Context: an optimization exercise on an open-source flow, tuned for small area. The choices shown serve that exercise and are no tape-out recipe. Where RTL was checked, it was by simulation tests only, not by an equivalence proof against the original. The series may have gaps, and a smaller design here may also do less where the tests do not look. No functional check of the RTL was part of runs 2 and 4 to 7.

==> flow/design.v <==
module median_filter_resource_optimized
(
    input                ck100m,
    input                srst_n,
    input                enable,        
    input        [15:0]  in,
    output reg           out_enable,    
    output reg   [15:0]  out            
);
    localparam int DEPTH = 11;
    localparam int MEDIAN_INDEX = DEPTH / 2;
    localparam [1:0] ST_IDLE   = 2'b00,  
                     ST_SORT   = 2'b01,  
                     ST_OUTPUT = 2'b10;  
    reg [1:0] state;
    reg [15:0] window     [0:DEPTH-1];  
    reg [15:0] sort_array [0:DEPTH-1];  
    reg [$clog2(DEPTH):0] sort_count;   
    always @(posedge ck100m or negedge srst_n) begin
        if (~srst_n) begin
            for (int i = 0; i < DEPTH; i++) begin
                window[i] <= 16'd0;
            end
        end else if (enable) begin
            window[0] <= in;
            for (int i = 1; i < DEPTH; i++) begin
                window[i] <= window[i-1];
            end
        end
    end
    always @(posedge ck100m or negedge srst_n) begin
        if (~srst_n) begin
            state       <= ST_IDLE;
            sort_count  <= '0;
            out_enable  <= 1'b0;
            out         <= 16'd0;
            for (int i = 0; i < DEPTH; i++) sort_array[i] <= 16'd0;
        end else begin
            out_enable <= 1'b0;
            case (state)
                ST_IDLE: begin
                    if (enable) begin
                        sort_array[0] <= in;
                        for (int i = 1; i < DEPTH; i++) begin
                            sort_array[i] <= window[i-1];
                        end
                        sort_count <= '0;
                        state      <= ST_SORT;
                    end
                end
                ST_SORT: begin
                    for (int i = 0; i < (DEPTH/2); i++) begin
                        int idx1, idx2;
                        if (sort_count[0] == 1'b0) begin  
                            idx1 = 2*i;
                            idx2 = 2*i + 1;
                        end else begin                  
                            idx1 = 2*i + 1;
                            idx2 = 2*i + 2;
                        end
                        if (idx2 < DEPTH) begin
                            logic [15:0] d1, d2;  
                            d1 = sort_array[idx1];
                            d2 = sort_array[idx2];
                            sort_array[idx1] <= (d1 <= d2) ? d1 : d2;  
                            sort_array[idx2] <= (d1 <= d2) ? d2 : d1;  
                        end
                    end
                    sort_count <= sort_count + 1'b1;
                    if (sort_count == (DEPTH - 1)) begin
                        state <= ST_OUTPUT;
                    end
                end
                ST_OUTPUT: begin
                    out        <= sort_array[MEDIAN_INDEX];
                    out_enable <= 1'b1;
                    state      <= ST_IDLE;  
                end
                default: begin
                    state <= ST_IDLE;
                end
            endcase
        end
    end
endmodule
==> flow/run.sh <==
#!/bin/bash
# synth_recipe.tcl (not shown) runs the flow's synth.tcl, then flattens the netlist and writes it again
# the make line also repeats each setting of config.mk as NAME=value (left out here)
make -C /OpenROAD-flow-scripts/flow DESIGN_CONFIG=/design/flow/config.mk WORK_HOME=/design/flow/orfs CLKGATE_MAP_FILE= SYNTH_SCRIPT=/design/flow/synth_recipe.tcl finish
==> flow/config.mk <==
export PLATFORM = sky130hd
export DESIGN_NAME = median_filter_resource_optimized
export DESIGN_NICKNAME = median_filter_resource_optimized
export VERILOG_FILES = /design/flow/design.v
export SDC_FILE = /design/flow/constraint.sdc
export NUM_CORES = 4
export LEC_CHECK = 0
export CAP_MARGIN = 20
export CORE_MARGIN = 2
export CORE_UTILIZATION = 40
export SLEW_MARGIN = 20
==> flow/constraint.sdc <==
create_clock -name core_clock -period 5.0 [get_ports {ck100m}]
set_input_delay 1.0000 -clock core_clock [delete_from_list [all_inputs] [get_ports {ck100m}]]
set_output_delay 1.0000 -clock core_clock [all_outputs]
set_load 0.01 [all_outputs]
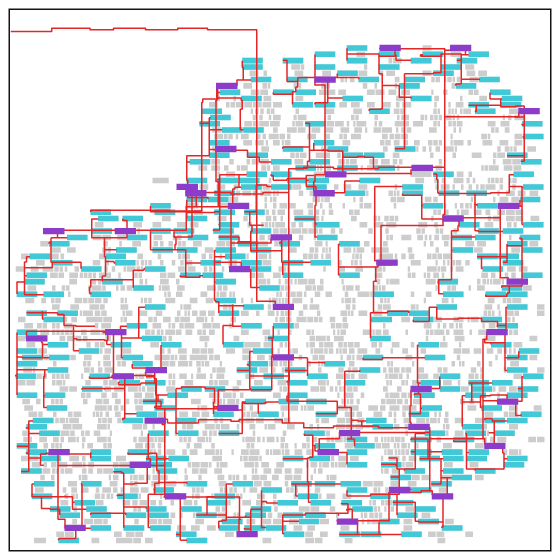
**Above:** run 1 (clock distribution).
legend:
  red:
    item: clock wires
    length: 5420 µm
  purple:
    item: clock-net drivers
    count: 43
  cyan:
    item: flip-flops
    count: 360
flops lie: all over the die
routed clock nets: 44
Fin Clk Skew: 0.03756 ns

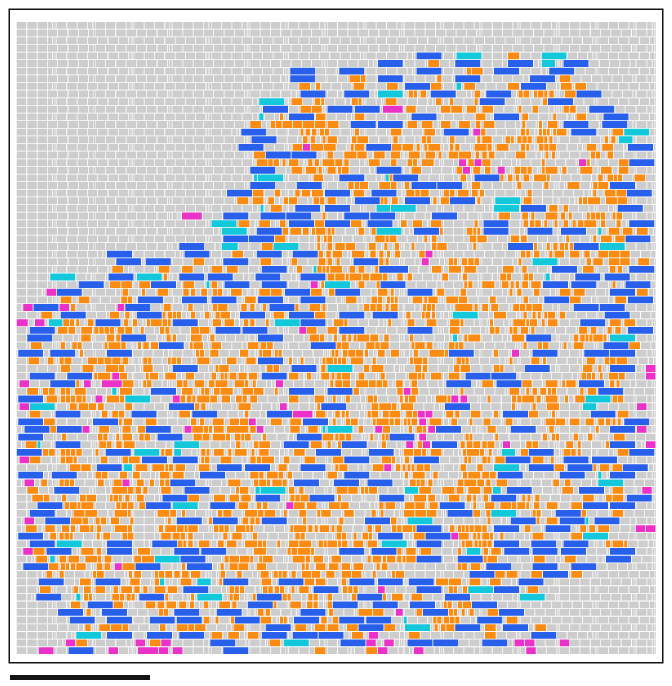
**Above:** run 1 (placed cells, one colour a class).
Bar = 50 µm. Fill, decap, tap and diode cells in grey.
legend:
  orange:
    class: remaining logic cells
    cells: 1589
    share_of_their_area: 50%
  cyan:
    class: clock drivers and dummy loads
    cells: 77
    share_of_their_area: 6.0%
  magenta:
    class: remaining buffers and delay cells
    cells: 82
    share_of_their_area: 3.4%
  blue:
    class: sequential cells
    cells: 360
    share_of_their_area: 40%

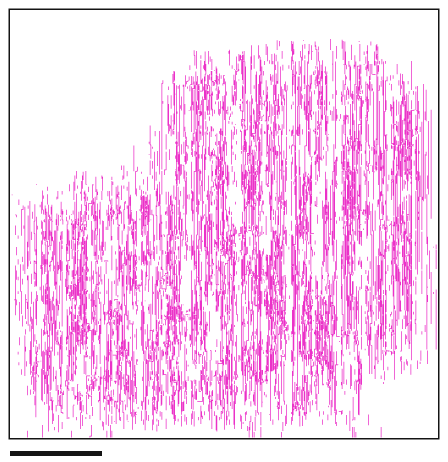
**Above:** run 1 (the metal 2 layer).
Bar = 50 µm.
nets with wire on the layer: 1817
longest straight run: 76.2 µm
main direction: vertical
GR Util met2: 0.3783
Vias: 17157

==> impl_metrics.env, run 1 <==
export IMPL_fmax_ghz=0.2153
export IMPL_grt_max_degree=164
export IMPL_dp_hpwl_um=42690
export IMPL_drt_iter0_drc=1494
export IMPL_cp_required_ns=5.50
export IMPL_min_period_over_period=0.9291
export IMPL_timing_rr_start="sort_count[0]"
export IMPL_final_util=0.4515
export IMPL_synth_cells=2109
export IMPL_synth_fp_nets=2210
export IMPL_route_detailed_drc=0
export IMPL_busiest_layer="met2"
export IMPL_worstPathArrival_ns=5.15
export IMPL_clk_pin_slew_worst_paths_ns=0.06
export IMPL_finalSetupViolCount=0
export IMPL_die_area_mm2=0.05411
export IMPL_seq_area_mm2=0.009012
export IMPL_final_cell_area_mm2=0.02326
export IMPL_synth_edf_count=0
export IMPL_grt_antenna_before_repair=0
export IMPL_start_util=0.4058
export IMPL_multiInputGateArea_mm2=0.01105
export IMPL_post_route_min_period_ns=4.645
export IMPL_synth_main_ff_cell="dfrtp_1"
export IMPL_grt_pass1_vias=17212
export IMPL_fp_dieW_um=232.6
export IMPL_final_max_slew_violation_count=0
export IMPL_globalRouteMet3Util=0.03566
export IMPL_cts_max_path_buffers=3
export IMPL_rr_endpoint="sort_array[9][0]"
export IMPL_yosysMostFrequentCell="dfrtp_1"
export IMPL_cp_start_kind="register"
export IMPL_status="finished clean"
export IMPL_chipHeight_um=232.6
export IMPL_core_area_mm2=0.05151
export IMPL_synthToLayoutAreaGrowth_pct=11.26
export IMPL_max_cap_violations=0
export IMPL_netlist_top_cells_area="dfrtp_1 (43%), mux2_2 (12%), mux2i_1 (5.0%)"
export IMPL_r2r_slack_ns=0.35
export IMPL_crit_path_max_fanout=38
export IMPL_grt_pass1_wl_um=101900
export IMPL_wirelength_um=64200
export IMPL_viasPerCell=6.152
export IMPL_cts_setup_buffers=0
export IMPL_timing_final_ws_setup_ns=0.3545
==> run 1: through the flow <==
step / hold slack (ns) / instances
after floorplan: 0.4626 / 2109
after global placement: 0.4650 / 2711
after detailed placement: 0.4911 / 2711
after CTS: 0.4310 / 2788
after global routing: 0.4591 / 2788
final: 0.3977 / 2789
==> run 1: worst max-delay path by stage <==
| stage | start | end | slack (ns) | depth (start not counted) |
|---|---|---|---|---|
| after global routing | sort_count[0] | sort_array[9][0] | 0.05 | 9 |
| final | sort_count[0] | sort_array[9][0] | 0.35 | 9 |
| after global placement | sort_count[0] | sort_array[9][0] | 0.47 | 9 |
| after detailed placement | sort_count[0] | sort_array[9][4] | 0.44 | 9 |
| after CTS | sort_count[0] | sort_array[9][0] | 0.43 | 9 |
| after floorplan | sort_count[0] | sort_array[1][13] | 1.28 | 14 |
==> run 1: cell families (layout without fill, tap and decap cells) <==
group                    count (synthesis)  after routing  synth area share
multiplexers                           326            326            0.1694
AO/OA/AOI/OAI                          568            568            0.1811
flip-flops                             360            360            0.4310
other                                    0              1                 0
adder cells (fa/ha/maj)                 82             82           0.04908
AND/OR/NAND/NOR                        553            553            0.1255
XOR/XNOR                                 2              2         0.0008381
buffers and inverters                  218            217           0.04316
==> run 1: state kept, by name, indices dropped and copies added, names as in the netlist <==
name / flops
sort_array: 176
window: 160
out: 16
sort_count: 5
state: 2
out_enable: 1
==> run 1: area by class of cell <==
cell class / instances / share of cell area
diodes: 1 / 0.0001076
clock buffers: 64 / 0.05444
clock inverters: 13 / 0.003712
inverters: 58 / 0.009360
multi-input cells: 1531 / 0.4751
flip-flops and latches: 360 / 0.3875
well taps: 680 / 0.03658
repair buffers: 82 / 0.03319
==> run 1: worst max-delay path, cell delays in order (launching register included) <==
cell and delay (ns):
dfrtp_4 0.60, inv_2 0.53, o21ai_0 0.29, ha_1 0.34
nand4_1 0.17, nor4_1 0.69, nand2_1 0.47, and2_1 0.42
o21ai_2 0.75, a221o_1 0.26
## Run 2: what changed since run 1
==> flow/design.v (replaced) <==
module median_filter_resource_optimized
(
    input                ck100m,
    input                srst_n,
    input                enable,
    input        [15:0]  in,
    output               out_enable,
    output reg   [15:0]  out
);
    localparam int B  = 4;             
    localparam int S  = 16 / B;        
    localparam int NT = S - 1;         
    localparam int L  = 10 + NT;       
    reg [15:0] win [0:9];
    reg [15:0] tail [0:NT-1];          
    reg [L-1:0] cand;
    reg [2:0] k;                       
    reg [3:0] nval;                    
    reg [3:0] cnt;                     
    wire idle  = (cnt == 4'd0) | (cnt == 4'd13);
    wire start = idle & enable;
    assign out_enable = (cnt == 4'd13);
    always @(posedge ck100m or negedge srst_n) begin
        if (~srst_n) begin
            cnt  <= 4'd0;
            nval <= 4'd0;
        end else begin
            cnt <= start ? 4'd1 : (idle ? 4'd0 : cnt + 4'd1);
            if (enable && nval != 4'd10) nval <= nval + 4'd1;
        end
    end
    always @(posedge ck100m) begin
        if (enable) begin
            win[0] <= in;
            for (int i = 1; i < 10; i++) win[i] <= win[i-1];
            for (int t = 0; t < NT; t++) begin
                for (int b = 0; b < 16 - B*(t+1); b++)
                    tail[t][b] <= (t == 0) ? win[9][b] : tail[t-1][b];
            end
        end
    end
    logic [B-1:0] lane [0:L-1];
    always_comb begin
        for (int q = 0; q < L; q++) begin
            lane[q] = '0;
            if (start) begin
                if (q == 0)       lane[q] = in[15 -: B];
                else if (q <= 10) lane[q] = win[q-1][15 -: B];
            end else begin
                for (int j = 1; j < S; j++)
                    if (cnt == j) begin
                        if (q < 10)            lane[q] = win[q][15-B*j -: B];
                        else if (j >= q - 9)   lane[q] = tail[q-10][15-B*j -: B];
                    end
            end
        end
    end
    logic [L-1:0] c_cur, c_zero;
    logic [2:0] k_cur;
    logic [4:0] pc;
    logic [B-1:0] dbits;
    always_comb begin
        if (start) begin
            for (int q = 0; q < L; q++) c_cur[q] = (q == 0) || (q <= 10 && q <= nval);
            k_cur = (nval < 4'd5) ? 3'd7 : 3'(nval - 4'd5);
        end else begin
            c_cur = cand;
            k_cur = k;
        end
        for (int i = B - 1; i >= 0; i--) begin
            for (int q = 0; q < L; q++) c_zero[q] = c_cur[q] & ~lane[q][i];
            pc = '0;
            for (int q = 0; q < L; q++) pc = pc + {4'd0, c_zero[q]};
            dbits[i] = (k_cur != 3'd7) && (pc <= {2'd0, k_cur});
            if (dbits[i]) begin
                k_cur = k_cur - pc[2:0];
                for (int q = 0; q < L; q++) c_cur[q] = c_cur[q] & lane[q][i];
            end else begin
                c_cur = c_zero;
            end
        end
    end
    always @(posedge ck100m) begin
        k <= k_cur;
        for (int q = 0; q < L; q++)
            cand[q] <= (enable && !start) ? ((q == 0) ? 1'b0 : c_cur[q-1]) : c_cur[q];
        if (start) out[15 -: B] <= dbits;
        for (int j = 1; j < S; j++)
            if (cnt == j) out[15-B*j -: B] <= dbits;
    end
endmodule
==> run 2 against run 1 <==
Net effect:
- now fails the layout checks on negative setup slack
- die area shrank 44%
- global-route usage decreased by 2.0 points
- first-iteration DRC count decreased by 47%
- sequential share of layout area grew 0.21 points
- sequential cell count shrank 136
- non-clock buffer count rose by 358
- final cell count is 36% lower
- via count decreased by 46%
==> impl_metrics.env, run 2 <==
export IMPL_max_cap_violations=0
export IMPL_status="failed layout checks"
export IMPL_worstPathArrival_ns=21.31
export IMPL_synth_simple_area_share=0.1023
export IMPL_cts_max_path_buffers=3
export IMPL_synth_edf_count=200
export IMPL_reg_top3="win x160, tail x24, out x16"
export IMPL_synthXorXnorAreaFrac=0.04247
export IMPL_min_period_over_period=4.174
export IMPL_cp_start_kind="register"
export IMPL_die_area_mm2=0.03025
export IMPL_grt_max_degree=74
export IMPL_synth_compound_area_share=0.1370
export IMPL_clk_pin_slew_worst_paths_ns=0.06
export IMPL_timing_rr_start="cnt[0]"
export IMPL_timing_final_ws_setup_ns=-15.87
export IMPL_check_failures="negative setup slack"
export IMPL_synth_cells=951
export IMPL_crit_path_max_fanout=8
export IMPL_post_route_min_period_ns=20.87
export IMPL_critPathMostFrequentCell="buf_4"
export IMPL_finalSetupViolCount=32
export IMPL_cpPeakStageDelay_ns=0.54
export IMPL_final_max_slew_violation_count=0
export IMPL_netlist_top_cells_area="edfxtp_1 (52%), fa_1 (6.2%), ha_1 (4.3%)"
run 2: cell types whose count changed after synthesis, sizes merged, moves of 77 or more:
cell,delta
a21oi,-169
and3,-77
clkbuf,-88
dfrtp,-352
edfxtp,+200
mux2,-218
mux2i,-99
nand2,-157
run 2: worst max-delay path by stage:
stage / startpoint / endpoint / cells past startpoint
after global routing: cnt[0] / cand[2] / 81
after CTS: cnt[0] / cand[1] / 80
after global placement: cnt[0] / cand[2] / 77
after floorplan: enable / cand[6] / 80
final: cnt[0] / cand[4] / 104
after detailed placement: cnt[1] / cand[1] / 77
run 2: stage by stage:
stage	cells	setup slack, ns	TNS [ns]
finish	1777	-15.87	-382.34
global route	1777	-16.50	-400.76
CTS	1762	-15.13	-368.46
detailed placement	1598	-15.42	-377.11
global placement	1598	-15.16	-370.22
floorplan	951	-15.42	-375.39
run 2: per-layer routing:
metal	up-vias	wire (µm)	global-route usage
met3	102	1746	0.03150
met2	315	16620	0.3705
met4	0	1720	0.09979
met5	-	0	0
met1	4570	13960	0.2823
li1	4327	-	-
run 2: area by class of cell:
class | count | area, µm² | area share
repair inverters | 2 | 15.01 | 0.0008962
well taps | 384 | 480.5 | 0.02868
clock buffers | 29 | 640.6 | 0.03824
clock inverters | 15 | 108.9 | 0.006497
multi-input cells | 615 | 5167 | 0.3084
inverters | 68 | 277.8 | 0.01658
repair buffers | 440 | 3536 | 0.2111
flip-flops and latches | 224 | 6528 | 0.3896
run 2: logic make-up after synthesis:
| family | count (synthesis) |
|---|---|
| AO/OA/AOI/OAI | 231 |
| XOR/XNOR | 56 |
| adder cells (fa/ha/maj) | 76 |
| buffers and inverters | 113 |
| flip-flops | 224 |
| multiplexers | 9 |
| AND/OR/NAND/NOR | 242 |
run 2: critical path: cells and delay by family, from the launching register on:
kind / cells / cell delay [ns]
flip-flops: 1 / 0.45
adder cells (fa/ha/maj): 22 / 9.43
buffers and inverters: 57 / 6.72
AO/OA/AOI/OAI: 11 / 1.61
AND/OR/NAND/NOR: 11 / 2.13
XOR/XNOR: 3 / 0.39
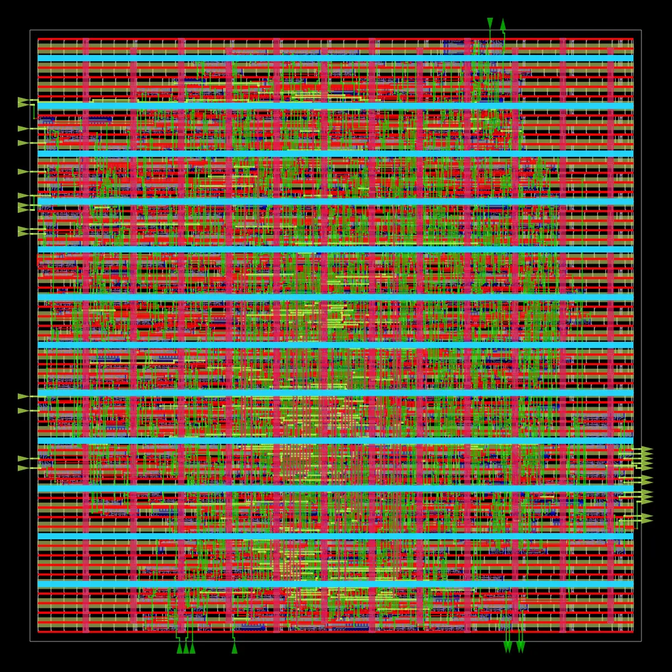
**Above:** run 2 (top view of the die).
final core utilization: 0.5869
Die X: 173.9 µm

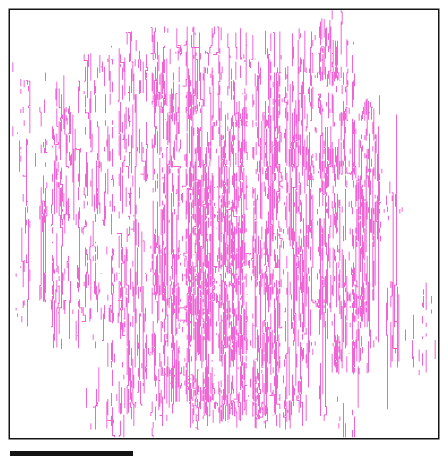
**Above:** run 2 (the metal 2 layer).
Bar = 50 µm.
share of all routed wire: 49%
longest straight run: 87.7 µm

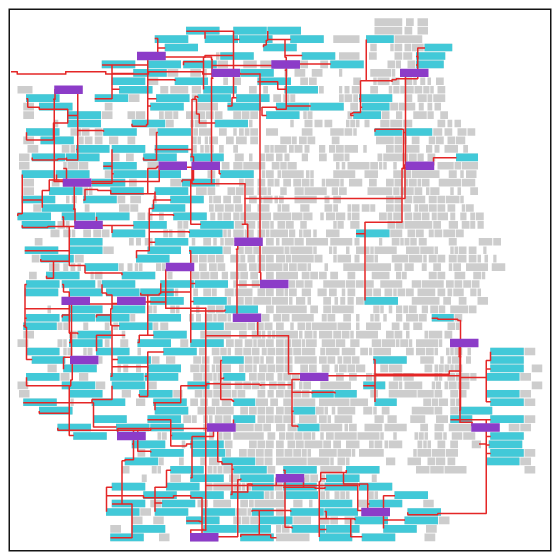
**Above:** run 2 (clock distribution).
legend:
  purple:
    item: clock-net drivers
    count: 25
  red:
    item: clock wires
    length: 2950 µm
  cyan:
    item: flip-flops
    count: 224
flops lie: all over the die
routed clock nets: 26
Worst-Skew Late Latency: 0.54 ns
Fin Clk Skew: 0.02916 ns

## Run 3: what changed since run 2
--- a/flow/design.v
+++ b/flow/design.v
@@ -7,7 +7,7 @@
     output               out_enable,
     output reg   [15:0]  out
 );
-    localparam int B  = 4;             
+    localparam int B  = 2;             
     localparam int S  = 16 / B;        
     localparam int NT = S - 1;         
     localparam int L  = 10 + NT;       
==> run 3 against run 2 <==
Net effect:
- still fails the layout checks on negative setup slack
- worst hold slack improved by 0.0049 ns
- maximum frequency rose by 85%
- sequential cell count rose by 36
- count of clock-buffer cells in the layout rose by 8
==> impl_metrics.env, run 3 <==
export IMPL_status="failed layout checks"
export IMPL_check_failures="negative setup slack"
export IMPL_cp_required_ns=5.43
export IMPL_rsz0062_at_grt="true"
export IMPL_reg_top3="win x160, tail x56, cand x17"
export IMPL_fp_dieW_um=180.2
export IMPL_fin_worst_skew_ns=0.007142
export IMPL_min_period_over_period=2.261
export IMPL_final_max_slew_violation_count=0
export IMPL_cpPeakStageDelay_ns=0.57
export IMPL_timing_final_ws_setup_ns=-6.304
export IMPL_synth_cells=971
export IMPL_synth_fp_nets=1041
export IMPL_max_cap_violations=0
export IMPL_viasPerCell=5.459
export IMPL_vias=9090
export IMPL_place_inst=1601
export IMPL_timing_rr_start="cnt[0]"
export IMPL_critPathMostFrequentCell="fa_1"
export IMPL_synthToLayoutAreaGrowth_pct=32.89
export IMPL_dp_hpwl_um=23550
export IMPL_rr_endpoint="cand[1]"
export IMPL_start_util=0.4058
export IMPL_drt_iter0_drc=789
export IMPL_diodes=0
export IMPL_finalSetupViolCount=36
export IMPL_r2r_slack_ns=-6.30
export IMPL_synth_edf_count=232
export IMPL_fin_setup_tns_ns=-184.90
export IMPL_dp_slack_ns=-6.919
export IMPL_stdcell_count=1665
export IMPL_post_route_min_period_ns=11.30
export IMPL_wirelength_um=32590
export IMPL_die_area_mm2=0.03246
export IMPL_grt_pass1_wl_um=50890
export IMPL_clk_pin_slew_worst_paths_ns=0.06
export IMPL_crit_path_max_fanout=12
export IMPL_end_kind="register"
export IMPL_yosysMostFrequentCell="edfxtp_1"
export IMPL_regMostFlops="win"
export IMPL_largest_reg_flops=160
export IMPL_critPathKind="reg -> reg"
export IMPL_grt_antenna_before_repair=0
export IMPL_grt_pass1_vias=9175
export IMPL_cts_max_path_buffers=3
export IMPL_chipHeight_um=180.2
export IMPL_synth_largest_area_cell="edfxtp_1"
export IMPL_crit_slowest_cell="fa_1"
export IMPL_cts_sinks=260
export IMPL_synth_main_ff_cell="edfxtp_1"
export IMPL_route_detailed_drc=0
export IMPL_grt_max_degree=82
export IMPL_netlist_top_cells_area="edfxtp_1 (56%), fa_1 (3.9%), dfxtp_1 (3.2%)"
export IMPL_cp_start_kind="register"
export IMPL_insertion_delay_ns=0.54
export IMPL_fmax_ghz=0.08847
export IMPL_worst_slew_pin_slew_ns=1.000
export IMPL_worstPathArrival_ns=11.74
export IMPL_crit_buf_inv=7
## run 3: changes by cell type after synthesis, moves of 15 or more
cell / delta
a22oi_1: +19
nand2_1: -36
a221o_1: -21
edfxtp_1: +32
o21ai_0: -56
o22ai_1: +15
a22o_1: +15
xor2_1: -21
## run 3: cell families after synthesis
group,share of synthesized area
xor gates and xnor gates,0.01623
adders and majority gates,0.06592
muxes,0.007660
buffers and inverters,0.04324
DFF,0.6096
AOI/OAI and AO/OA,0.1494
and+or+nand+nor,0.1080
## run 3: layout make-up
| class | count | area [µm²] |
|---|---|---|
| clock buffers | 37 | 755.7 |
| clock inverters | 13 | 117.6 |
| fillers | 2562 | 14090 |
| inverters | 72 | 277.8 |
| multi-input cells | 582 | 4786 |
| flip-flops and latches | 260 | 7569 |
| well taps | 396 | 495.5 |
| repair buffers | 305 | 2495 |
## run 3: repair_timing
action,CTS,global route
cloned,1,0
buffers inserted,11,4
setup endpoints to repair,36,36
pin swaps,43,13
gates resized for setup,47,31
## run 3: through the flow
step	hold slack, ns
floorplan	0.4208
global placement	0.4250
detailed placement	0.4296
CTS	0.4433
global route	0.4507
finish	0.4428
## run 3: worst reg2reg max path, delay by kind of cell, from the launching register on
kind	cells	cell delay, ns
multiplexers	1	0.32
AND/OR/NAND/NOR	7	1.60
AO/OA/AOI/OAI	9	1.44
XOR/XNOR	1	0.23
buffers and inverters	7	0.70
flip-flops	1	0.43
adder cells (fa/ha/maj)	15	6.50
## run 3: worst max-delay path by stage
stage / slack, ns / cells after the start / to / start
final: -6.30 / 40 / cand[1] / cnt[0]
after global routing: -6.66 / 40 / cand[15] / cnt[0]
after CTS: -6.36 / 38 / cand[1] / cnt[0]
after detailed placement: -6.92 / 36 / cand[1] / enable
after global placement: -6.71 / 37 / cand[6] / enable
after floorplan: -6.64 / 39 / cand[1] / enable
## run 3: layer usage
| layer | vias up | track usage | share of wire |
|---|---|---|---|
| li1 | 4283 | - | - |
| met1 | 4499 | 0.2727 | 0.44 |
| met2 | 251 | 0.3244 | 0.47 |
| met3 | 57 | 0.03234 | 0.053 |
| met4 | 0 | 0.05968 | 0.029 |
| met5 | - | 0 | 0 |
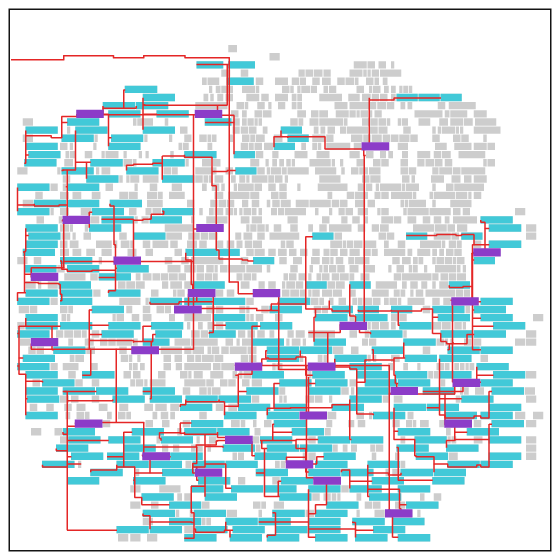
**Above:** run 3 (clock distribution).
legend:
  cyan:
    item: flip-flops
    count: 260
  purple:
    item: clock-net drivers
    count: 28
  red:
    item: clock wires
    length: 3110 µm
routed clock nets: 29

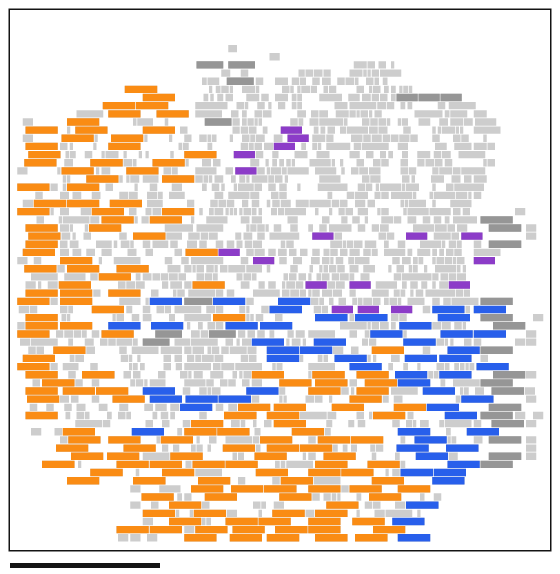
**Above:** run 3 (register map, names as in the netlist).
Bar = 50 µm. Other sequential cells in the stronger grey, the rest of the logic in the fainter grey.
legend:
  blue:
    name_in_the_netlist: tail
    sequential_cells: 56
  purple:
    name_in_the_netlist: cand
    sequential_cells: 17
  orange:
    name_in_the_netlist: win
    sequential_cells: 160
register share of the cell area: 0.4588
final core utilization: 0.5393
Reg area: 0.007569 mm²

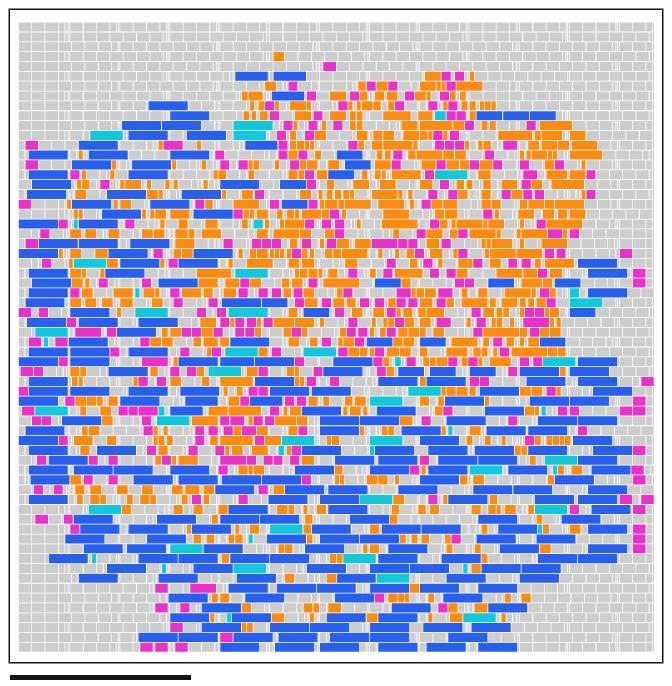
**Above:** run 3 (placed cells, one colour a class).
Bar = 50 µm. Fill, decap, tap and diode cells in grey.
legend:
  cyan:
    class: clock drivers and dummy loads
    cells: 50
    share_of_their_area: 5.5%
  blue:
    class: sequential cells
    cells: 260
    share_of_their_area: 47%
  magenta:
    class: remaining buffers and delay cells
    cells: 305
    share_of_their_area: 16%
  orange:
    class: remaining logic cells
    cells: 654
    share_of_their_area: 32%
post-route cell area: 0.01650 mm²
Core Rows: 64
area of the core: 0.03059 mm²

## Run 4: what changed since run 3
--- a/flow/design.v
+++ b/flow/design.v
@@ -55,6 +55,26 @@
             end
         end
     end
+    function automatic [4:0] popcnt17(input [16:0] x);
+        logic t1, t2, t3, t4, t5, t6, t7, t8, t9, t10, t11, t12, t13, t14, t15, t16, t17, t18, t19, t20, t21, t22, t23, t24, t25, t26, t27, t28, t29, t30, t31, t32;
+        t1 = x[0] ^ x[1] ^ x[2]; t2 = (x[0] & x[1]) | (x[0] & x[2]) | (x[1] & x[2]);
+        t3 = x[3] ^ x[4] ^ x[5]; t4 = (x[3] & x[4]) | (x[3] & x[5]) | (x[4] & x[5]);
+        t5 = x[6] ^ x[7] ^ x[8]; t6 = (x[6] & x[7]) | (x[6] & x[8]) | (x[7] & x[8]);
+        t7 = x[9] ^ x[10] ^ x[11]; t8 = (x[9] & x[10]) | (x[9] & x[11]) | (x[10] & x[11]);
+        t9 = x[12] ^ x[13] ^ x[14]; t10 = (x[12] & x[13]) | (x[12] & x[14]) | (x[13] & x[14]);
+        t11 = x[15] ^ x[16]; t12 = x[15] & x[16];
+        t13 = t1 ^ t3 ^ t5; t14 = (t1 & t3) | (t1 & t5) | (t3 & t5);
+        t15 = t7 ^ t9 ^ t11; t16 = (t7 & t9) | (t7 & t11) | (t9 & t11);
+        t17 = t2 ^ t4 ^ t6; t18 = (t2 & t4) | (t2 & t6) | (t4 & t6);
+        t19 = t8 ^ t10 ^ t12; t20 = (t8 & t10) | (t8 & t12) | (t10 & t12);
+        t21 = t13 ^ t15; t22 = t13 & t15;
+        t23 = t14 ^ t16 ^ t17; t24 = (t14 & t16) | (t14 & t17) | (t16 & t17);
+        t25 = t22 ^ t23 ^ t19; t26 = (t22 & t23) | (t22 & t19) | (t23 & t19);
+        t27 = t24 ^ t18 ^ t20; t28 = (t24 & t18) | (t24 & t20) | (t18 & t20);
+        t29 = t26 ^ t27; t30 = t26 & t27;
+        t31 = t30 ^ t28; t32 = t30 & t28;
+        popcnt17 = {t32, t31, t29, t25, t21};
+    endfunction
     logic [L-1:0] c_cur, c_zero;
     logic [2:0] k_cur;
     logic [4:0] pc;
@@ -69,8 +89,7 @@
         end
         for (int i = B - 1; i >= 0; i--) begin
             for (int q = 0; q < L; q++) c_zero[q] = c_cur[q] & ~lane[q][i];
-            pc = '0;
-            for (int q = 0; q < L; q++) pc = pc + {4'd0, c_zero[q]};
+            pc = popcnt17(c_zero);
             dbits[i] = (k_cur != 3'd7) && (pc <= {2'd0, k_cur});
             if (dbits[i]) begin
                 k_cur = k_cur - pc[2:0];
==> run 4 against run 3 <==
Net effect:
- still fails the layout checks on negative setup slack
- via count decreased by 1.7%
- critical endpoint is now cand[15]
- largest cell class unchanged
- critical path depth increased by 3
- worst setup slack improved by 2.1 ns
- global-route usage decreased by 0.16 points
- worst hold slack got worse by 0.0055 ns
==> impl_metrics.env, run 4 <==
export IMPL_status="failed layout checks"
export IMPL_check_failures="negative setup slack"
export IMPL_start_util=0.4042
export IMPL_cp_required_ns=5.39
export IMPL_viasPerCell=5.241
export IMPL_insertion_delay_ns=0.54
export IMPL_finalSetupViolCount=36
export IMPL_final_util=0.5609
export IMPL_diodes=0
export IMPL_route_detailed_drc=0
export IMPL_worstPathArrival_ns=9.62
export IMPL_fmax_ghz=0.1084
export IMPL_dp_hpwl_um=21940
export IMPL_crit_path_max_fanout=6
export IMPL_regMostFlops="win"
export IMPL_timing_final_ws_setup_ns=-4.229
export IMPL_fin_worst_skew_ns=0.01557
export IMPL_worst_slew_pin_slew_ns=0.9532
export IMPL_globalRouteMet3Util=0.02330
export IMPL_fp_dieW_um=179.6
export IMPL_min_period_over_period=1.846
export IMPL_drt_iter0_drc=767
export IMPL_clk_pin_slew_worst_paths_ns=0.06
export IMPL_place_inst=1604
export IMPL_core_area_mm2=0.03051
export IMPL_cts_max_path_buffers=3
export IMPL_timing_rr_start="cnt[0]"
export IMPL_fill_cells=2540
export IMPL_cts_sinks=260
export IMPL_fin_setup_tns_ns=-119.87
export IMPL_largest_reg_flops=160
export IMPL_end_kind="register"
export IMPL_synth_cells=1003
export IMPL_grt_pass1_vias=9095
export IMPL_synth_edf_count=232
export IMPL_gr_usage_met1=0.2738
export IMPL_grt_pass1_wl_um=50090
export IMPL_worstSetupStartpoint="cnt[0]"
export IMPL_synth_largest_area_cell="edfxtp_1"
export IMPL_netlist_top_cells_area="edfxtp_1 (56%), dfxtp_1 (3.2%), fa_1 (3.2%)"
[run 4: routing by layer]
metal  wire length, µm  vias up
met5                 0        -
met4               716        0
met3              1288       47
met2             15840      200
met1             14770     4382
li1                  -     4307
[run 4: final timing paths]
| path | end | slack (ns) | cells past startpoint |
|---|---|---|---|
| max | cand[15] | -4.23 | 43 |
| max reg2reg | cand[15] | -4.23 | 43 |
| max in group asynchronous | cnt[1] | 3.82 | 1 |
| min reg2reg | win[2][9] | 0.44 | 0 |
| min | win[2][9] | 0.44 | 0 |
| min in group asynchronous | nval[3] | 0.80 | 1 |
[run 4: what timing repair did]
| item | CTS | global route |
|---|---|---|
| gates cloned | 3 | 2 |
| buffers inserted | 39 | 9 |
| pin swaps | 47 | 34 |
| hold buffers | 0 | 0 |
| setup endpoints to repair | 36 | 36 |
| resized for setup | 107 | 62 |
[run 4: worst max-delay path: cells and delay by family, from the launching register on]
kind | cells | cell delay [ns]
AND/OR/NAND/NOR | 10 | 1.25
buffers and inverters | 13 | 1.32
flip-flops | 1 | 0.40
adder cells (fa/ha/maj) | 11 | 4.08
XOR/XNOR | 2 | 0.68
AO/OA/AOI/OAI | 7 | 1.33
[run 4: cells by family after synthesis]
logic type / count (synthesis) / synth area share
DFF: 260 / 0.6136
buffers and inverters: 126 / 0.04322
xor gates and xnor gates: 38 / 0.02820
AOI/OAI and AO/OA: 270 / 0.1464
and+or+nand+nor: 252 / 0.09952
adders and majority gates: 52 / 0.06452
muxes: 5 / 0.004565
[run 4: final cells by class]
cell class              count  area [µm²]  area share
clock buffers              39       773.2     0.04519
clock inverters            14       146.4    0.008554
inverters                  67       275.3     0.01609
multi-input cells         617        5062      0.2958
flip-flops and latches    260        7570      0.4423
well taps                 396       495.5     0.02895
repair buffers            312        2790      0.1630
[run 4: metrics by stage]
| step | hold slack [ns] | cell area [µm²] |
|---|---|---|
| floorplan | 0.4166 | 12550 |
| global placement | 0.4225 | 14860 |
| detailed placement | 0.4243 | 14860 |
| CTS | 0.4389 | 16630 |
| global route | 0.4482 | 17110 |
| finish | 0.4373 | 17110 |
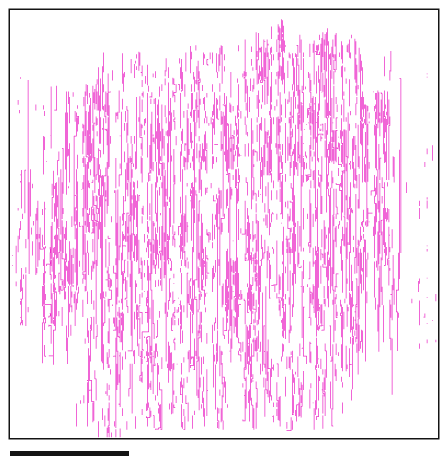
**Above:** run 4 (the metal 2 layer).
Bar = 50 µm.
longest straight run: 77.9 µm
main direction: vertical
share of all routed wire: 49%
nets with wire on the layer: 1205
wire length on this layer: 15800 µm
Vias: 8936
GR Util met2: 0.3300
Post-Route WL: 32610 µm

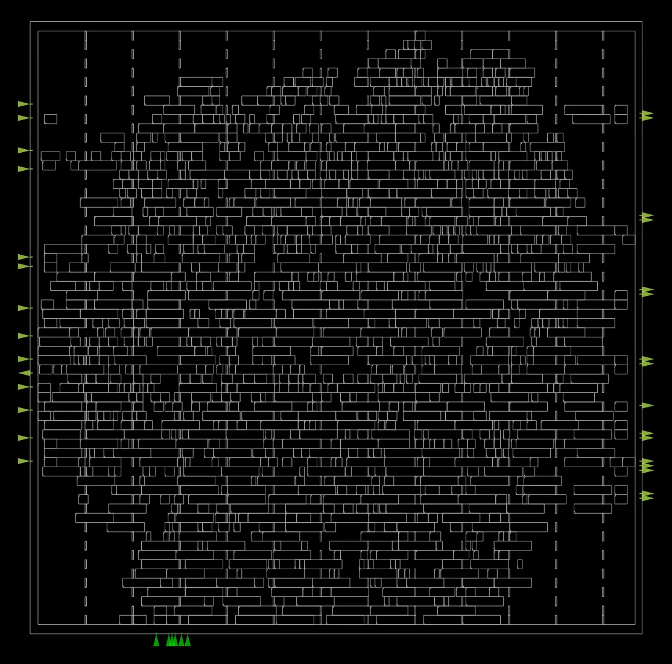
**Above:** run 4 (cell placement).
Post-Layout Cell Count: 1705
register share of the cell area: 0.4423

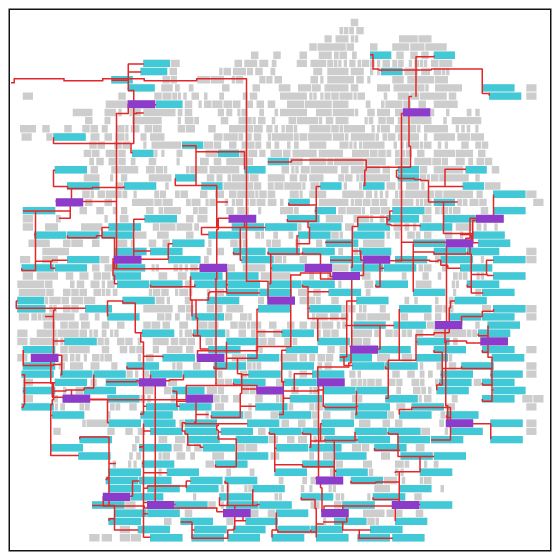
**Above:** run 4 (clock distribution).
legend:
  purple:
    item: clock-net drivers
    count: 29
  cyan:
    item: flip-flops
    count: 260
  red:
    item: clock wires
    length: 3310 µm
routed clock nets: 30

==> run 5: a larger rewrite; changed files in full <==
==> flow/design.v <==
module median_filter_resource_optimized
(
    input                ck100m,
    input                srst_n,
    input                enable,
    input        [15:0]  in,
    output               out_enable,
    output reg   [15:0]  out
);
    localparam int NT = 7;              
    localparam int L  = 17;             
    localparam int N  = 18;             
    reg [15:0] win  [0:9];
    reg [15:0] tail [0:NT-1];
    reg [L-1:0] cand;
    reg [2:0]  k;
    reg [3:0]  nval;                     
    reg [3:0]  cnt;                      
    wire idle  = (cnt == 4'd0) | (cnt == 4'd13);
    wire start = idle & enable;
    assign out_enable = (cnt == 4'd13);
    wire [2:0] dig = idle ? 3'd0 : cnt[2:0];
    always @(posedge ck100m or negedge srst_n) begin
        if (~srst_n) begin
            cnt  <= 4'd0;
            nval <= 4'd0;
        end else begin
            cnt <= start ? 4'd1 : (idle ? 4'd0 : cnt + 4'd1);
            if (enable && nval != 4'd10) nval <= nval + 4'd1;
        end
    end
    always @(posedge ck100m) begin
        if (enable) begin
            win[0] <= in;
            for (int i = 1; i < 10; i++) win[i] <= win[i-1];
            for (int t = 0; t < NT; t++)
                for (int b = 0; b < 14 - 2*t; b++)
                    tail[t][b] <= (t == 0) ? win[9][b] : tail[t-1][b];
        end
    end
    logic [1:0] lane [0:N-1];
    always_comb begin
        for (int n = 0; n < N; n++) lane[n] = 2'b00;
        for (int n = 0; n < 10; n++)
            for (int j = 0; j < 8; j++)
                if (dig == j) lane[n] = win[n][15-2*j -: 2];
        for (int t = 0; t < NT; t++)
            for (int j = t + 1; j < 8; j++)
                if (dig == j) lane[10+t] = tail[t][15-2*j -: 2];
        lane[L] = in[15:14];
    end
    function automatic [4:0] popcnt18(input [17:0] x);
        logic t1, t2, t3, t4, t5, t6, t7, t8, t9, t10, t11, t12, t13, t14, t15, t16, t17, t18, t19, t20, t21, t22, t23, t24, t25, t26, t27, t28, t29, t30, t31, t32;
        t1 = x[0] ^ x[1] ^ x[2]; t2 = (x[0] & x[1]) | (x[0] & x[2]) | (x[1] & x[2]);
        t3 = x[3] ^ x[4] ^ x[5]; t4 = (x[3] & x[4]) | (x[3] & x[5]) | (x[4] & x[5]);
        t5 = x[6] ^ x[7] ^ x[8]; t6 = (x[6] & x[7]) | (x[6] & x[8]) | (x[7] & x[8]);
        t7 = x[9] ^ x[10] ^ x[11]; t8 = (x[9] & x[10]) | (x[9] & x[11]) | (x[10] & x[11]);
        t9 = x[12] ^ x[13] ^ x[14]; t10 = (x[12] & x[13]) | (x[12] & x[14]) | (x[13] & x[14]);
        t11 = x[15] ^ x[16] ^ x[17]; t12 = (x[15] & x[16]) | (x[15] & x[17]) | (x[16] & x[17]);
        t13 = t1 ^ t3 ^ t5; t14 = (t1 & t3) | (t1 & t5) | (t3 & t5);
        t15 = t7 ^ t9 ^ t11; t16 = (t7 & t9) | (t7 & t11) | (t9 & t11);
        t17 = t2 ^ t4 ^ t6; t18 = (t2 & t4) | (t2 & t6) | (t4 & t6);
        t19 = t8 ^ t10 ^ t12; t20 = (t8 & t10) | (t8 & t12) | (t10 & t12);
        t21 = t13 ^ t15; t22 = t13 & t15;
        t23 = t14 ^ t16 ^ t17; t24 = (t14 & t16) | (t14 & t17) | (t16 & t17);
        t25 = t22 ^ t23 ^ t19; t26 = (t22 & t23) | (t22 & t19) | (t23 & t19);
        t27 = t24 ^ t18 ^ t20; t28 = (t24 & t18) | (t24 & t20) | (t18 & t20);
        t29 = t26 ^ t27; t30 = t26 & t27;
        t31 = t30 ^ t28; t32 = t30 & t28;
        popcnt18 = {t32, t31, t29, t25, t21};
    endfunction
    logic [N-1:0] c_cur, lt1, lt2, lt3, c_new;
    logic [4:0] a1, a2, a3, asel;
    logic [2:0] k_cur, k_new;
    logic [1:0] d;
    always_comb begin
        if (idle) begin
            for (int n = 0; n < L; n++) c_cur[n] = (n < 10) && (n < nval);
            c_cur[L] = 1'b1;
            k_cur = (nval < 4'd5) ? 3'd7 : nval[2:0] - 3'd5;
        end else begin
            c_cur = {1'b0, cand};
            k_cur = k;
        end
        for (int n = 0; n < N; n++) begin
            lt1[n] = c_cur[n] & ~lane[n][1] & ~lane[n][0];
            lt2[n] = c_cur[n] & ~lane[n][1];
            lt3[n] = c_cur[n] & ~(lane[n][1] & lane[n][0]);
        end
        a1 = popcnt18(lt1);
        a2 = popcnt18(lt2);
        a3 = popcnt18(lt3);
        if (k_cur == 3'd7)                              begin d = 2'd0; asel = 5'd0; end
        else if (a3[4:3] == 2'b00 && a3[2:0] <= k_cur) begin d = 2'd3; asel = a3; end
        else if (a2[4:3] == 2'b00 && a2[2:0] <= k_cur) begin d = 2'd2; asel = a2; end
        else if (a1[4:3] == 2'b00 && a1[2:0] <= k_cur) begin d = 2'd1; asel = a1; end
        else                                            begin d = 2'd0; asel = 5'd0; end
        k_new = k_cur - asel[2:0];
        for (int n = 0; n < N; n++) c_new[n] = c_cur[n] & (lane[n] == d);
    end
    always @(posedge ck100m) begin
        k <= k_new;
        cand <= enable ? c_new[L-1:0] << 1 | {{(L-1){1'b0}}, c_new[L]} : c_new[L-1:0];
        for (int j = 0; j < 8; j++)
            if (dig == j && (j == 0 ? idle : !cnt[3])) out[15-2*j -: 2] <= d;
    end
endmodule
==> run 5 against run 4 <==
Net effect:
- the layout still fails its checks (negative setup slack)
- core utilization fell by 0.24 points
- clock skew barely moved
- sequential cell count did not move
- die area fell by 0.35%
- sequential share of layout area rose by 0.30 points
- final area fell by 0.69%
- critical path depth fell by 15
- worst setup slack improved by 2.7 ns
- count of clock-buffer cells in the layout fell by 1
==> impl_metrics.env, run 5 <==
export IMPL_finalSetupViolCount=36
export IMPL_synthXorXnorAreaFrac=0.03065
export IMPL_largest_reg_flops=160
export IMPL_synth_fp_nets=1034
export IMPL_route_detailed_drc=0
export IMPL_stdcell_count=1631
export IMPL_synth_largest_area_cell="edfxtp_1"
export IMPL_timing_final_ws_setup_ns=-1.531
export IMPL_fin_worst_skew_ns=0.01603
export IMPL_max_cap_violations=0
export IMPL_cts_sinks=260
export IMPL_crit_path_max_fanout=5
export IMPL_status="failed layout checks"
export IMPL_busiest_layer="met2"
export IMPL_grt_pass1_wl_um=47270
export IMPL_insertion_delay_ns=0.55
export IMPL_crit_slowest_cell="fa_2"
export IMPL_synth_fa_ha_area_frac=0.08980
export IMPL_check_failures="negative setup slack"
export IMPL_fp_dieW_um=179.3
export IMPL_postPlaceCellArea_mm2=0.01478
export IMPL_dp_slack_ns=-1.763
export IMPL_cpPeakStageDelay_ns=0.55
export IMPL_fin_setup_tns_ns=-45.15
## run 5: worst max path at each step
stage | start | end | slack, ns | cells after the start
after floorplan | cnt[0] | k[2] | -1.58 | 31
after global placement | cnt[0] | k[2] | -1.72 | 25
after detailed placement | cnt[0] | k[2] | -1.76 | 25
after CTS | cnt[0] | k[2] | -1.45 | 29
after global routing | cnt[0] | k[2] | -1.72 | 28
final | cnt[0] | cand[13] | -1.53 | 28
## run 5: final cells by class
type | instances | area share
clock buffers | 38 | 0.04403
clock inverters | 13 | 0.006332
inverters | 60 | 0.01421
multi-input cells | 586 | 0.3158
flip-flops and latches | 260 | 0.4454
well taps | 396 | 0.02916
repair buffers | 278 | 0.1451
## run 5: timing repair
item	4_1_cts	5_1_grt
setup buffers	27	13
gates cloned	2	1
hold buffers	0	0
endpoints found under the hold margin	0	0
pin swaps	44	42
endpoints found under the setup margin	36	36
gates resized for setup	124	73
## run 5: stage by stage
step	hold slack, ns	util
final	0.4417	0.5585
after global routing	0.4530	0.5585
after CTS	0.4430	0.5421
after detailed placement	0.4299	0.4856
after global placement	0.4244	0.4856
after floorplan	0.4180	-
## run 5: worst max-delay path: cells and delay by family (launching register included)
| kind | cells | cell delay [ns] |
|---|---|---|
| xor gates and xnor gates | 1 | 0.15 |
| DFF | 1 | 0.44 |
| and+or+nand+nor | 5 | 1.38 |
| AOI/OAI and AO/OA | 7 | 1.13 |
| adders and majority gates | 6 | 2.28 |
| buffers and inverters | 9 | 1.03 |
## run 5: cell families after synthesis
family,count (synthesis)
xor+xnor,43
flops,260
compound gates,218
buf+inv,105
mux,24
fa+ha+maj,65
simple gates,236
## run 5: per-layer routing
| metal | wire (µm) | vias to the layer above |
|---|---|---|
| met5 | 0 | - |
| met4 | 770 | 0 |
| met3 | 1474 | 46 |
| met2 | 14960 | 220 |
| met1 | 13350 | 4314 |
| li1 | - | 4040 |
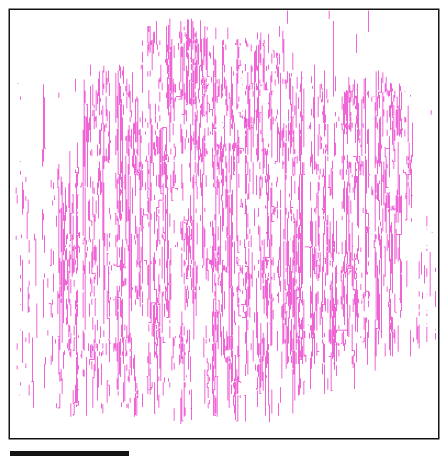
**Above:** run 5 (the metal 2 layer).
Bar = 50 µm.
share of all routed wire: 49%
wire length on this layer: 15000 µm
Post-Route WL: 30560 µm
Vias: 8620
GR Util met2: 0.3234

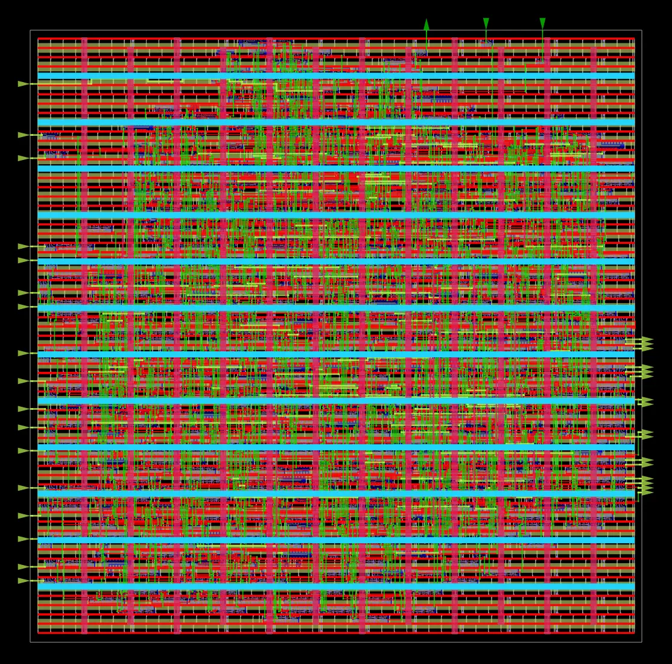
**Above:** run 5 (top view of the die).
final core utilization: 0.5585
IO Count: 36
post-route cell area: 0.01699 mm²
die area: 0.03214 mm²

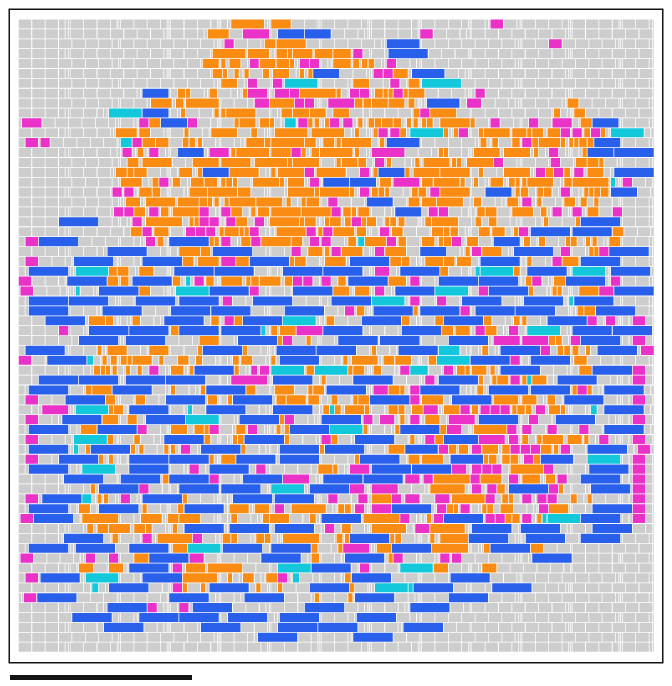
**Above:** run 5 (placed cells, one colour a class).
Bar = 50 µm. Fill, decap, tap and diode cells in grey.
legend:
  cyan:
    class: clock drivers and dummy loads
    cells: 51
    share_of_their_area: 5.2%
  magenta:
    class: remaining buffers and delay cells
    cells: 278
    share_of_their_area: 15%
  orange:
    class: remaining logic cells
    cells: 646
    share_of_their_area: 34%
  blue:
    class: sequential cells
    cells: 260
    share_of_their_area: 46%
area of the core: 0.03043 mm²
register share of the cell area: 0.4454

--- run 6 (changed files replaced; the others as in run 5) ---
==> flow/design.v <==
module median_filter_resource_optimized
(
    input                ck100m,
    input                srst_n,
    input                enable,
    input        [15:0]  in,
    output               out_enable,
    output reg   [15:0]  out
);
    localparam int NT = 7;              
    localparam int L  = 17;             
    localparam int N  = 18;             
    reg [15:0] win  [0:9];
    reg [15:0] tail [0:NT-1];            
    reg [L-1:0] cand;
    reg [3:0]  m;
    reg [3:0]  nval;                     
    reg [3:0]  cnt;
    wire [2:0] dig   = cnt[2:0];
    wire       idle  = (dig == 3'd0);
    wire       start = idle & enable;
    assign out_enable = (cnt == 4'd8);
    always @(posedge ck100m or negedge srst_n) begin
        if (~srst_n) begin
            cnt  <= 4'd0;
            nval <= 4'd0;
        end else begin
            if (idle)              cnt <= enable ? 4'd1 : 4'd0;
            else if (cnt == 4'd7)  cnt <= 4'd9;
            else if (cnt == 4'd13) cnt <= 4'd8;
            else                   cnt <= cnt + 4'd1;
            if (enable && nval != 4'd10) nval <= nval + 4'd1;
        end
    end
    logic [15:0] w9sh;
    always_comb begin
        w9sh = '0;
        for (int j = 0; j < 7; j++)
            if (dig == j) w9sh = win[9] << (2*j + 2);
    end
    always @(posedge ck100m) begin
        if (enable) begin
            win[0] <= in;
            for (int i = 1; i < 10; i++) win[i] <= win[i-1];
        end
        for (int t = 0; t < NT; t++)
            for (int b = 2 + 2*t; b < 16; b++)
                tail[t][b] <= enable ? ((t == 0) ? w9sh[b] : tail[t-1][b-2]) : tail[t][b-2];
    end
    logic [1:0] lane [0:N-1];
    always_comb begin
        for (int n = 0; n < 10; n++) begin
            lane[n] = 2'b00;
            for (int j = 0; j < 8; j++)
                if (dig == j) lane[n] = win[n][15-2*j -: 2];
        end
        for (int t = 0; t < NT; t++) lane[10+t] = tail[t][15:14];
        lane[L] = in[15:14];
    end
    function automatic [3:0] tsum(input [17:0] x, input [3:0] m);
        logic t1, t2, t3, t4, t5, t6, t7, t8, t9, t10, t11, t12, t13, t14, t15, t16, t17, t18, t19, t20, t21, t22, t23, t24, t25, t26, t27, t28, t29, t30, t31, t32, t33, t34, t35, t36, t37, t38, t39, t40;
        t1 = x[0] ^ x[1] ^ x[2]; t2 = (x[0] & x[1]) | (x[0] & x[2]) | (x[1] & x[2]);
        t3 = x[3] ^ x[4] ^ x[5]; t4 = (x[3] & x[4]) | (x[3] & x[5]) | (x[4] & x[5]);
        t5 = x[6] ^ x[7] ^ x[8]; t6 = (x[6] & x[7]) | (x[6] & x[8]) | (x[7] & x[8]);
        t7 = x[9] ^ x[10] ^ x[11]; t8 = (x[9] & x[10]) | (x[9] & x[11]) | (x[10] & x[11]);
        t9 = x[12] ^ x[13] ^ x[14]; t10 = (x[12] & x[13]) | (x[12] & x[14]) | (x[13] & x[14]);
        t11 = x[15] ^ x[16] ^ x[17]; t12 = (x[15] & x[16]) | (x[15] & x[17]) | (x[16] & x[17]);
        t13 = t1 ^ t3 ^ t5; t14 = (t1 & t3) | (t1 & t5) | (t3 & t5);
        t15 = t7 ^ t9 ^ t11; t16 = (t7 & t9) | (t7 & t11) | (t9 & t11);
        t17 = t2 ^ t4 ^ t6; t18 = (t2 & t4) | (t2 & t6) | (t4 & t6);
        t19 = t8 ^ t10 ^ t12; t20 = (t8 & t10) | (t8 & t12) | (t10 & t12);
        t21 = t13 ^ t15 ^ m[0]; t22 = (t13 & t15) | (t13 & m[0]) | (t15 & m[0]);
        t23 = t14 ^ t16 ^ t17; t24 = (t14 & t16) | (t14 & t17) | (t16 & t17);
        t25 = t19 ^ m[1]; t26 = t19 & m[1];
        t27 = t18 ^ t20 ^ m[2]; t28 = (t18 & t20) | (t18 & m[2]) | (t20 & m[2]);
        t29 = t22 ^ t23 ^ t25; t30 = (t22 & t23) | (t22 & t25) | (t23 & t25);
        t31 = t24 ^ t26 ^ t27; t32 = (t24 & t26) | (t24 & t27) | (t26 & t27);
        t33 = t30 ^ t31; t34 = t30 & t31;
        t35 = t32 ^ t28 ^ m[3]; t36 = (t32 & t28) | (t32 & m[3]) | (t28 & m[3]);
        t37 = t34 ^ t35; t38 = t34 & t35;
        t39 = t38 ^ t36; t40 = t38 & t36;
        tsum = {(t37 | t39 | t40), t33, t29, t21};
    endfunction
    logic [N-1:0] c_cur, lt1, lt2, lt3, c_new;
    logic [3:0] m_cur, t1, t2, t3, m_new;
    logic [1:0] d;
    always_comb begin
        if (idle) begin
            for (int n = 0; n < L; n++) c_cur[n] = (n < 10) && (n < nval);
            c_cur[L] = 1'b1;
            m_cur = 4'd12 - nval;
        end else begin
            c_cur = {1'b0, cand};
            m_cur = m;
        end
        for (int n = 0; n < N; n++) begin
            lt1[n] = c_cur[n] & ~lane[n][1] & ~lane[n][0];
            lt2[n] = c_cur[n] & ~lane[n][1];
            lt3[n] = c_cur[n] & ~(lane[n][1] & lane[n][0]);
        end
        t1 = tsum(lt1, m_cur);
        t2 = tsum(lt2, m_cur);
        t3 = tsum(lt3, m_cur);
        if (!t3[3])      begin d = 2'd3; m_new = t3; end
        else if (!t2[3]) begin d = 2'd2; m_new = t2; end
        else if (!t1[3]) begin d = 2'd1; m_new = t1; end
        else             begin d = 2'd0; m_new = m_cur; end
        for (int n = 0; n < N; n++) c_new[n] = c_cur[n] & (lane[n] == d);
    end
    always @(posedge ck100m) begin
        m <= m_new;
        cand <= enable ? {c_new[L-2:0], c_new[L]} : c_new[L-1:0];
        for (int j = 0; j < 8; j++)
            if (dig == j && (j == 0 || !cnt[3])) out[15-2*j -: 2] <= d;
    end
endmodule
==> run 6 against run 5 <==
Net effect:
- still fails the layout checks on negative setup slack
- synthesized area increased by 3.8%
- via count grew 9.8%
- core utilization shrank 0.69 points
- count of clock-buffer cells in the layout decreased by 5
- first-iteration DRC count rose by 33%
- final area increased by 2.2%
- sequential share of layout area shrank 4.0 points
- critical path type unchanged
- critical endpoint is now cand[5]
==> impl_metrics.env, run 6 <==
export IMPL_status="failed layout checks"
export IMPL_check_failures="negative setup slack"
export IMPL_max_cap_violations=0
export IMPL_synth_fp_nets=1115
export IMPL_synth_edf_count=176
export IMPL_min_period_over_period=1.190
export IMPL_diodes=0
export IMPL_vias=9466
export IMPL_synth_fa_ha_area_frac=0.08884
export IMPL_synthToLayoutAreaGrowth_pct=36.06
export IMPL_cts_sinks=261
export IMPL_grt_pass1_vias=9677
export IMPL_timing_final_ws_setup_ns=-0.9483
export IMPL_yosysMostFrequentCell="edfxtp_1"
export IMPL_finalSetupViolCount=37
export IMPL_post_route_min_period_ns=5.948
export IMPL_start_util=0.4054
export IMPL_drt_iter0_drc=895
export IMPL_final_max_slew_violation_count=0
export IMPL_cp_top_family="adder cells"
export IMPL_postPlaceCellArea_mm2=0.01523
export IMPL_synth_main_ff_cell="edfxtp_1"
export IMPL_synthMuxAreaShare=0.05138
export IMPL_grt_max_degree=72
export IMPL_io_pins=36
export IMPL_grt_antenna_before_repair=1
export IMPL_cp_start_kind="register"
export IMPL_grt_pass1_wl_um=56040
run 6: cell count changes in the layout (fill, tap and decap cells not counted), moves of 9 or more:
cell and delta:
buf_4 +17, dfxtp_1 +57, edfxtp_1 -56, inv_1 +13, mux2_2 +33, nand2_1 -21
nand3b_1 +9, nor2_1 -25, o22ai_1 -15
run 6: metal layers:
metal	vias to the layer above	share of wire	global-route usage
li1	4322	-	-
met1	4695	0.43	0.2998
met2	387	0.47	0.3570
met3	62	0.074	0.04011
met4	0	0.031	0.08097
met5	-	0	0
run 6: layout make-up:
cell class                 count  area [µm²]  share of cell area
sequential                   261        7030              0.4050
multi-input combinational    638        5987              0.3449
timing repair buffer         295        2567              0.1479
clock buffer                  33       770.7             0.04440
tap                          402       503.0             0.02897
inverter                      79       321.6             0.01852
clock inverter                21       180.2             0.01038
run 6: cells by family (layout without fill, tap and decap cells):
family,Yosys count,after routing
buf+inv,135,428
mux,60,60
xor+xnor,46,46
compound gates,234,234
simple gates,234,234
fa+ha+maj,64,64
flops,261,261
run 6: final timing paths:
path,startpoint,to,slack (ns),cells past startpoint
worst min register to register,tail[5][12],tail[6][14],0.35,0
min in group asynchronous,srst_n,cnt[3],0.84,1
worst min-delay path,tail[5][12],tail[6][14],0.35,0
worst max-delay path,cnt[0],cand[5],-0.95,27
max in group asynchronous,srst_n,cnt[2],3.69,1
worst max register to register,cnt[0],cand[5],-0.95,27
run 6: timing repair:
action / in CTS / in global routing
gates cloned: 2 / 0
setup endpoints to repair: 37 / 37
hold buffers: 0 / 0
setup buffers: 34 / 9
pin swaps: 58 / 30
resized for setup: 116 / 50
run 6: per-stage QoR:
step | utilization | TNS, ns
2_1_floorplan | - | -17.36
3_3_place_gp | 0.4840 | -33.68
3_5_place_dp | 0.4840 | -35.79
4_1_cts | 0.5412 | -27.40
5_1_grt | 0.5516 | -34.91
6_report | 0.5516 | -27.58
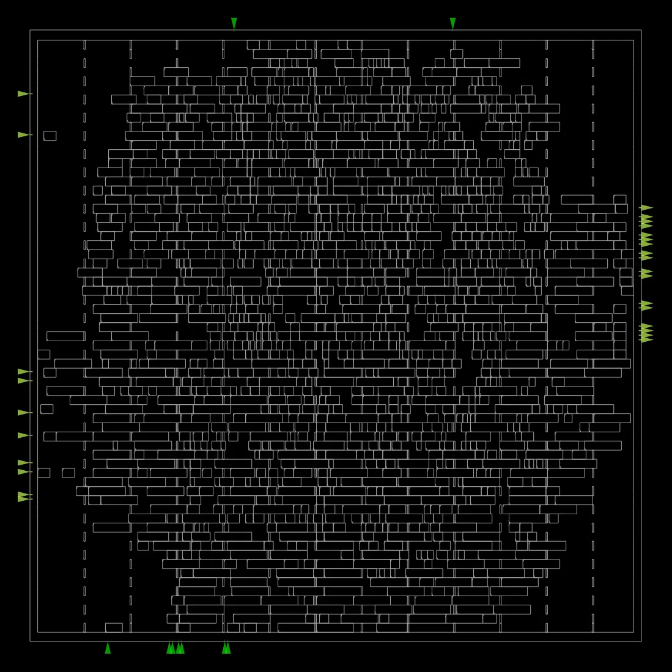
**Above:** run 6 (cell placement).
area of the core: 0.03147 mm²
Core Rows: 65
register share of the cell area: 0.4050
final core utilization: 0.5516

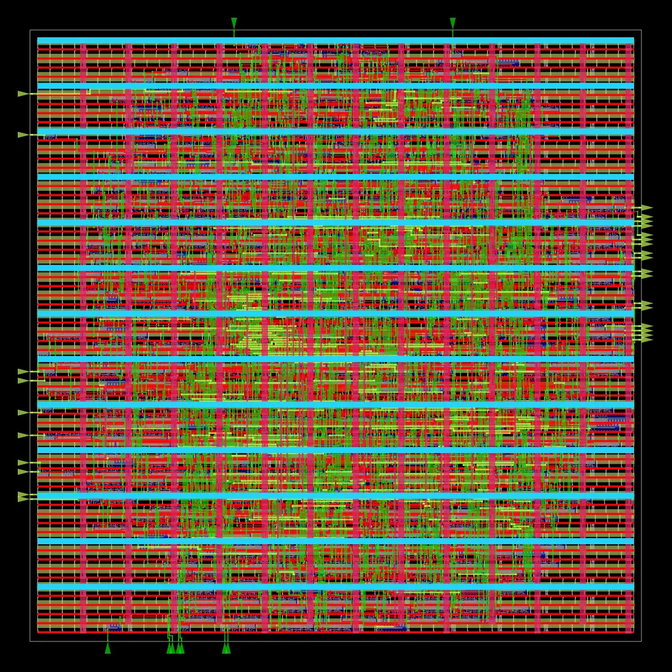
**Above:** run 6 (top view of the die).
die height: 182.6 µm
die area: 0.03334 mm²
Die X: 182.6 µm

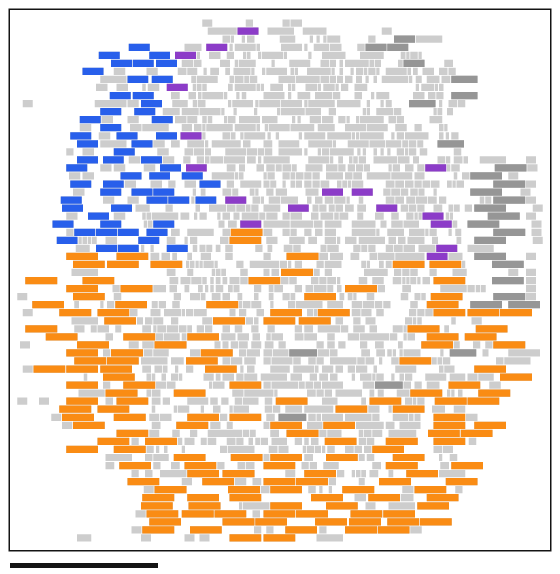
**Above:** run 6 (register map, names as in the netlist).
Bar = 50 µm. Other sequential cells in the stronger grey, the rest of the logic in the fainter grey.
legend:
  orange:
    name_in_the_netlist: win
    sequential_cells: 160
  blue:
    name_in_the_netlist: tail
    sequential_cells: 56
  purple:
    name_in_the_netlist: cand
    sequential_cells: 17
not coloured: 28
Reg area: 0.007030 mm²

==> run 7: a larger rewrite; changed files in full <==
==> flow/design.v <==
module median_filter_resource_optimized
(
    input                ck100m,
    input                srst_n,
    input                enable,
    input        [15:0]  in,
    output               out_enable,
    output reg   [15:0]  out
);
    localparam int NT = 7;              
    localparam int L  = 17;             
    reg [15:0] win  [0:9];
    reg [15:0] tail [0:NT-1];            
    reg [L-1:0] cand;
    reg [3:0]  m;
    reg [3:0]  nval;                     
    reg [6:0]  q;                        
    wire idle = ~q[6] & ~q[1];           
    assign out_enable = ~q[1] & q[0];    
    logic [7:0] sel;                     
    always_comb begin
        sel[0] = idle;
        for (int j = 1; j < 7; j++) sel[j] = q[7-j] & ~q[6-j];
        sel[7] = q[6] & q[0];
    end
    always @(posedge ck100m or negedge srst_n) begin
        if (~srst_n) begin
            q    <= 7'd0;
            nval <= 4'd0;
        end else begin
            q <= {idle ? enable : ~q[0], q[6:1]};
            if (enable && nval != 4'd10) nval <= nval + 4'd1;
        end
    end
    logic [15:0] w9sh;
    always_comb begin
        w9sh = '0;
        for (int j = 0; j < 7; j++)
            if (sel[j]) w9sh = w9sh | (win[9] << (2*j + 2));
    end
    always @(posedge ck100m) begin
        if (enable) begin
            win[0] <= in;
            for (int i = 1; i < 10; i++) win[i] <= win[i-1];
        end
        tail[0][15:2] <= w9sh[15:2];
        for (int t = 1; t < NT; t++)
            for (int b = 2 + 2*t; b < 16; b++) tail[t][b] <= tail[t-1][b-2];
    end
    logic [1:0] lane [0:L-1];
    always_comb begin
        for (int n = 0; n < 10; n++) begin
            lane[n] = 2'b00;
            for (int j = 0; j < 8; j++)
                if (sel[j]) lane[n] = lane[n] | win[n][15-2*j -: 2];
        end
        for (int t = 0; t < NT; t++) lane[10+t] = tail[t][15:14];
    end
    function automatic [3:0] tsum(input [16:0] x, input [3:0] m);
        logic t1, t2, t3, t4, t5, t6, t7, t8, t9, t10, t11, t12, t13, t14, t15, t16, t17, t18, t19, t20, t21, t22, t23, t24, t25, t26, t27, t28, t29, t30, t31, t32, t33, t34, t35, t36, t37, t38, t39, t40;
        t1 = x[0] ^ x[1] ^ x[2]; t2 = (x[0] & x[1]) | (x[0] & x[2]) | (x[1] & x[2]);
        t3 = x[3] ^ x[4] ^ x[5]; t4 = (x[3] & x[4]) | (x[3] & x[5]) | (x[4] & x[5]);
        t5 = x[6] ^ x[7] ^ x[8]; t6 = (x[6] & x[7]) | (x[6] & x[8]) | (x[7] & x[8]);
        t7 = x[9] ^ x[10] ^ x[11]; t8 = (x[9] & x[10]) | (x[9] & x[11]) | (x[10] & x[11]);
        t9 = x[12] ^ x[13] ^ x[14]; t10 = (x[12] & x[13]) | (x[12] & x[14]) | (x[13] & x[14]);
        t11 = x[15] ^ x[16] ^ m[0]; t12 = (x[15] & x[16]) | (x[15] & m[0]) | (x[16] & m[0]);
        t13 = t1 ^ t3 ^ t5; t14 = (t1 & t3) | (t1 & t5) | (t3 & t5);
        t15 = t7 ^ t9 ^ t11; t16 = (t7 & t9) | (t7 & t11) | (t9 & t11);
        t17 = t2 ^ t4 ^ t6; t18 = (t2 & t4) | (t2 & t6) | (t4 & t6);
        t19 = t8 ^ t10 ^ t12; t20 = (t8 & t10) | (t8 & t12) | (t10 & t12);
        t21 = t13 ^ t15; t22 = t13 & t15;
        t23 = t14 ^ t16 ^ t17; t24 = (t14 & t16) | (t14 & t17) | (t16 & t17);
        t25 = t19 ^ m[1]; t26 = t19 & m[1];
        t27 = t18 ^ t20 ^ m[2]; t28 = (t18 & t20) | (t18 & m[2]) | (t20 & m[2]);
        t29 = t22 ^ t23 ^ t25; t30 = (t22 & t23) | (t22 & t25) | (t23 & t25);
        t31 = t24 ^ t26 ^ t27; t32 = (t24 & t26) | (t24 & t27) | (t26 & t27);
        t33 = t30 ^ t31; t34 = t30 & t31;
        t35 = t32 ^ t28 ^ m[3]; t36 = (t32 & t28) | (t32 & m[3]) | (t28 & m[3]);
        t37 = t34 ^ t35; t38 = t34 & t35;
        t39 = t38 ^ t36; t40 = t38 & t36;
        tsum = {(t37 | t39 | t40), t33, t29, t21};
    endfunction
    logic [L-1:0] c_cur, lt1, lt2, lt3, c_new;
    logic [3:0] m_cur, s1, s2, s3, m_new;
    logic i1, i2, i3, ok1, ok2, ok3, cin;
    logic [1:0] d;
    always_comb begin
        if (idle) begin
            for (int n = 0; n < L; n++) c_cur[n] = (n < 10) && (n < nval);
            m_cur = 4'd12 - nval;
        end else begin
            c_cur = cand;
            m_cur = m;
        end
        for (int n = 0; n < L; n++) begin
            lt1[n] = c_cur[n] & ~lane[n][1] & ~lane[n][0];
            lt2[n] = c_cur[n] & ~lane[n][1];
            lt3[n] = c_cur[n] & ~(lane[n][1] & lane[n][0]);
        end
        i1 = idle & ~in[15] & ~in[14];
        i2 = idle & ~in[15];
        i3 = idle & ~(in[15] & in[14]);
        s1 = tsum(lt1, m_cur);
        s2 = tsum(lt2, m_cur);
        s3 = tsum(lt3, m_cur);
        ok1 = ~s1[3] & ~(i1 & (s1[2:0] == 3'd7));
        ok2 = ~s2[3] & ~(i2 & (s2[2:0] == 3'd7));
        ok3 = ~s3[3] & ~(i3 & (s3[2:0] == 3'd7));
        if (ok3)      begin d = 2'd3; m_new = s3 + {3'd0, i3}; end
        else if (ok2) begin d = 2'd2; m_new = s2 + {3'd0, i2}; end
        else if (ok1) begin d = 2'd1; m_new = s1 + {3'd0, i1}; end
        else          begin d = 2'd0; m_new = m_cur; end
        for (int n = 0; n < L; n++) c_new[n] = c_cur[n] & (lane[n] == d);
        cin = idle & (in[15:14] == d);
    end
    always @(posedge ck100m) begin
        m <= m_new;
        cand[9:0]    <= enable ? {c_new[8:0], cin} : c_new[9:0];
        cand[10]     <= enable & c_new[9];
        cand[L-1:11] <= c_new[L-2:10];
        for (int j = 0; j < 8; j++)
            if (sel[j]) out[15-2*j -: 2] <= d;
    end
endmodule
==> run 7 against run 6 <==
Net effect:
- the layout still fails its checks (negative setup slack)
- non-clock buffer count fell by 39
- synthesized cell count fell by 9.5%
- critical path type unchanged
- highest routed layer unchanged
- sequential share of layout area rose by 4.6 points
- largest cell class unchanged
- maximum frequency rose by 1.9%
==> impl_metrics.env, run 7 <==
export IMPL_dp_slack_ns=-1.047
export IMPL_fin_worst_skew_ns=0.03259
export IMPL_synth_cells=936
export IMPL_max_cap_violations=0
export IMPL_drt_iter0_drc=605
export IMPL_timing_final_ws_setup_ns=-0.8388
export IMPL_fin_setup_tns_ns=-24.67
export IMPL_synthToLayoutAreaGrowth_pct=33.02
export IMPL_cp_required_ns=5.45
export IMPL_post_route_min_period_ns=5.839
export IMPL_end_kind="register"
export IMPL_status="failed layout checks"
export IMPL_vias=8036
export IMPL_grt_pass1_vias=8077
export IMPL_check_failures="negative setup slack"
export IMPL_finalSetupViolCount=37
export IMPL_wirelength_um=28630
export IMPL_chipHeight_um=176.0
export IMPL_cts_max_path_buffers=3
export IMPL_synth_edf_count=176
export IMPL_diodes=0
export IMPL_synth_largest_area_cell="edfxtp_1"
export IMPL_cpPeakStageDelay_ns=0.56
export IMPL_fmax_ghz=0.1713
export IMPL_netlist_top_cells_area="edfxtp_1 (45%), dfxtp_1 (13%), fa_1 (7.6%)"
export IMPL_route_detailed_drc=0
export IMPL_regMostFlops="win"
export IMPL_cts_sinks=264
export IMPL_crit_path_cell_trace="or2_4, inv_8, buf_6, a32o_1, or4_4, buf_4, nand2_2, nand2_1, fa_2, fa_1, inv_1, fa_2, inv_2, fa_2, inv_1, fa_1, ha_4, ha_4, or3_4, a31o_4, nand2_8, nor3b_4, a311o_1, a32o_1"
export IMPL_worst_slew_pin_slew_ns=0.9437
export IMPL_clk_pin_slew_worst_paths_ns=0.06
==> run 7: changes by cell type after synthesis, sizes merged, moves of 16 or more <==
cell	delta
buf	-18
nand3b	+19
nor2	-29
nand2	+20
a21oi	-37
xnor2	-25
a22o	+16
a22oi	+25
mux2	-43
inv	+21
==> run 7: final timing paths <==
check                      cells past startpoint     endpoint        start
max in group asynchronous                      1         q[0]       srst_n
setup / recovery                              24      cand[6]         q[1]
min in group asynchronous                      1         q[4]       srst_n
setup reg to reg                              24      cand[6]         q[1]
hold / removal                                 0  tail[2][14]  tail[1][12]
hold reg to reg                                0  tail[2][14]  tail[1][12]
==> run 7: what timing repair did <==
action                                  in CTS  in global routing
endpoints found under the setup margin      37                 37
setup buffers                               12                 16
resized for setup                           73                 59
pin swaps                                   43                 45
==> run 7: logic make-up after synthesis <==
group | count (synthesis) | share of synthesized area
DFF | 264 | 0.6001
and+or+nand+nor | 261 | 0.1203
AOI/OAI and AO/OA | 168 | 0.1040
buffers and inverters | 144 | 0.05159
adders and majority gates | 69 | 0.1015
xor gates and xnor gates | 28 | 0.02072
muxes | 2 | 0.001797
==> run 7: layout make-up <==
cell class,instances,area [µm²],area share
clock buffers,45,775.7,0.04928
flip-flops and latches,264,7104,0.4513
well taps,384,480.5,0.03052
repair buffers,256,2201,0.1398
clock inverters,6,53.80,0.003418
inverters,98,380.4,0.02416
multi-input cells,528,4747,0.3015
==> run 7: routing by layer <==
layer,part of all wire,track usage
met1,0.44,0.2515
met2,0.50,0.3222
met3,0.041,0.02519
met4,0.028,0.05165
met5,0,0
==> run 7: per-stage QoR <==
stage                     hold WS (ns)  utilization  instance area, µm²  instances
after detailed placement        0.3121       0.4888               14140       1503
after global placement          0.3104       0.4888               14140       1503
after floorplan                 0.3096            -               12060        936
after global routing            0.3240       0.5441               15740       1581
final                           0.3196       0.5441               15740       1581
after CTS                       0.3229       0.5329               15420       1566
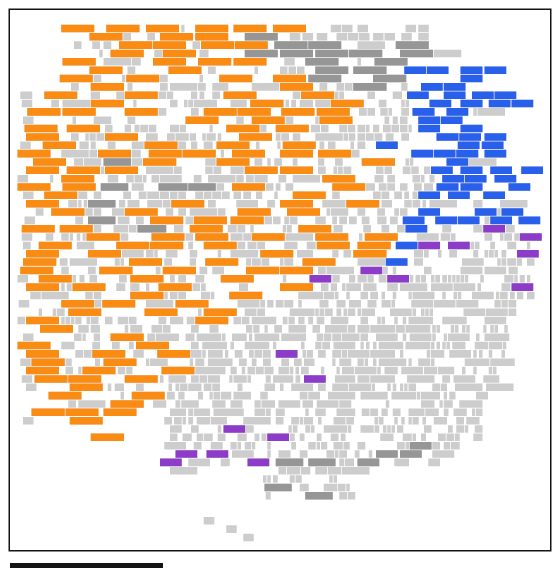
**Above:** run 7 (register map, names as in the netlist).
Bar = 50 µm. Other sequential cells in the stronger grey, the rest of the logic in the fainter grey.
legend:
  orange:
    name_in_the_netlist: win
    sequential_cells: 160
  purple:
    name_in_the_netlist: cand
    sequential_cells: 17
  blue:
    name_in_the_netlist: tail
    sequential_cells: 56
    where: top right
not coloured: 31
final core utilization: 0.5441
register share of the cell area: 0.4513
Reg area: 0.007104 mm²

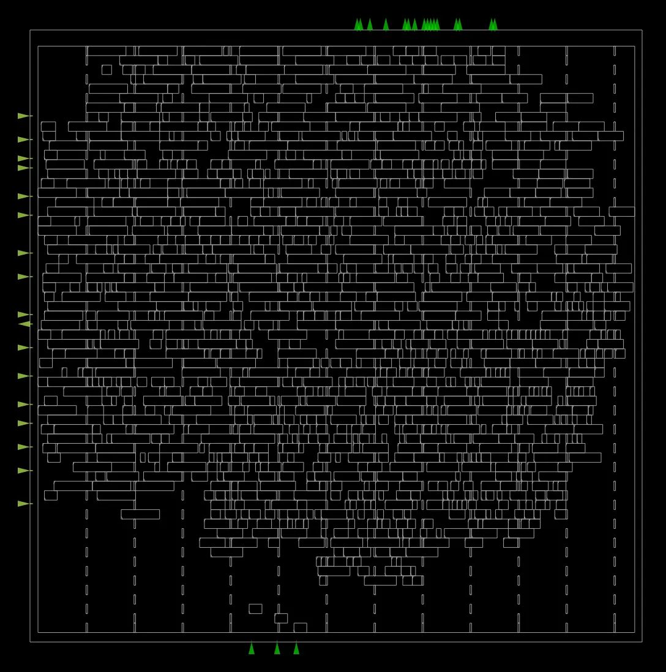
**Above:** run 7 (cell placement).
final sequential cell count: 264
Fill cells: 2457
Post-Layout Cell Count: 1581
area of the core: 0.02894 mm²
# Taps: 384

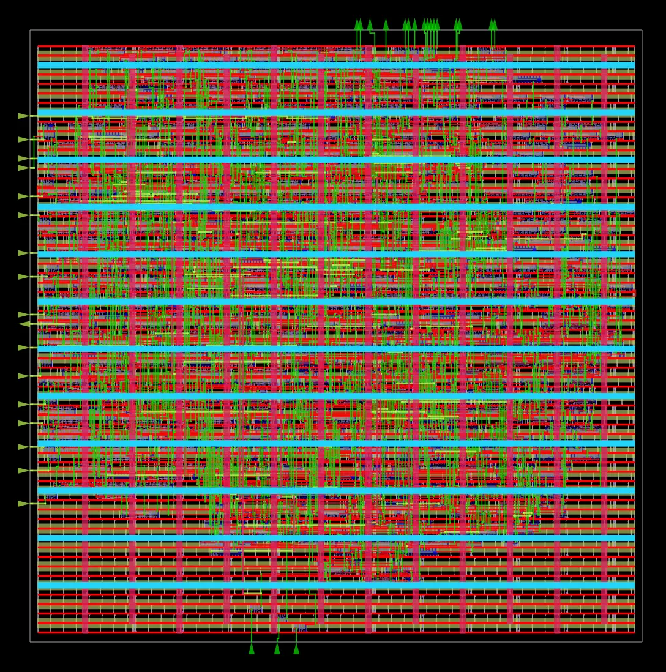
**Above:** run 7 (top view of the die).
post-route cell area: 0.01574 mm²
Core Rows: 62

--- run 8 (changed files replaced; the others as in run 7) ---
==> flow/design.v <==
module median_filter_resource_optimized
(
    input                ck100m,
    input                srst_n,
    input                enable,
    input        [15:0]  in,
    output               out_enable,
    output reg   [15:0]  out
);
    localparam int NT = 7;              
    localparam int L  = 17;             
    reg [15:0] win  [0:9];
    reg [15:0] tail [0:NT-1];            
    reg [1:0]  lane [0:9];               
    reg [L-1:0] cand;
    reg [3:0]  m;
    reg [3:0]  nval;                     
    reg [6:0]  q;                        
    wire idle = ~q[6] & ~q[1];           
    assign out_enable = ~q[1] & q[0];    
    wire s12  = ~q[2] & q[1];            
    logic [7:0] sel;                     
    logic [7:0] nsel;                    
    logic nidle;                         
    always_comb begin
        sel[0] = idle;
        for (int j = 1; j < 7; j++) sel[j] = q[7-j] & ~q[6-j];
        sel[7] = q[6] & q[0];
        nidle = (idle & ~enable) | s12;
        nsel[0] = nidle;
        nsel[1] = idle & enable;
        for (int j = 2; j < 8; j++) nsel[j] = sel[j-1];
    end
    logic [3:0] nval_next;
    always_comb nval_next = nval + {3'd0, enable && nval != 4'd10};
    always @(posedge ck100m or negedge srst_n) begin
        if (~srst_n) begin
            q    <= 7'd0;
            nval <= 4'd0;
        end else begin
            q    <= {idle ? enable : ~q[0], q[6:1]};
            nval <= nval_next;
        end
    end
    logic [15:0] w9sh;
    always_comb begin
        w9sh = '0;
        for (int j = 0; j < 7; j++)
            if (sel[j]) w9sh = w9sh | (win[9] << (2*j + 2));
    end
    logic [1:0] xw [0:9];
    logic [1:0] xin;
    always_comb begin
        for (int n = 0; n < 10; n++) begin
            xw[n] = 2'b00;
            for (int j = 0; j < 8; j++)
                if (nsel[j]) xw[n] = xw[n] | win[n][15-2*j -: 2];
        end
        xin = 2'b00;
        for (int j = 0; j < 8; j++)
            if (nsel[j]) xin = xin | in[15-2*j -: 2];
    end
    always @(posedge ck100m) begin
        if (enable) begin
            win[0]  <= in;
            lane[0] <= xin;
            for (int i = 1; i < 10; i++) begin
                win[i]  <= win[i-1];
                lane[i] <= xw[i-1];
            end
        end else begin
            for (int i = 0; i < 10; i++) lane[i] <= xw[i];
        end
        tail[0][15:2] <= w9sh[15:2];
        for (int t = 1; t < NT; t++)
            for (int b = 2 + 2*t; b < 16; b++) tail[t][b] <= tail[t-1][b-2];
    end
    function automatic [3:0] tsum(input [16:0] x, input [3:0] m);
        logic t1, t2, t3, t4, t5, t6, t7, t8, t9, t10, t11, t12, t13, t14, t15, t16, t17, t18, t19, t20, t21, t22, t23, t24, t25, t26, t27, t28, t29, t30, g0, g1, g2, p0, p1, p2, c1, c2, c3;
        t1 = m[0] ^ x[0] ^ x[10]; t2 = (m[0] & x[0]) | (m[0] & x[10]) | (x[0] & x[10]);
        t3 = x[11] ^ x[12] ^ x[13]; t4 = (x[11] & x[12]) | (x[11] & x[13]) | (x[12] & x[13]);
        t5 = x[14] ^ x[15] ^ x[16]; t6 = (x[14] & x[15]) | (x[14] & x[16]) | (x[15] & x[16]);
        t7 = x[1] ^ x[2] ^ x[3]; t8 = (x[1] & x[2]) | (x[1] & x[3]) | (x[2] & x[3]);
        t9 = x[4] ^ x[5] ^ x[6]; t10 = (x[4] & x[5]) | (x[4] & x[6]) | (x[5] & x[6]);
        t11 = x[7] ^ x[8] ^ x[9]; t12 = (x[7] & x[8]) | (x[7] & x[9]) | (x[8] & x[9]);
        t13 = t1 ^ t11 ^ t3; t14 = (t1 & t11) | (t1 & t3) | (t11 & t3);
        t15 = t5 ^ t7 ^ t9; t16 = (t5 & t7) | (t5 & t9) | (t7 & t9);
        t17 = m[1] ^ t10 ^ t12; t18 = (m[1] & t10) | (m[1] & t12) | (t10 & t12);
        t19 = t2 ^ t4 ^ t6; t20 = (t2 & t4) | (t2 & t6) | (t4 & t6);
        t21 = t8 ^ t14 ^ t16; t22 = (t8 & t14) | (t8 & t16) | (t14 & t16);
        t23 = t17 ^ t19 ^ t21; t24 = (t17 & t19) | (t17 & t21) | (t19 & t21);
        t25 = m[2] ^ t18 ^ t20; t26 = (m[2] & t18) | (m[2] & t20) | (t18 & t20);
        t27 = t22 ^ t25 ^ t24; t28 = (t22 & t25) | (t22 & t24) | (t25 & t24);
        t29 = m[3] ^ t26 ^ t28; t30 = (m[3] & t26) | (m[3] & t28) | (t26 & t28);
        g0 = t13 & t15; p0 = t13 ^ t15;
        g1 = t23 & 1'b0; p1 = t23 ^ 1'b0;
        g2 = t27 & 1'b0; p2 = t27 ^ 1'b0;
        c1 = g0; c2 = g1 | (p1 & g0); c3 = g2 | (p2 & g1) | (p2 & p1 & g0);
        tsum = {c3 | t29 | t30, p2 ^ c2, p1 ^ c1, p0};
    endfunction
    logic [1:0] ln [0:L-1];
    logic [L-1:0] lt1, lt2, lt3, c_new;
    logic [3:0] s1, s2, s3, m_new;
    logic i1, i2, i3, ok1, ok2, ok3, cin;
    logic [1:0] d;
    always_comb begin
        for (int n = 0; n < 10; n++) ln[n] = lane[n];
        for (int t = 0; t < NT; t++) ln[10+t] = tail[t][15:14];
        for (int n = 0; n < L; n++) begin
            lt1[n] = cand[n] & ~ln[n][1] & ~ln[n][0];
            lt2[n] = cand[n] & ~ln[n][1];
            lt3[n] = cand[n] & ~(ln[n][1] & ln[n][0]);
        end
        i1 = idle & ~in[15] & ~in[14];
        i2 = idle & ~in[15];
        i3 = idle & ~(in[15] & in[14]);
        s1 = tsum(lt1, m);
        s2 = tsum(lt2, m);
        s3 = tsum(lt3, m);
        ok1 = ~s1[3] & ~(i1 & (s1[2:0] == 3'd7));
        ok2 = ~s2[3] & ~(i2 & (s2[2:0] == 3'd7));
        ok3 = ~s3[3] & ~(i3 & (s3[2:0] == 3'd7));
        if (ok3)      begin d = 2'd3; m_new = s3 + {3'd0, i3}; end
        else if (ok2) begin d = 2'd2; m_new = s2 + {3'd0, i2}; end
        else if (ok1) begin d = 2'd1; m_new = s1 + {3'd0, i1}; end
        else          begin d = 2'd0; m_new = m; end
        for (int n = 0; n < L; n++) c_new[n] = cand[n] & (ln[n] == d);
        cin = idle & (in[15:14] == d);
    end
    always @(posedge ck100m or negedge srst_n) begin
        if (~srst_n) begin
            cand <= '0;
            m    <= 4'd12;
        end else if (nidle) begin
            for (int n = 0; n < L; n++) cand[n] <= (n < 10) && (n < nval_next);
            m <= 4'd12 - nval_next;
        end else begin
            m <= m_new;
            cand[9:0]    <= enable ? {c_new[8:0], cin} : c_new[9:0];
            cand[10]     <= enable & c_new[9];
            cand[L-1:11] <= c_new[L-2:10];
        end
    end
    always @(posedge ck100m) begin
        for (int j = 0; j < 8; j++)
            if (sel[j]) out[15-2*j -: 2] <= d;
    end
endmodule
==> flow/config.mk <==
export PLATFORM = sky130hd
export DESIGN_NAME = median_filter_resource_optimized
export DESIGN_NICKNAME = median_filter_resource_optimized
export VERILOG_FILES = /design/flow/design.v
export SDC_FILE = /design/flow/constraint.sdc
export NUM_CORES = 4
export LEC_CHECK = 0
export CAP_MARGIN = 20
export CORE_MARGIN = 2
export CORE_UTILIZATION = 40
export CTS_BUF_LIST = sky130_fd_sc_hd__clkbuf_4 sky130_fd_sc_hd__clkbuf_8
export SLEW_MARGIN = 20
==> run 8 against run 7 <==
Net effect:
- now clean on timing, DRC and antenna
- first-iteration DRC count decreased by 1.5%
- final cell count decreased by 7.1%
- global-route usage decreased by 1.6 points
- synthesized cell count increased by 0.53%
- final area decreased by 7.9%
- critical endpoint is now cand[3]
==> impl_metrics.env, run 8 <==
export IMPL_status="finished clean"
export IMPL_io_pins=36
export IMPL_postPlaceCellArea_mm2=0.01338
export IMPL_die_area_mm2=0.03236
export IMPL_fin_worst_skew_ns=0.04003
export IMPL_cp_top_family="adder cells"
export IMPL_synth_largest_area_cell="edfxtp_1"
export IMPL_dp_hpwl_um=19380
export IMPL_critPathMostFrequentCell="fa_1"
export IMPL_fmax_ghz=0.2051
export IMPL_post_route_min_period_ns=4.875
export IMPL_cpPeakStageDelay_ns=0.61
export IMPL_final_util=0.4751
export IMPL_grt_antenna_before_repair=0
export IMPL_grt_pass1_vias=8077
export IMPL_crit_path_cell_trace="a21boi_0, fa_1, inv_1, fa_1, fa_1, fa_2, fa_2, inv_2, fa_1, or3_4, o211ai_1, buf_4, mux2i_1, a32o_2, a2111o_1"
export IMPL_finalSetupViolCount=0
export IMPL_grt_max_degree=86
export IMPL_worst_slew_pin_slew_ns=1.066
export IMPL_chipHeight_um=179.9
export IMPL_viasPerCell=5.351
export IMPL_timing_final_ws_setup_ns=0.1246
export IMPL_diodes=0
export IMPL_final_max_slew_violation_count=0
export IMPL_largest_reg_flops=160
export IMPL_clk_pin_slew_worst_paths_ns=0.07
export IMPL_fin_setup_tns_ns=0
export IMPL_worst_hold_slack_ns=0.3136
export IMPL_dp_slack_ns=-0.01800
export IMPL_crit_slowest_cell="fa_1"
export IMPL_crit_path_max_fanout=3
export IMPL_synth_main_ff_cell="edfxtp_1"
export IMPL_insertion_delay_ns=0.58
export IMPL_fp_dieW_um=179.9
export IMPL_start_util=0.4056
export IMPL_synth_cells=941
export IMPL_synth_edf_count=176
[run 8: changes by cell type in the layout (fill, tap and decap cells not counted), sizes merged, moves of 14 or more]
cell	delta
nand2	-17
nor3	-20
clkbuf	+31
inv	-40
buf	-168
dfrtp	+19
a222oi	+14
a21oi	+14
nand3b	-23
a22oi	+19
mux2i	+20
xnor2	+15
nand3	+28
[run 8: logic make-up after synthesis]
family / count (synthesis) / synth area share
XOR/XNOR: 36 / 0.02548
AO/OA/AOI/OAI: 201 / 0.1189
flip-flops: 284 / 0.6150
AND/OR/NAND/NOR: 241 / 0.1042
adder cells (fa/ha/maj): 58 / 0.08392
multiplexers: 22 / 0.01790
buffers and inverters: 99 / 0.03458
[run 8: cell type report]
class / count / area, µm²
Multi-Input combinational cell: 558 / 4404
Sequential cell: 284 / 7611
Inverter: 56 / 210.2
Timing Repair Buffer: 89 / 793.3
Tap cell: 396 / 495.5
Fill cell: 2687 / 16010
Clock buffer: 76 / 902.1
Clock inverter: 10 / 80.08
[run 8: routing by layer]
| metal | up-vias | wire length, µm | global-route usage |
|---|---|---|---|
| met2 | 253 | 13240 | 0.2825 |
| met1 | 3859 | 12110 | 0.2165 |
| li1 | 3687 | - | - |
| met4 | 0 | 949 | 0.07447 |
| met5 | - | 0 | 0 |
| met3 | 62 | 1797 | 0.04072 |
[run 8: path summary, 6_finish.rpt]
kind / start / to / slack, ns / cells past startpoint
max: cand[2] / cand[3] / 0.12 / 15
min: tail[5][12] / tail[6][14] / 0.31 / 0
max reg2reg: cand[2] / cand[3] / 0.12 / 15
min reg2reg: tail[5][12] / tail[6][14] / 0.31 / 0
max in group asynchronous: srst_n / m[3] / 3.74 / 2
min in group asynchronous: srst_n / cand[16] / 0.88 / 2
[run 8: repair_timing]
action	CTS	global route
pin swaps	1	12
endpoints found under the setup margin	1	29
setup buffers	2	5
cloned	0	1
gates resized for setup	0	24
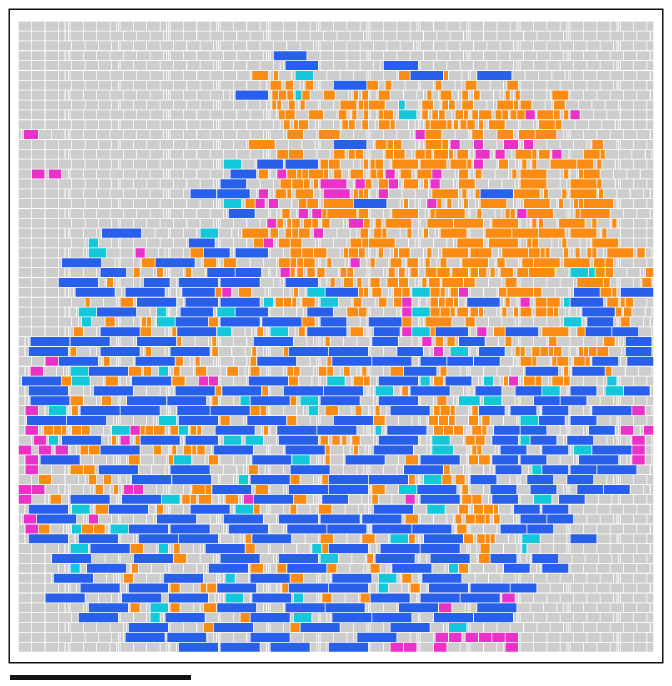
**Above:** run 8 (placed cells, one colour a class).
Bar = 50 µm. Fill, decap, tap and diode cells in grey.
legend:
  magenta:
    class: remaining buffers and delay cells
    cells: 89
    share_of_their_area: 5.7%
  orange:
    class: remaining logic cells
    cells: 614
    share_of_their_area: 33%
  blue:
    class: sequential cells
    cells: 284
    share_of_their_area: 54%
  cyan:
    class: clock drivers and dummy loads
    cells: 86
    share_of_their_area: 7.0%

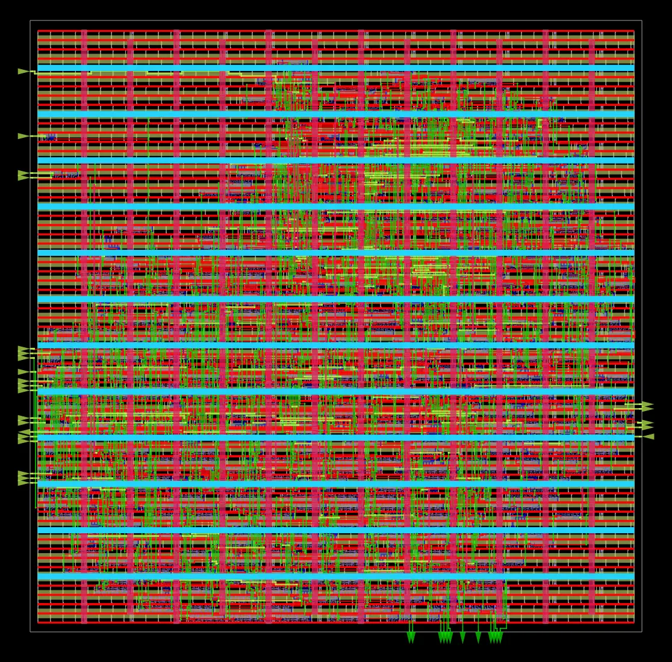
**Above:** run 8 (top view of the die).
Core Rows: 64
post-route cell area: 0.01450 mm²

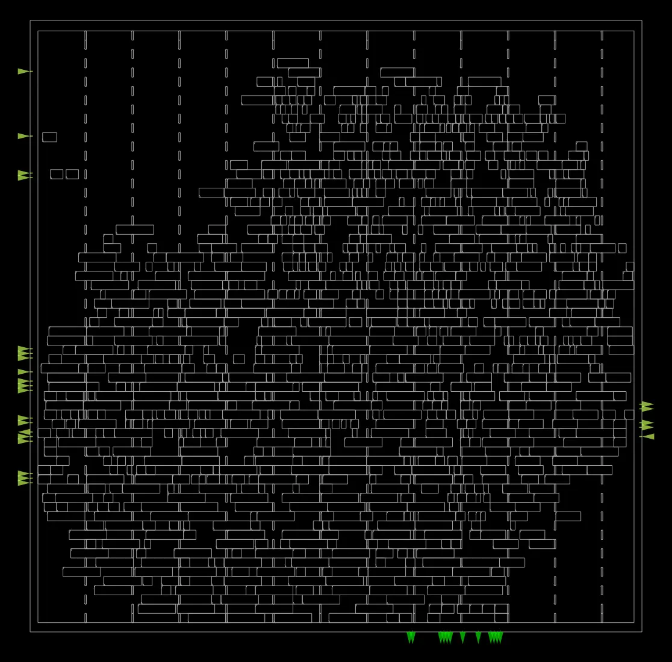
**Above:** run 8 (cell placement).
Fill cells: 2687
Post-Layout Cell Count: 1469

## Run 9: what changed since run 8
--- a/flow/config.mk
+++ b/flow/config.mk
@@ -5,8 +5,8 @@
 export SDC_FILE = /design/flow/constraint.sdc
 export NUM_CORES = 4
 export LEC_CHECK = 0
+export ABC_AREA = 1
 export CAP_MARGIN = 20
 export CORE_MARGIN = 2
 export CORE_UTILIZATION = 40
-export CTS_BUF_LIST = sky130_fd_sc_hd__clkbuf_4 sky130_fd_sc_hd__clkbuf_8
 export SLEW_MARGIN = 20
==> run 9 against run 8 <==
Net effect:
- still clean on timing, DRC and antenna
- non-clock buffer count fell by 36
- clock skew fell by 0.020 ns
- first-iteration DRC count rose by 3.2%
- wire length fell by 7.8%
- sequential cell count did not move
- count of clock-buffer cells in the layout fell by 29
==> impl_metrics.env, run 9 <==
export IMPL_status="finished clean"
export IMPL_fill_cells=2801
export IMPL_finalSetupViolCount=0
export IMPL_io_pins=36
export IMPL_rsz0062_at_grt="true"
export IMPL_min_period_over_period=0.9597
export IMPL_fin_setup_tns_ns=0
export IMPL_holdPathStages=0
export IMPL_rr_endpoint="cand[12]"
export IMPL_cp_start_kind="register"
export IMPL_grt_max_degree=82
export IMPL_netlist_top_cells_area="edfxtp_1 (43%), dfxtp_1 (12%), nand2_1 (7.2%)"
export IMPL_fmax_ghz=0.2084
export IMPL_timing_rr_start="lane[0][1]"
export IMPL_start_util=0.4041
export IMPL_r2r_slack_ns=0.20
export IMPL_diodes=0
export IMPL_largest_reg_flops=160
export IMPL_max_cap_violations=0
export IMPL_synth_largest_area_cell="edfxtp_1"
export IMPL_cts_max_path_buffers=3
export IMPL_synth_edf_count=176
export IMPL_clk_pin_slew_worst_paths_ns=0.06
export IMPL_worst_hold_slack_ns=0.3237
export IMPL_regMostFlops="win"
export IMPL_worstSetupStartpoint="lane[0][1]"
export IMPL_worstPathArrival_ns=5.23
export IMPL_synthToLayoutAreaGrowth_pct=15.37
export IMPL_worst_slew_pin_slew_ns=0.9618
export IMPL_row_count=64
export IMPL_cp_required_ns=5.43
export IMPL_synth_fp_nets=1171
export IMPL_insertion_delay_ns=0.56
export IMPL_place_inst=1513
export IMPL_rr_worst_depth=16
export IMPL_grt_pass1_wl_um=41340
export IMPL_synth_cells=1095
export IMPL_cts_sinks=284
export IMPL_hold_path_end="tail[4][12]"
export IMPL_post_route_min_period_ns=4.798
export IMPL_viasPerCell=4.991
export IMPL_critPathKind="reg -> reg"
export IMPL_crit_path_max_fanout=16
export IMPL_grt_pass1_vias=7867
export IMPL_route_detailed_drc=0
export IMPL_final_cell_mix="nand2_1 (235), edfxtp_1 (176), inv_1 (134)"
export IMPL_end_kind="register"
export IMPL_reg_top3="win x160, tail x56, lane x20"
export IMPL_synth_main_ff_cell="edfxtp_1"
## run 9: changes by cell type after synthesis, sizes merged, moves of 18 or more
cell	change
nand2	+182
xnor2	-27
nor2b	-18
nor2	+40
a21oi	+18
inv	+83
a22o	+31
nand2b	-20
mux2i	-21
nand3	+26
a22oi	-51
## run 9: per-layer routing
layer,vias to the layer above,track usage,part of all wire
li1,3829,-,-
met1,3785,0.2206,0.45
met2,181,0.2870,0.48
met3,39,0.02566,0.043
met4,2,0.04738,0.026
met5,-,0,0.00050
## run 9: kinds of logic (layout without fill, tap and decap cells)
group,Yosys count,count (layout),synth area share
fa+ha+maj,57,57,0.08365
simple gates,435,435,0.1592
flops,284,284,0.6189
xor+xnor,8,8,0.006310
buf+inv,170,249,0.05648
compound gates,141,141,0.07551
## run 9: through the flow
stage	utilization	setup WS, ns
2_1_floorplan	-	0.5887
3_3_place_gp	0.4307	0.1338
3_5_place_dp	0.4307	0.08169
4_1_cts	0.4651	0.05855
5_1_grt	0.4662	-0.03675
6_report	0.4662	0.2015
## run 9: area by class of cell
type                            instances  area [µm²]  share of cell area
Clock buffer                           47       919.6             0.06483
Multi-Input combinational cell        641        4016              0.2831
Tap cell                              396       495.5             0.03493
Inverter                              140       529.3             0.03731
Timing Repair Buffer                   53       486.7             0.03431
Clock inverter                          9       127.6            0.008997
Sequential cell                       284        7610              0.5365
## run 9: worst max-delay path, cell delays in order (launching register included)
cell and delay (ns):
dfxtp_1 0.35, inv_1 0.08, o21ai_1 0.25, fa_1 0.49, fa_1 0.48, fa_1 0.49, fa_1 0.39, fa_1 0.36
inv_1 0.07, fa_1 0.39, or2_0 0.27, a21oi_4 0.20, nand2_8 0.11, nand2_4 0.23, clkinvlp_4 0.23, nor2_1 0.20
nor3_2 0.07
## run 9: what timing repair did
item	CTS	global route
resized for setup	0	5
hold buffers	0	0
buffers inserted	0	1
endpoints found under the setup margin	0	18
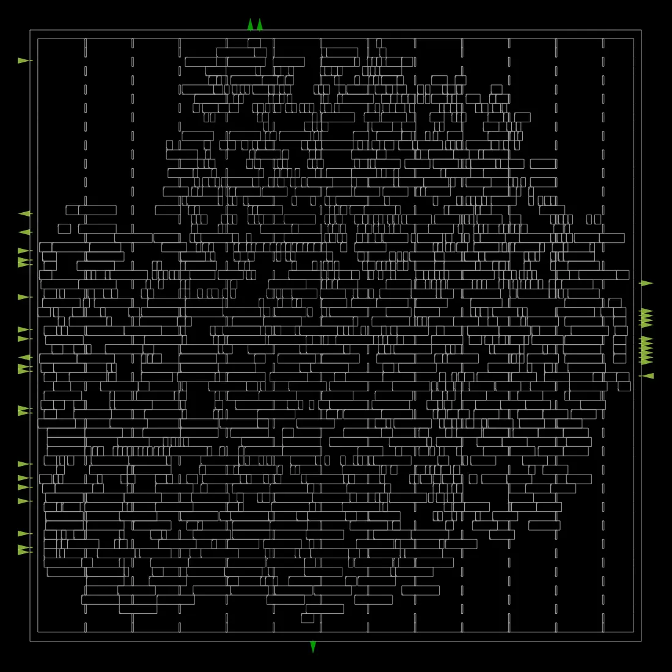
**Above:** run 9 (cell placement).
Post-Layout Cell Count: 1570
register share of the cell area: 0.5365
# Taps: 396
final sequential cell count: 284
final core utilization: 0.4662

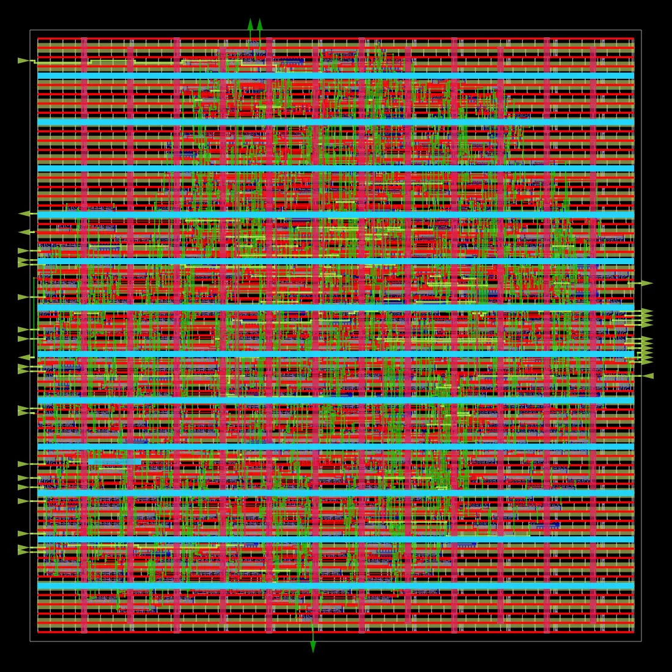
**Above:** run 9 (top view of the die).
die area: 0.03216 mm²
die height: 179.3 µm
post-route cell area: 0.01418 mm²
Post-Route WL: 25900 µm
Die X: 179.3 µm

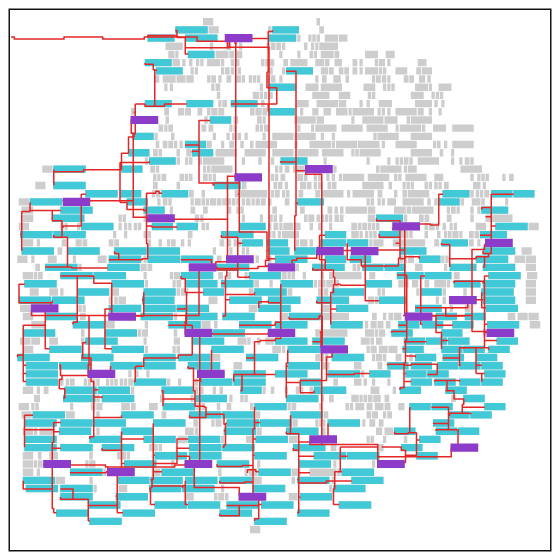
**Above:** run 9 (clock distribution).
legend:
  red:
    item: clock wires
    length: 3270 µm
  purple:
    item: clock-net drivers
    count: 30
  cyan:
    item: flip-flops
    count: 284
routed clock nets: 31

## Run 10: what changed since run 9
--- a/flow/config.mk
+++ b/flow/config.mk
@@ -5,7 +5,6 @@
 export SDC_FILE = /design/flow/constraint.sdc
 export NUM_CORES = 4
 export LEC_CHECK = 0
-export ABC_AREA = 1
 export CAP_MARGIN = 20
 export CORE_MARGIN = 2
 export CORE_UTILIZATION = 40
==> run 10 against run 9 <==
Net effect:
- core utilization rose by 0.71 points
- critical path depth fell by 2
- synthesized area rose by 0.64%
- critical endpoint is now cand[3]
- register-to-register slack got worse by 0.02 ns
==> impl_metrics.env, run 10 <==
export IMPL_worstPathArrival_ns=5.25
export IMPL_fmax_ghz=0.2077
export IMPL_dr_wl_met3_um=1837
export IMPL_rr_endpoint="cand[3]"
export IMPL_yosysMostFrequentCell="edfxtp_1"
export IMPL_synth_edf_count=176
export IMPL_diodes=0
export IMPL_worst_slew_pin_slew_ns=1.066
export IMPL_seq_area_mm2=0.007611
export IMPL_synth_largest_area_cell="edfxtp_1"
export IMPL_grt_max_degree=86
export IMPL_synthToLayoutAreaGrowth_pct=16.69
export IMPL_core_area_mm2=0.03051
export IMPL_reg_top3="win x160, tail x56, lane x20"
export IMPL_hold_path_end="tail[4][11]"
export IMPL_grt_antenna_before_repair=0
export IMPL_drt_iter0_drc=642
export IMPL_min_delay_start="tail[3][9]"
export IMPL_crit_path_max_fanout=3
export IMPL_min_period_over_period=0.9627
export IMPL_cp_required_ns=5.44
export IMPL_grtUsageMet2=0.2797
export IMPL_end_kind="register"
export IMPL_post_route_min_period_ns=4.813
export IMPL_multiInputGateArea_mm2=0.004398
export IMPL_route_detailed_drc=0
export IMPL_globalRouteMet3Util=0.03566
export IMPL_fin_worst_skew_ns=0.01800
export IMPL_clk_pin_slew_worst_paths_ns=0.06
export IMPL_comb_multi_input_count=558
export IMPL_final_cell_mix="edfxtp_1 (176), dfxtp_1 (75), nand2_1 (58)"
export IMPL_timing_final_ws_setup_ns=0.1865
export IMPL_n_tap_cell=396
export IMPL_multi_input_area_share=0.3046
export IMPL_dp_hpwl_um=19380
export IMPL_row_count=64
export IMPL_status="finished clean"
export IMPL_dp_slack_ns=-0.01800
export IMPL_highest_layer="met4"
export IMPL_seq_cell_count=284
export IMPL_wl_met2_um=13000
export IMPL_busiest_layer="met2"
export IMPL_cp_start_kind="register"
export IMPL_grt_pass1_wl_um=42890
export IMPL_grt_pass1_vias=7848
export IMPL_timing_rr_start="cand[14]"
export IMPL_buffers=87
export IMPL_synth_main_ff_cell="edfxtp_1"
export IMPL_regMostFlops="win"
export IMPL_r2r_slack_ns=0.19
export IMPL_dominant_cells="flip-flops and latches"
export IMPL_clock_buffers=49
export IMPL_rr_worst_depth=14
export IMPL_insertion_delay_ns=0.56
export IMPL_vias=7718
export IMPL_inverters_excl_clock=56
==> run 10: changes by cell type after synthesis, moves of 18 or more <==
| cell | previous run | this run |
|---|---|---|
| xnor2_1 | 4 | 31 |
| a22oi_1 | 0 | 51 |
| nor2b_1 | 0 | 18 |
| a22o_1 | 38 | 6 |
| inv_1 | 135 | 55 |
| nand2b_1 | 0 | 20 |
| nor2_1 | 72 | 37 |
| nand3_1 | 69 | 46 |
| nand4_1 | 28 | 8 |
| nand2_1 | 235 | 60 |
| mux2i_1 | 0 | 21 |
==> run 10: logic make-up after synthesis <==
kind of cell / share of synthesized area
AOI/OAI and AO/OA: 0.1189
xor gates and xnor gates: 0.02548
adders and majority gates: 0.08392
buffers and inverters: 0.03458
DFF: 0.6150
muxes: 0.01790
and+or+nand+nor: 0.1042
==> run 10: stage by stage <==
step	hold slack (ns)	instance area (µm²)
floorplan	0.3096	12370
global placement	0.3107	13380
detailed placement	0.3121	13380
CTS	0.3259	14360
global route	0.3292	14440
finish	0.3234	14440
==> run 10: timing repair <==
item / in CTS / in global routing
setup endpoints to repair: 1 / 29
gates cloned: 0 / 0
gates resized for setup: 0 / 21
buffers inserted: 3 / 3
hold buffers: 0 / 0
pin swaps: 1 / 12
==> run 10: worst max-delay path by stage <==
stage          endpoint  slack (ns)  cells after the start
5_1_grt         cand[3]       -0.01                     18
3_3_place_gp    cand[3]        0.09                     14
2_1_floorplan   cand[3]        0.24                     16
4_1_cts         cand[3]       0.007                     14
6_report        cand[3]        0.19                     14
3_5_place_dp    cand[3]       -0.02                     15
==> run 10: worst max-delay path, stage by stage (launching register included) <==
cell and delay [ns]:
dfrtp_1 0.38, a21boi_0 0.15, fa_1 0.56, inv_1 0.08, fa_2 0.39, fa_1 0.45
fa_2 0.35, fa_2 0.34, inv_2 0.06, fa_1 0.43, or3_4 0.41, o211ai_1 0.28
mux2i_1 0.12, a32o_1 0.30, a2111o_1 0.40
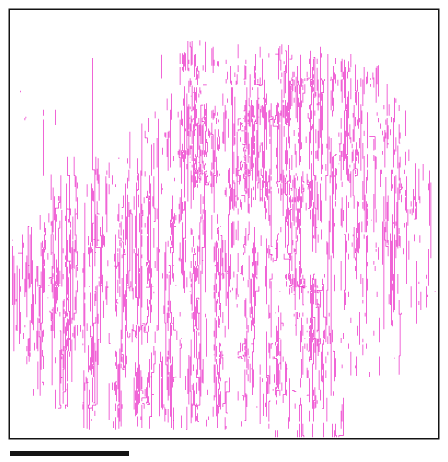
**Above:** run 10 (the metal 2 layer).
Bar = 50 µm.
nets with wire on the layer: 943
main direction: vertical
wire length on this layer: 13000 µm

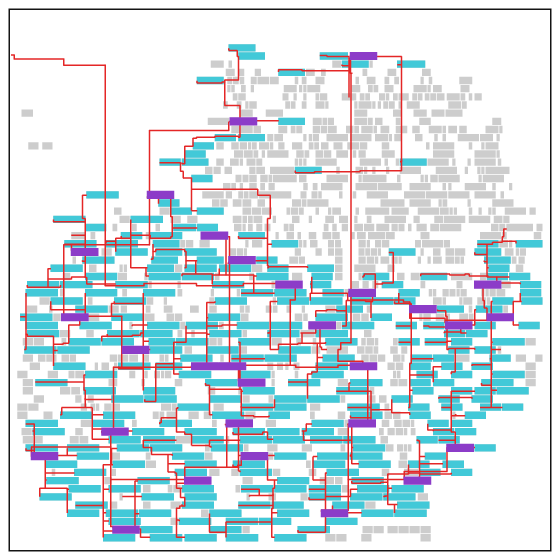
**Above:** run 10 (clock distribution).
legend:
  purple:
    item: clock-net drivers
    count: 29
  red:
    item: clock wires
    length: 3280 µm
  cyan:
    item: flip-flops
    count: 284
routed clock nets: 30

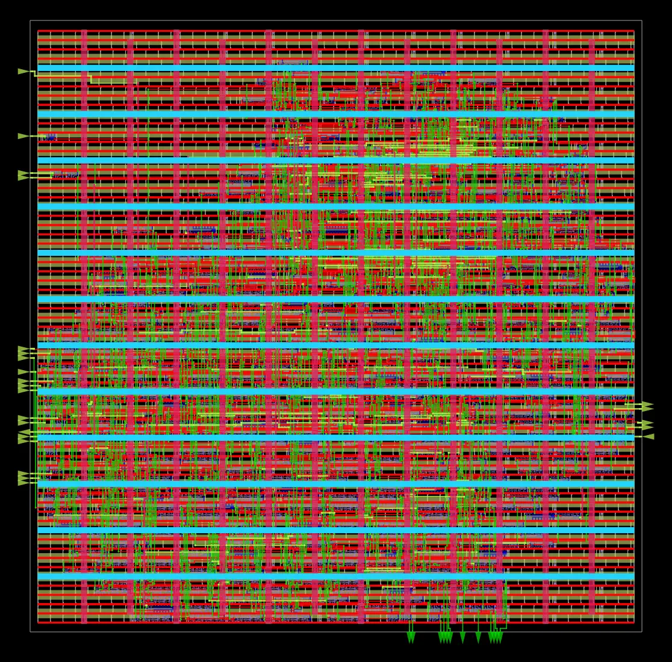
**Above:** run 10 (top view of the die).
Post-Layout Cell Count: 1435
die height: 179.9 µm

## Run 11: what changed since run 10
--- a/flow/design.v
+++ b/flow/design.v
@@ -56,9 +56,7 @@
             for (int j = 0; j < 8; j++)
                 if (nsel[j]) xw[n] = xw[n] | win[n][15-2*j -: 2];
         end
-        xin = 2'b00;
-        for (int j = 0; j < 8; j++)
-            if (nsel[j]) xin = xin | in[15-2*j -: 2];
+        xin = nidle ? in[15:14] : in[13:12];
     end
     always @(posedge ck100m) begin
         if (enable) begin
--- a/flow/config.mk
+++ b/flow/config.mk
@@ -5,7 +5,10 @@
 export SDC_FILE = /design/flow/constraint.sdc
 export NUM_CORES = 4
 export LEC_CHECK = 0
+export ABC_AREA = 1
 export CAP_MARGIN = 20
 export CORE_MARGIN = 2
 export CORE_UTILIZATION = 40
+export CTS_CLUSTER_DIAMETER = 45
+export CTS_CLUSTER_SIZE = 30
 export SLEW_MARGIN = 20
==> run 11 against run 10 <==
Net effect:
- maximum frequency grew 1.3%
- sequential cell count stayed put
- first-iteration DRC count down 1.7%
- critical path type unchanged
- die area shrank 0.67%
- largest cell class unchanged
==> impl_metrics.env, run 11 <==
export IMPL_crit_path_end="cand[9]"
export IMPL_crit_path_cell_trace="inv_1, o21ai_0, fa_1, fa_1, fa_1, fa_1, fa_1, inv_1, fa_1, or2_2, a21oi_4, nand2_4, buf_4, nand3_1, nand2_1, nor2_1, nand3_1, nand3_1"
export IMPL_fmax_ghz=0.2104
export IMPL_synth_largest_area_cell="edfxtp_1"
export IMPL_synth_edf_count=176
export IMPL_yosysMostFrequentCell="nand2_1"
export IMPL_rr_worst_depth=18
export IMPL_drt_iter0_drc=631
export IMPL_clk_pin_slew_worst_paths_ns=0.08
export IMPL_grt_max_degree=110
export IMPL_post_route_min_period_ns=4.753
export IMPL_wl_met2_um=11960
export IMPL_critPathKind="reg -> reg"
export IMPL_grt_pass1_wl_um=39910
export IMPL_rsz0062_at_grt="false"
export IMPL_dp_hpwl_um=17510
export IMPL_start_util=0.4039
export IMPL_worstSetupStartpoint="lane[5][1]"
export IMPL_max_cap_violations=0
export IMPL_status="finished clean"
export IMPL_timing_rr_start="lane[5][1]"
export IMPL_diodes=0
export IMPL_final_cell_mix="nand2_1 (220), edfxtp_1 (176), inv_1 (132)"
export IMPL_final_max_slew_violation_count=0
export IMPL_synth_cells=1075
export IMPL_synthToLayoutAreaGrowth_pct=16.17
export IMPL_postPlaceCellArea_mm2=0.01305
export IMPL_regMostFlops="win"
export IMPL_vias=7636
export IMPL_met1_length_um=11180
export IMPL_viasPerCell=4.930
export IMPL_chipHeight_um=179.3
export IMPL_rr_endpoint="cand[9]"
export IMPL_synth_fp_nets=1151
export IMPL_io_pins=36
export IMPL_ctsHoldBuffers=0
export IMPL_worst_slew_pin_slew_ns=0.9710
export IMPL_fp_dieW_um=179.3
export IMPL_r2r_slack_ns=0.25
export IMPL_cp_required_ns=5.50
export IMPL_finalSetupViolCount=0
-- run 11: changes by cell type in the layout (fill, tap and decap cells not counted), sizes merged, moves of 21 or more --
cell,change
nor2,+41
nand2,+169
a22o,+35
mux2i,-21
xnor2,-27
buf,-36
inv,+94
a22oi,-51
nand3,+33
-- run 11: critical path, delay by kind of cell (launching register included) --
kind | cells | cell delay [ns]
AND/OR/NAND/NOR | 7 | 0.94
buffers and inverters | 3 | 0.35
adder cells (fa/ha/maj) | 6 | 2.56
flip-flops | 1 | 0.38
AO/OA/AOI/OAI | 2 | 0.44
-- run 11: layer usage --
metal  track usage  vias up
met2        0.2712      195
met1        0.2158     3649
met3       0.02290       42
li1              -     3750
met5             0        -
met4       0.05040        0
-- run 11: kinds of logic after synthesis --
kind of cell / share of synthesized area
adders and majority gates: 0.08369
and+or+nand+nor: 0.1555
AOI/OAI and AO/OA: 0.07646
xor gates and xnor gates: 0.007127
buffers and inverters: 0.05803
DFF: 0.6192
-- run 11: final cells by class --
| type | instances | area [µm²] |
|---|---|---|
| fill | 2750 | 16150 |
| tap | 396 | 495.5 |
| sequential | 284 | 7614 |
| timing repair buffer | 51 | 471.7 |
| multi-input combinational | 622 | 3990 |
| clock inverter | 26 | 424.2 |
| inverter | 140 | 530.5 |
| clock buffer | 30 | 750.7 |
-- run 11: how the worst min path moves through the flow --
stage / start / to / cells after the start
3_3_place_gp: tail[0][2] / tail[1][4] / 0
4_1_cts: tail[0][4] / tail[1][6] / 0
2_1_floorplan: tail[0][8] / tail[1][10] / 0
5_1_grt: tail[0][2] / tail[1][4] / 0
3_5_place_dp: tail[0][3] / tail[1][5] / 0
6_report: tail[3][12] / tail[4][14] / 0
-- run 11: repair_timing --
item,CTS,global route
setup endpoints to repair,0,15
setup buffers,0,4
gates resized for setup,0,5
-- run 11: through the flow --
| step | util | worst slack (ns) | hold slack (ns) |
|---|---|---|---|
| after detailed placement | 0.4290 | 0.1563 | 0.3121 |
| after global placement | 0.4290 | 0.2700 | 0.3098 |
| final | 0.4692 | 0.2469 | 0.3217 |
| after floorplan | - | 0.5554 | 0.3096 |
| after CTS | 0.4676 | 0.1508 | 0.3218 |
| after global routing | 0.4692 | 0.01355 | 0.3189 |
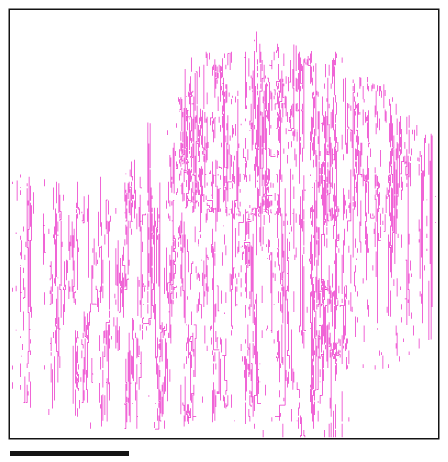
**Above:** run 11 (the metal 2 layer).
Bar = 50 µm.
nets with wire on the layer: 992
longest straight run: 90.7 µm
wire length on this layer: 12000 µm

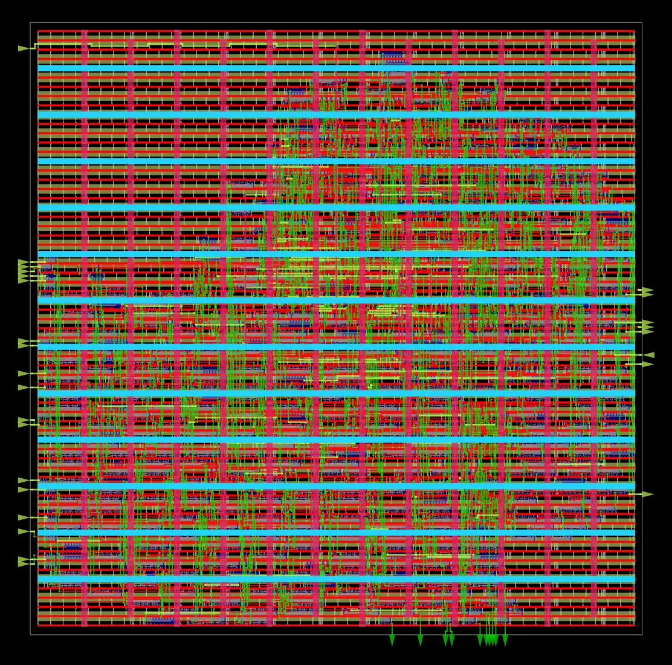
**Above:** run 11 (top view of the die).
Post-Layout Cell Count: 1549
Post-Route WL: 25110 µm
post-route cell area: 0.01428 mm²
die area: 0.03214 mm²

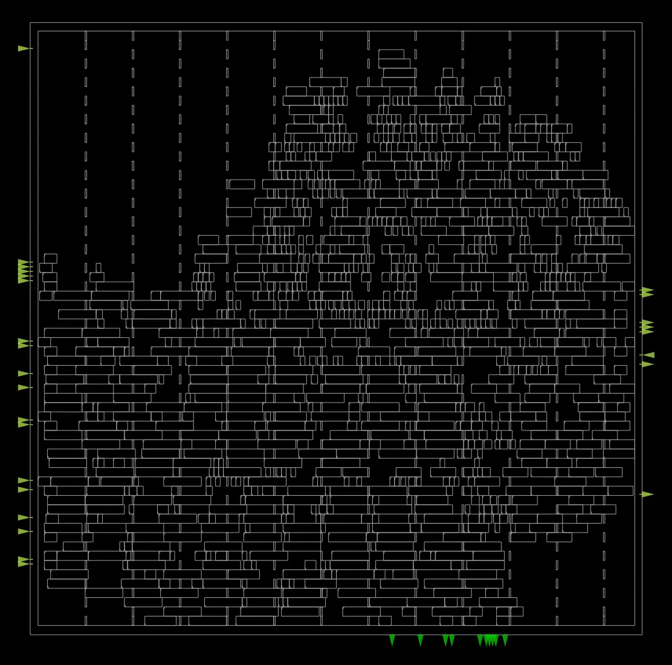
**Above:** run 11 (cell placement).
area of the core: 0.03043 mm²
Fill cells: 2750
final core utilization: 0.4692
register share of the cell area: 0.5333

## Run 12: what changed since run 11
--- a/flow/config.mk
+++ b/flow/config.mk
@@ -9,6 +9,6 @@
 export CAP_MARGIN = 20
 export CORE_MARGIN = 2
 export CORE_UTILIZATION = 40
-export CTS_CLUSTER_DIAMETER = 45
-export CTS_CLUSTER_SIZE = 30
+export CTS_CLUSTER_DIAMETER = 60
+export CTS_CLUSTER_SIZE = 25
 export SLEW_MARGIN = 20
==> run 12 against run 11 <==
Net effect:
- still clean
- critical path depth increased by 2
- synthesized area unchanged
- die area stayed put
- first-iteration DRC count down 12%
- register-to-register slack worse by 0.02 ns
==> impl_metrics.env, run 12 <==
export IMPL_status="finished clean"
export IMPL_diodes=0
export IMPL_synth_largest_area_cell="edfxtp_1"
export IMPL_grt_antenna_before_repair=0
export IMPL_insertion_delay_ns=0.54
export IMPL_io_pins=36
export IMPL_end_kind="register"
export IMPL_fp_dieW_um=179.3
export IMPL_largest_reg_flops=160
export IMPL_synth_edf_count=176
export IMPL_viasPerCell=4.952
export IMPL_synth_main_ff_cell="edfxtp_1"
export IMPL_timing_final_ws_setup_ns=0.2285
export IMPL_synth_cells=1075
export IMPL_worst_slew_pin_slew_ns=1.020
export IMPL_drt_iter0_drc=556
export IMPL_dp_hpwl_um=17510
export IMPL_fmax_ghz=0.2096
export IMPL_start_util=0.4039
export IMPL_finalSetupViolCount=0
export IMPL_cp_top_family="adder cells"
export IMPL_reg_top3="win x160, tail x56, lane x20"
export IMPL_grt_pass1_vias=7447
export IMPL_synth_fp_nets=1151
export IMPL_grt_max_degree=110
export IMPL_postPlaceCellArea_mm2=0.01305
export IMPL_regMostFlops="win"
export IMPL_final_max_slew_violation_count=0
export IMPL_route_detailed_drc=0
export IMPL_worstPathArrival_ns=5.24
export IMPL_cp_required_ns=5.47
export IMPL_crit_path_max_fanout=22
export IMPL_clk_pin_slew_worst_paths_ns=0.09
export IMPL_crit_slowest_cell="fa_1"
export IMPL_core_area_mm2=0.03043
export IMPL_cts_max_path_buffers=3
export IMPL_yosysMostFrequentCell="nand2_1"
-- run 12: cell counts after synthesis --
Identical to the previous run, type by type.
-- run 12: through the flow --
| step | hold slack, ns | setup TNS [ns] | instances |
|---|---|---|---|
| 6_report | 0.3257 | 0 | 1535 |
| 5_1_grt | 0.3271 | -0.009415 | 1535 |
| 4_1_cts | 0.3256 | 0 | 1530 |
| 3_5_place_dp | 0.3121 | 0 | 1488 |
| 3_3_place_gp | 0.3098 | 0 | 1488 |
| 2_1_floorplan | 0.3096 | 0 | 1075 |
-- run 12: path summary, 6_finish.rpt --
path / start / end / slack (ns) / cells after the start
max: cand[14] / cand[6] / 0.23 / 20
min: tail[0][13] / tail[1][15] / 0.33 / 0
max reg2reg: cand[14] / cand[6] / 0.23 / 20
min reg2reg: tail[0][13] / tail[1][15] / 0.33 / 0
max in group asynchronous: srst_n / m[3] / 3.75 / 2
min in group asynchronous: srst_n / q[0] / 0.87 / 2
-- run 12: kinds of logic (layout without fill, tap and decap cells) --
kind of cell             Yosys count  in the layout  synth area share
AO/OA/AOI/OAI                    140            140           0.07646
AND/OR/NAND/NOR                  414            415            0.1555
buffers and inverters            170            233           0.05803
flip-flops                       284            284            0.6192
XOR/XNOR                          10             10          0.007127
adder cells (fa/ha/maj)           57             57           0.08369
-- run 12: repair_timing --
item                                    in CTS  in global routing
setup buffers                                0                  4
endpoints found under the setup margin       0                 15
gates resized for setup                      0                  5
-- run 12: per-layer routing --
metal  GRT usage  share of wire  vias up  wire length, µm
met3     0.02142          0.048       38             1180
met4     0.04772          0.028        0              703
met1      0.2192           0.46     3638            11310
met2      0.2645           0.47      199            11650
met5           0              0        -                0
li1            -              -     3727                -
-- run 12: layout make-up --
type                            count  area (µm²)
Fill cell                        2780       16500
Sequential cell                   284        7614
Tap cell                          396       495.5
Multi-Input combinational cell    622        3990
Clock buffer                       25       583.1
Inverter                          140       530.5
Timing Repair Buffer               51       471.7
Clock inverter                     17       244.0
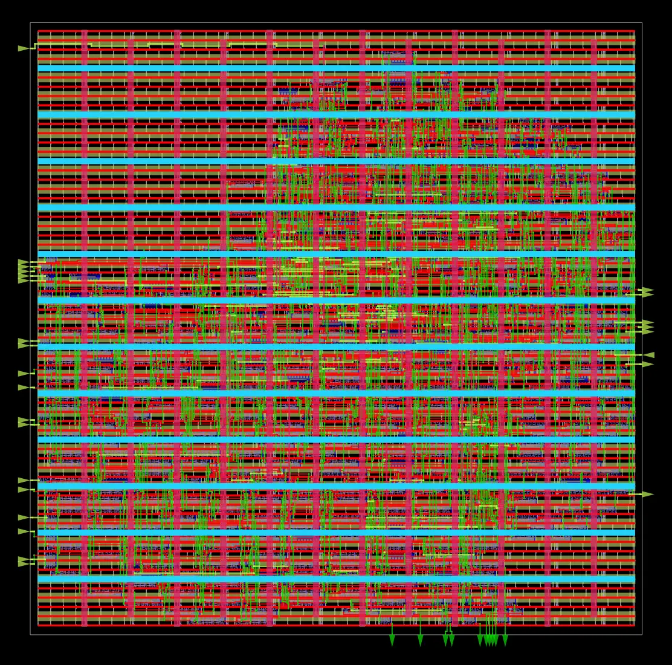
**Above:** run 12 (top view of the die).
Post-Route WL: 24840 µm
die height: 179.3 µm
post-route cell area: 0.01393 mm²
final core utilization: 0.4577

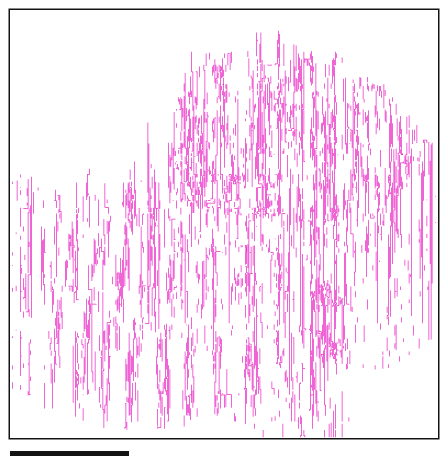
**Above:** run 12 (the metal 2 layer).
Bar = 50 µm.
share of all routed wire: 47%
longest straight run: 86.4 µm
main direction: vertical
Vias: 7602
GR Util met2: 0.2645

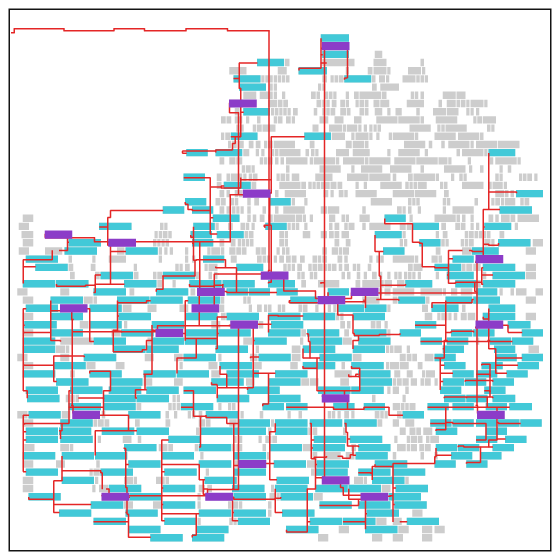
**Above:** run 12 (clock distribution).
legend:
  red:
    item: clock wires
    length: 3050 µm
  cyan:
    item: flip-flops
    count: 284
  purple:
    item: clock-net drivers
    count: 23
routed clock nets: 24
Fin Clk Skew: 0.01507 ns

## port drivers added, routing unchanged
No port has a modelled driver above. Below, the same layouts with a new extraction and two added sets of constraints.
Step 1 (the two cells are an assumption about what drives the block):
set clk [get_ports {ck100m}]
set_driving_cell -lib_cell sky130_fd_sc_hd__clkbuf_16 $clk
set_driving_cell -lib_cell sky130_fd_sc_hd__buf_2 [delete_from_list [all_inputs] $clk]
Step 2 also shifts input and output timing later by t, the mid clock arrival at the registers, as if the neighbouring blocks saw the same clock.
Three values: ideal, step 1, step 2; two values: the first two.
run	shift t [ns]	setup WS [ns]	worst hold slack (ns)	worst setup path after step 2	cell pins on the clock port's net
run 1	0.630	0.355 / 0.355 / 0.355	0.398 / 0.388 / 0.488	register to register	1
run 2	0.572	-15.868 / -15.868 / -16.005	0.438 / 0.438 / 0.438	input to register	1
run 3	0.583	-6.304 / -6.304 / -6.753	0.443 / 0.443 / 0.443	input to register	1
run 4	0.580	-4.229 / -4.229 / -4.396	0.437 / 0.437 / 0.437	input to register	1
run 5	0.592	-1.531 / -1.531 / -1.531	0.442 / 0.442 / 0.442	register to register	1
run 6	0.611	-0.948 / -0.948 / -0.948	0.348 / 0.348 / 0.348	register to register	1
run 7	0.591	-0.839 / -0.839 / -0.839	0.320 / 0.320 / 0.320	register to register	1
run 8	0.605	0.125 / 0.125 / 0.125	0.314 / 0.314 / 0.314	register to register	1
run 9	0.601	0.202 / 0.202 / 0.202	0.324 / 0.324 / 0.324	register to register	1
run 10	0.597	0.187 / 0.187 / 0.187	0.323 / 0.323 / 0.323	register to register	1
run 11	0.614	0.247 / 0.247 / 0.247	0.322 / 0.322 / 0.322	register to register	1
run 12	0.577	0.229 / 0.229 / 0.229	0.326 / 0.326 / 0.326	register to register	1
The setup slack of run 3, which loses most, moves by 0.000 ns with the drivers and by -0.449 ns with both steps.
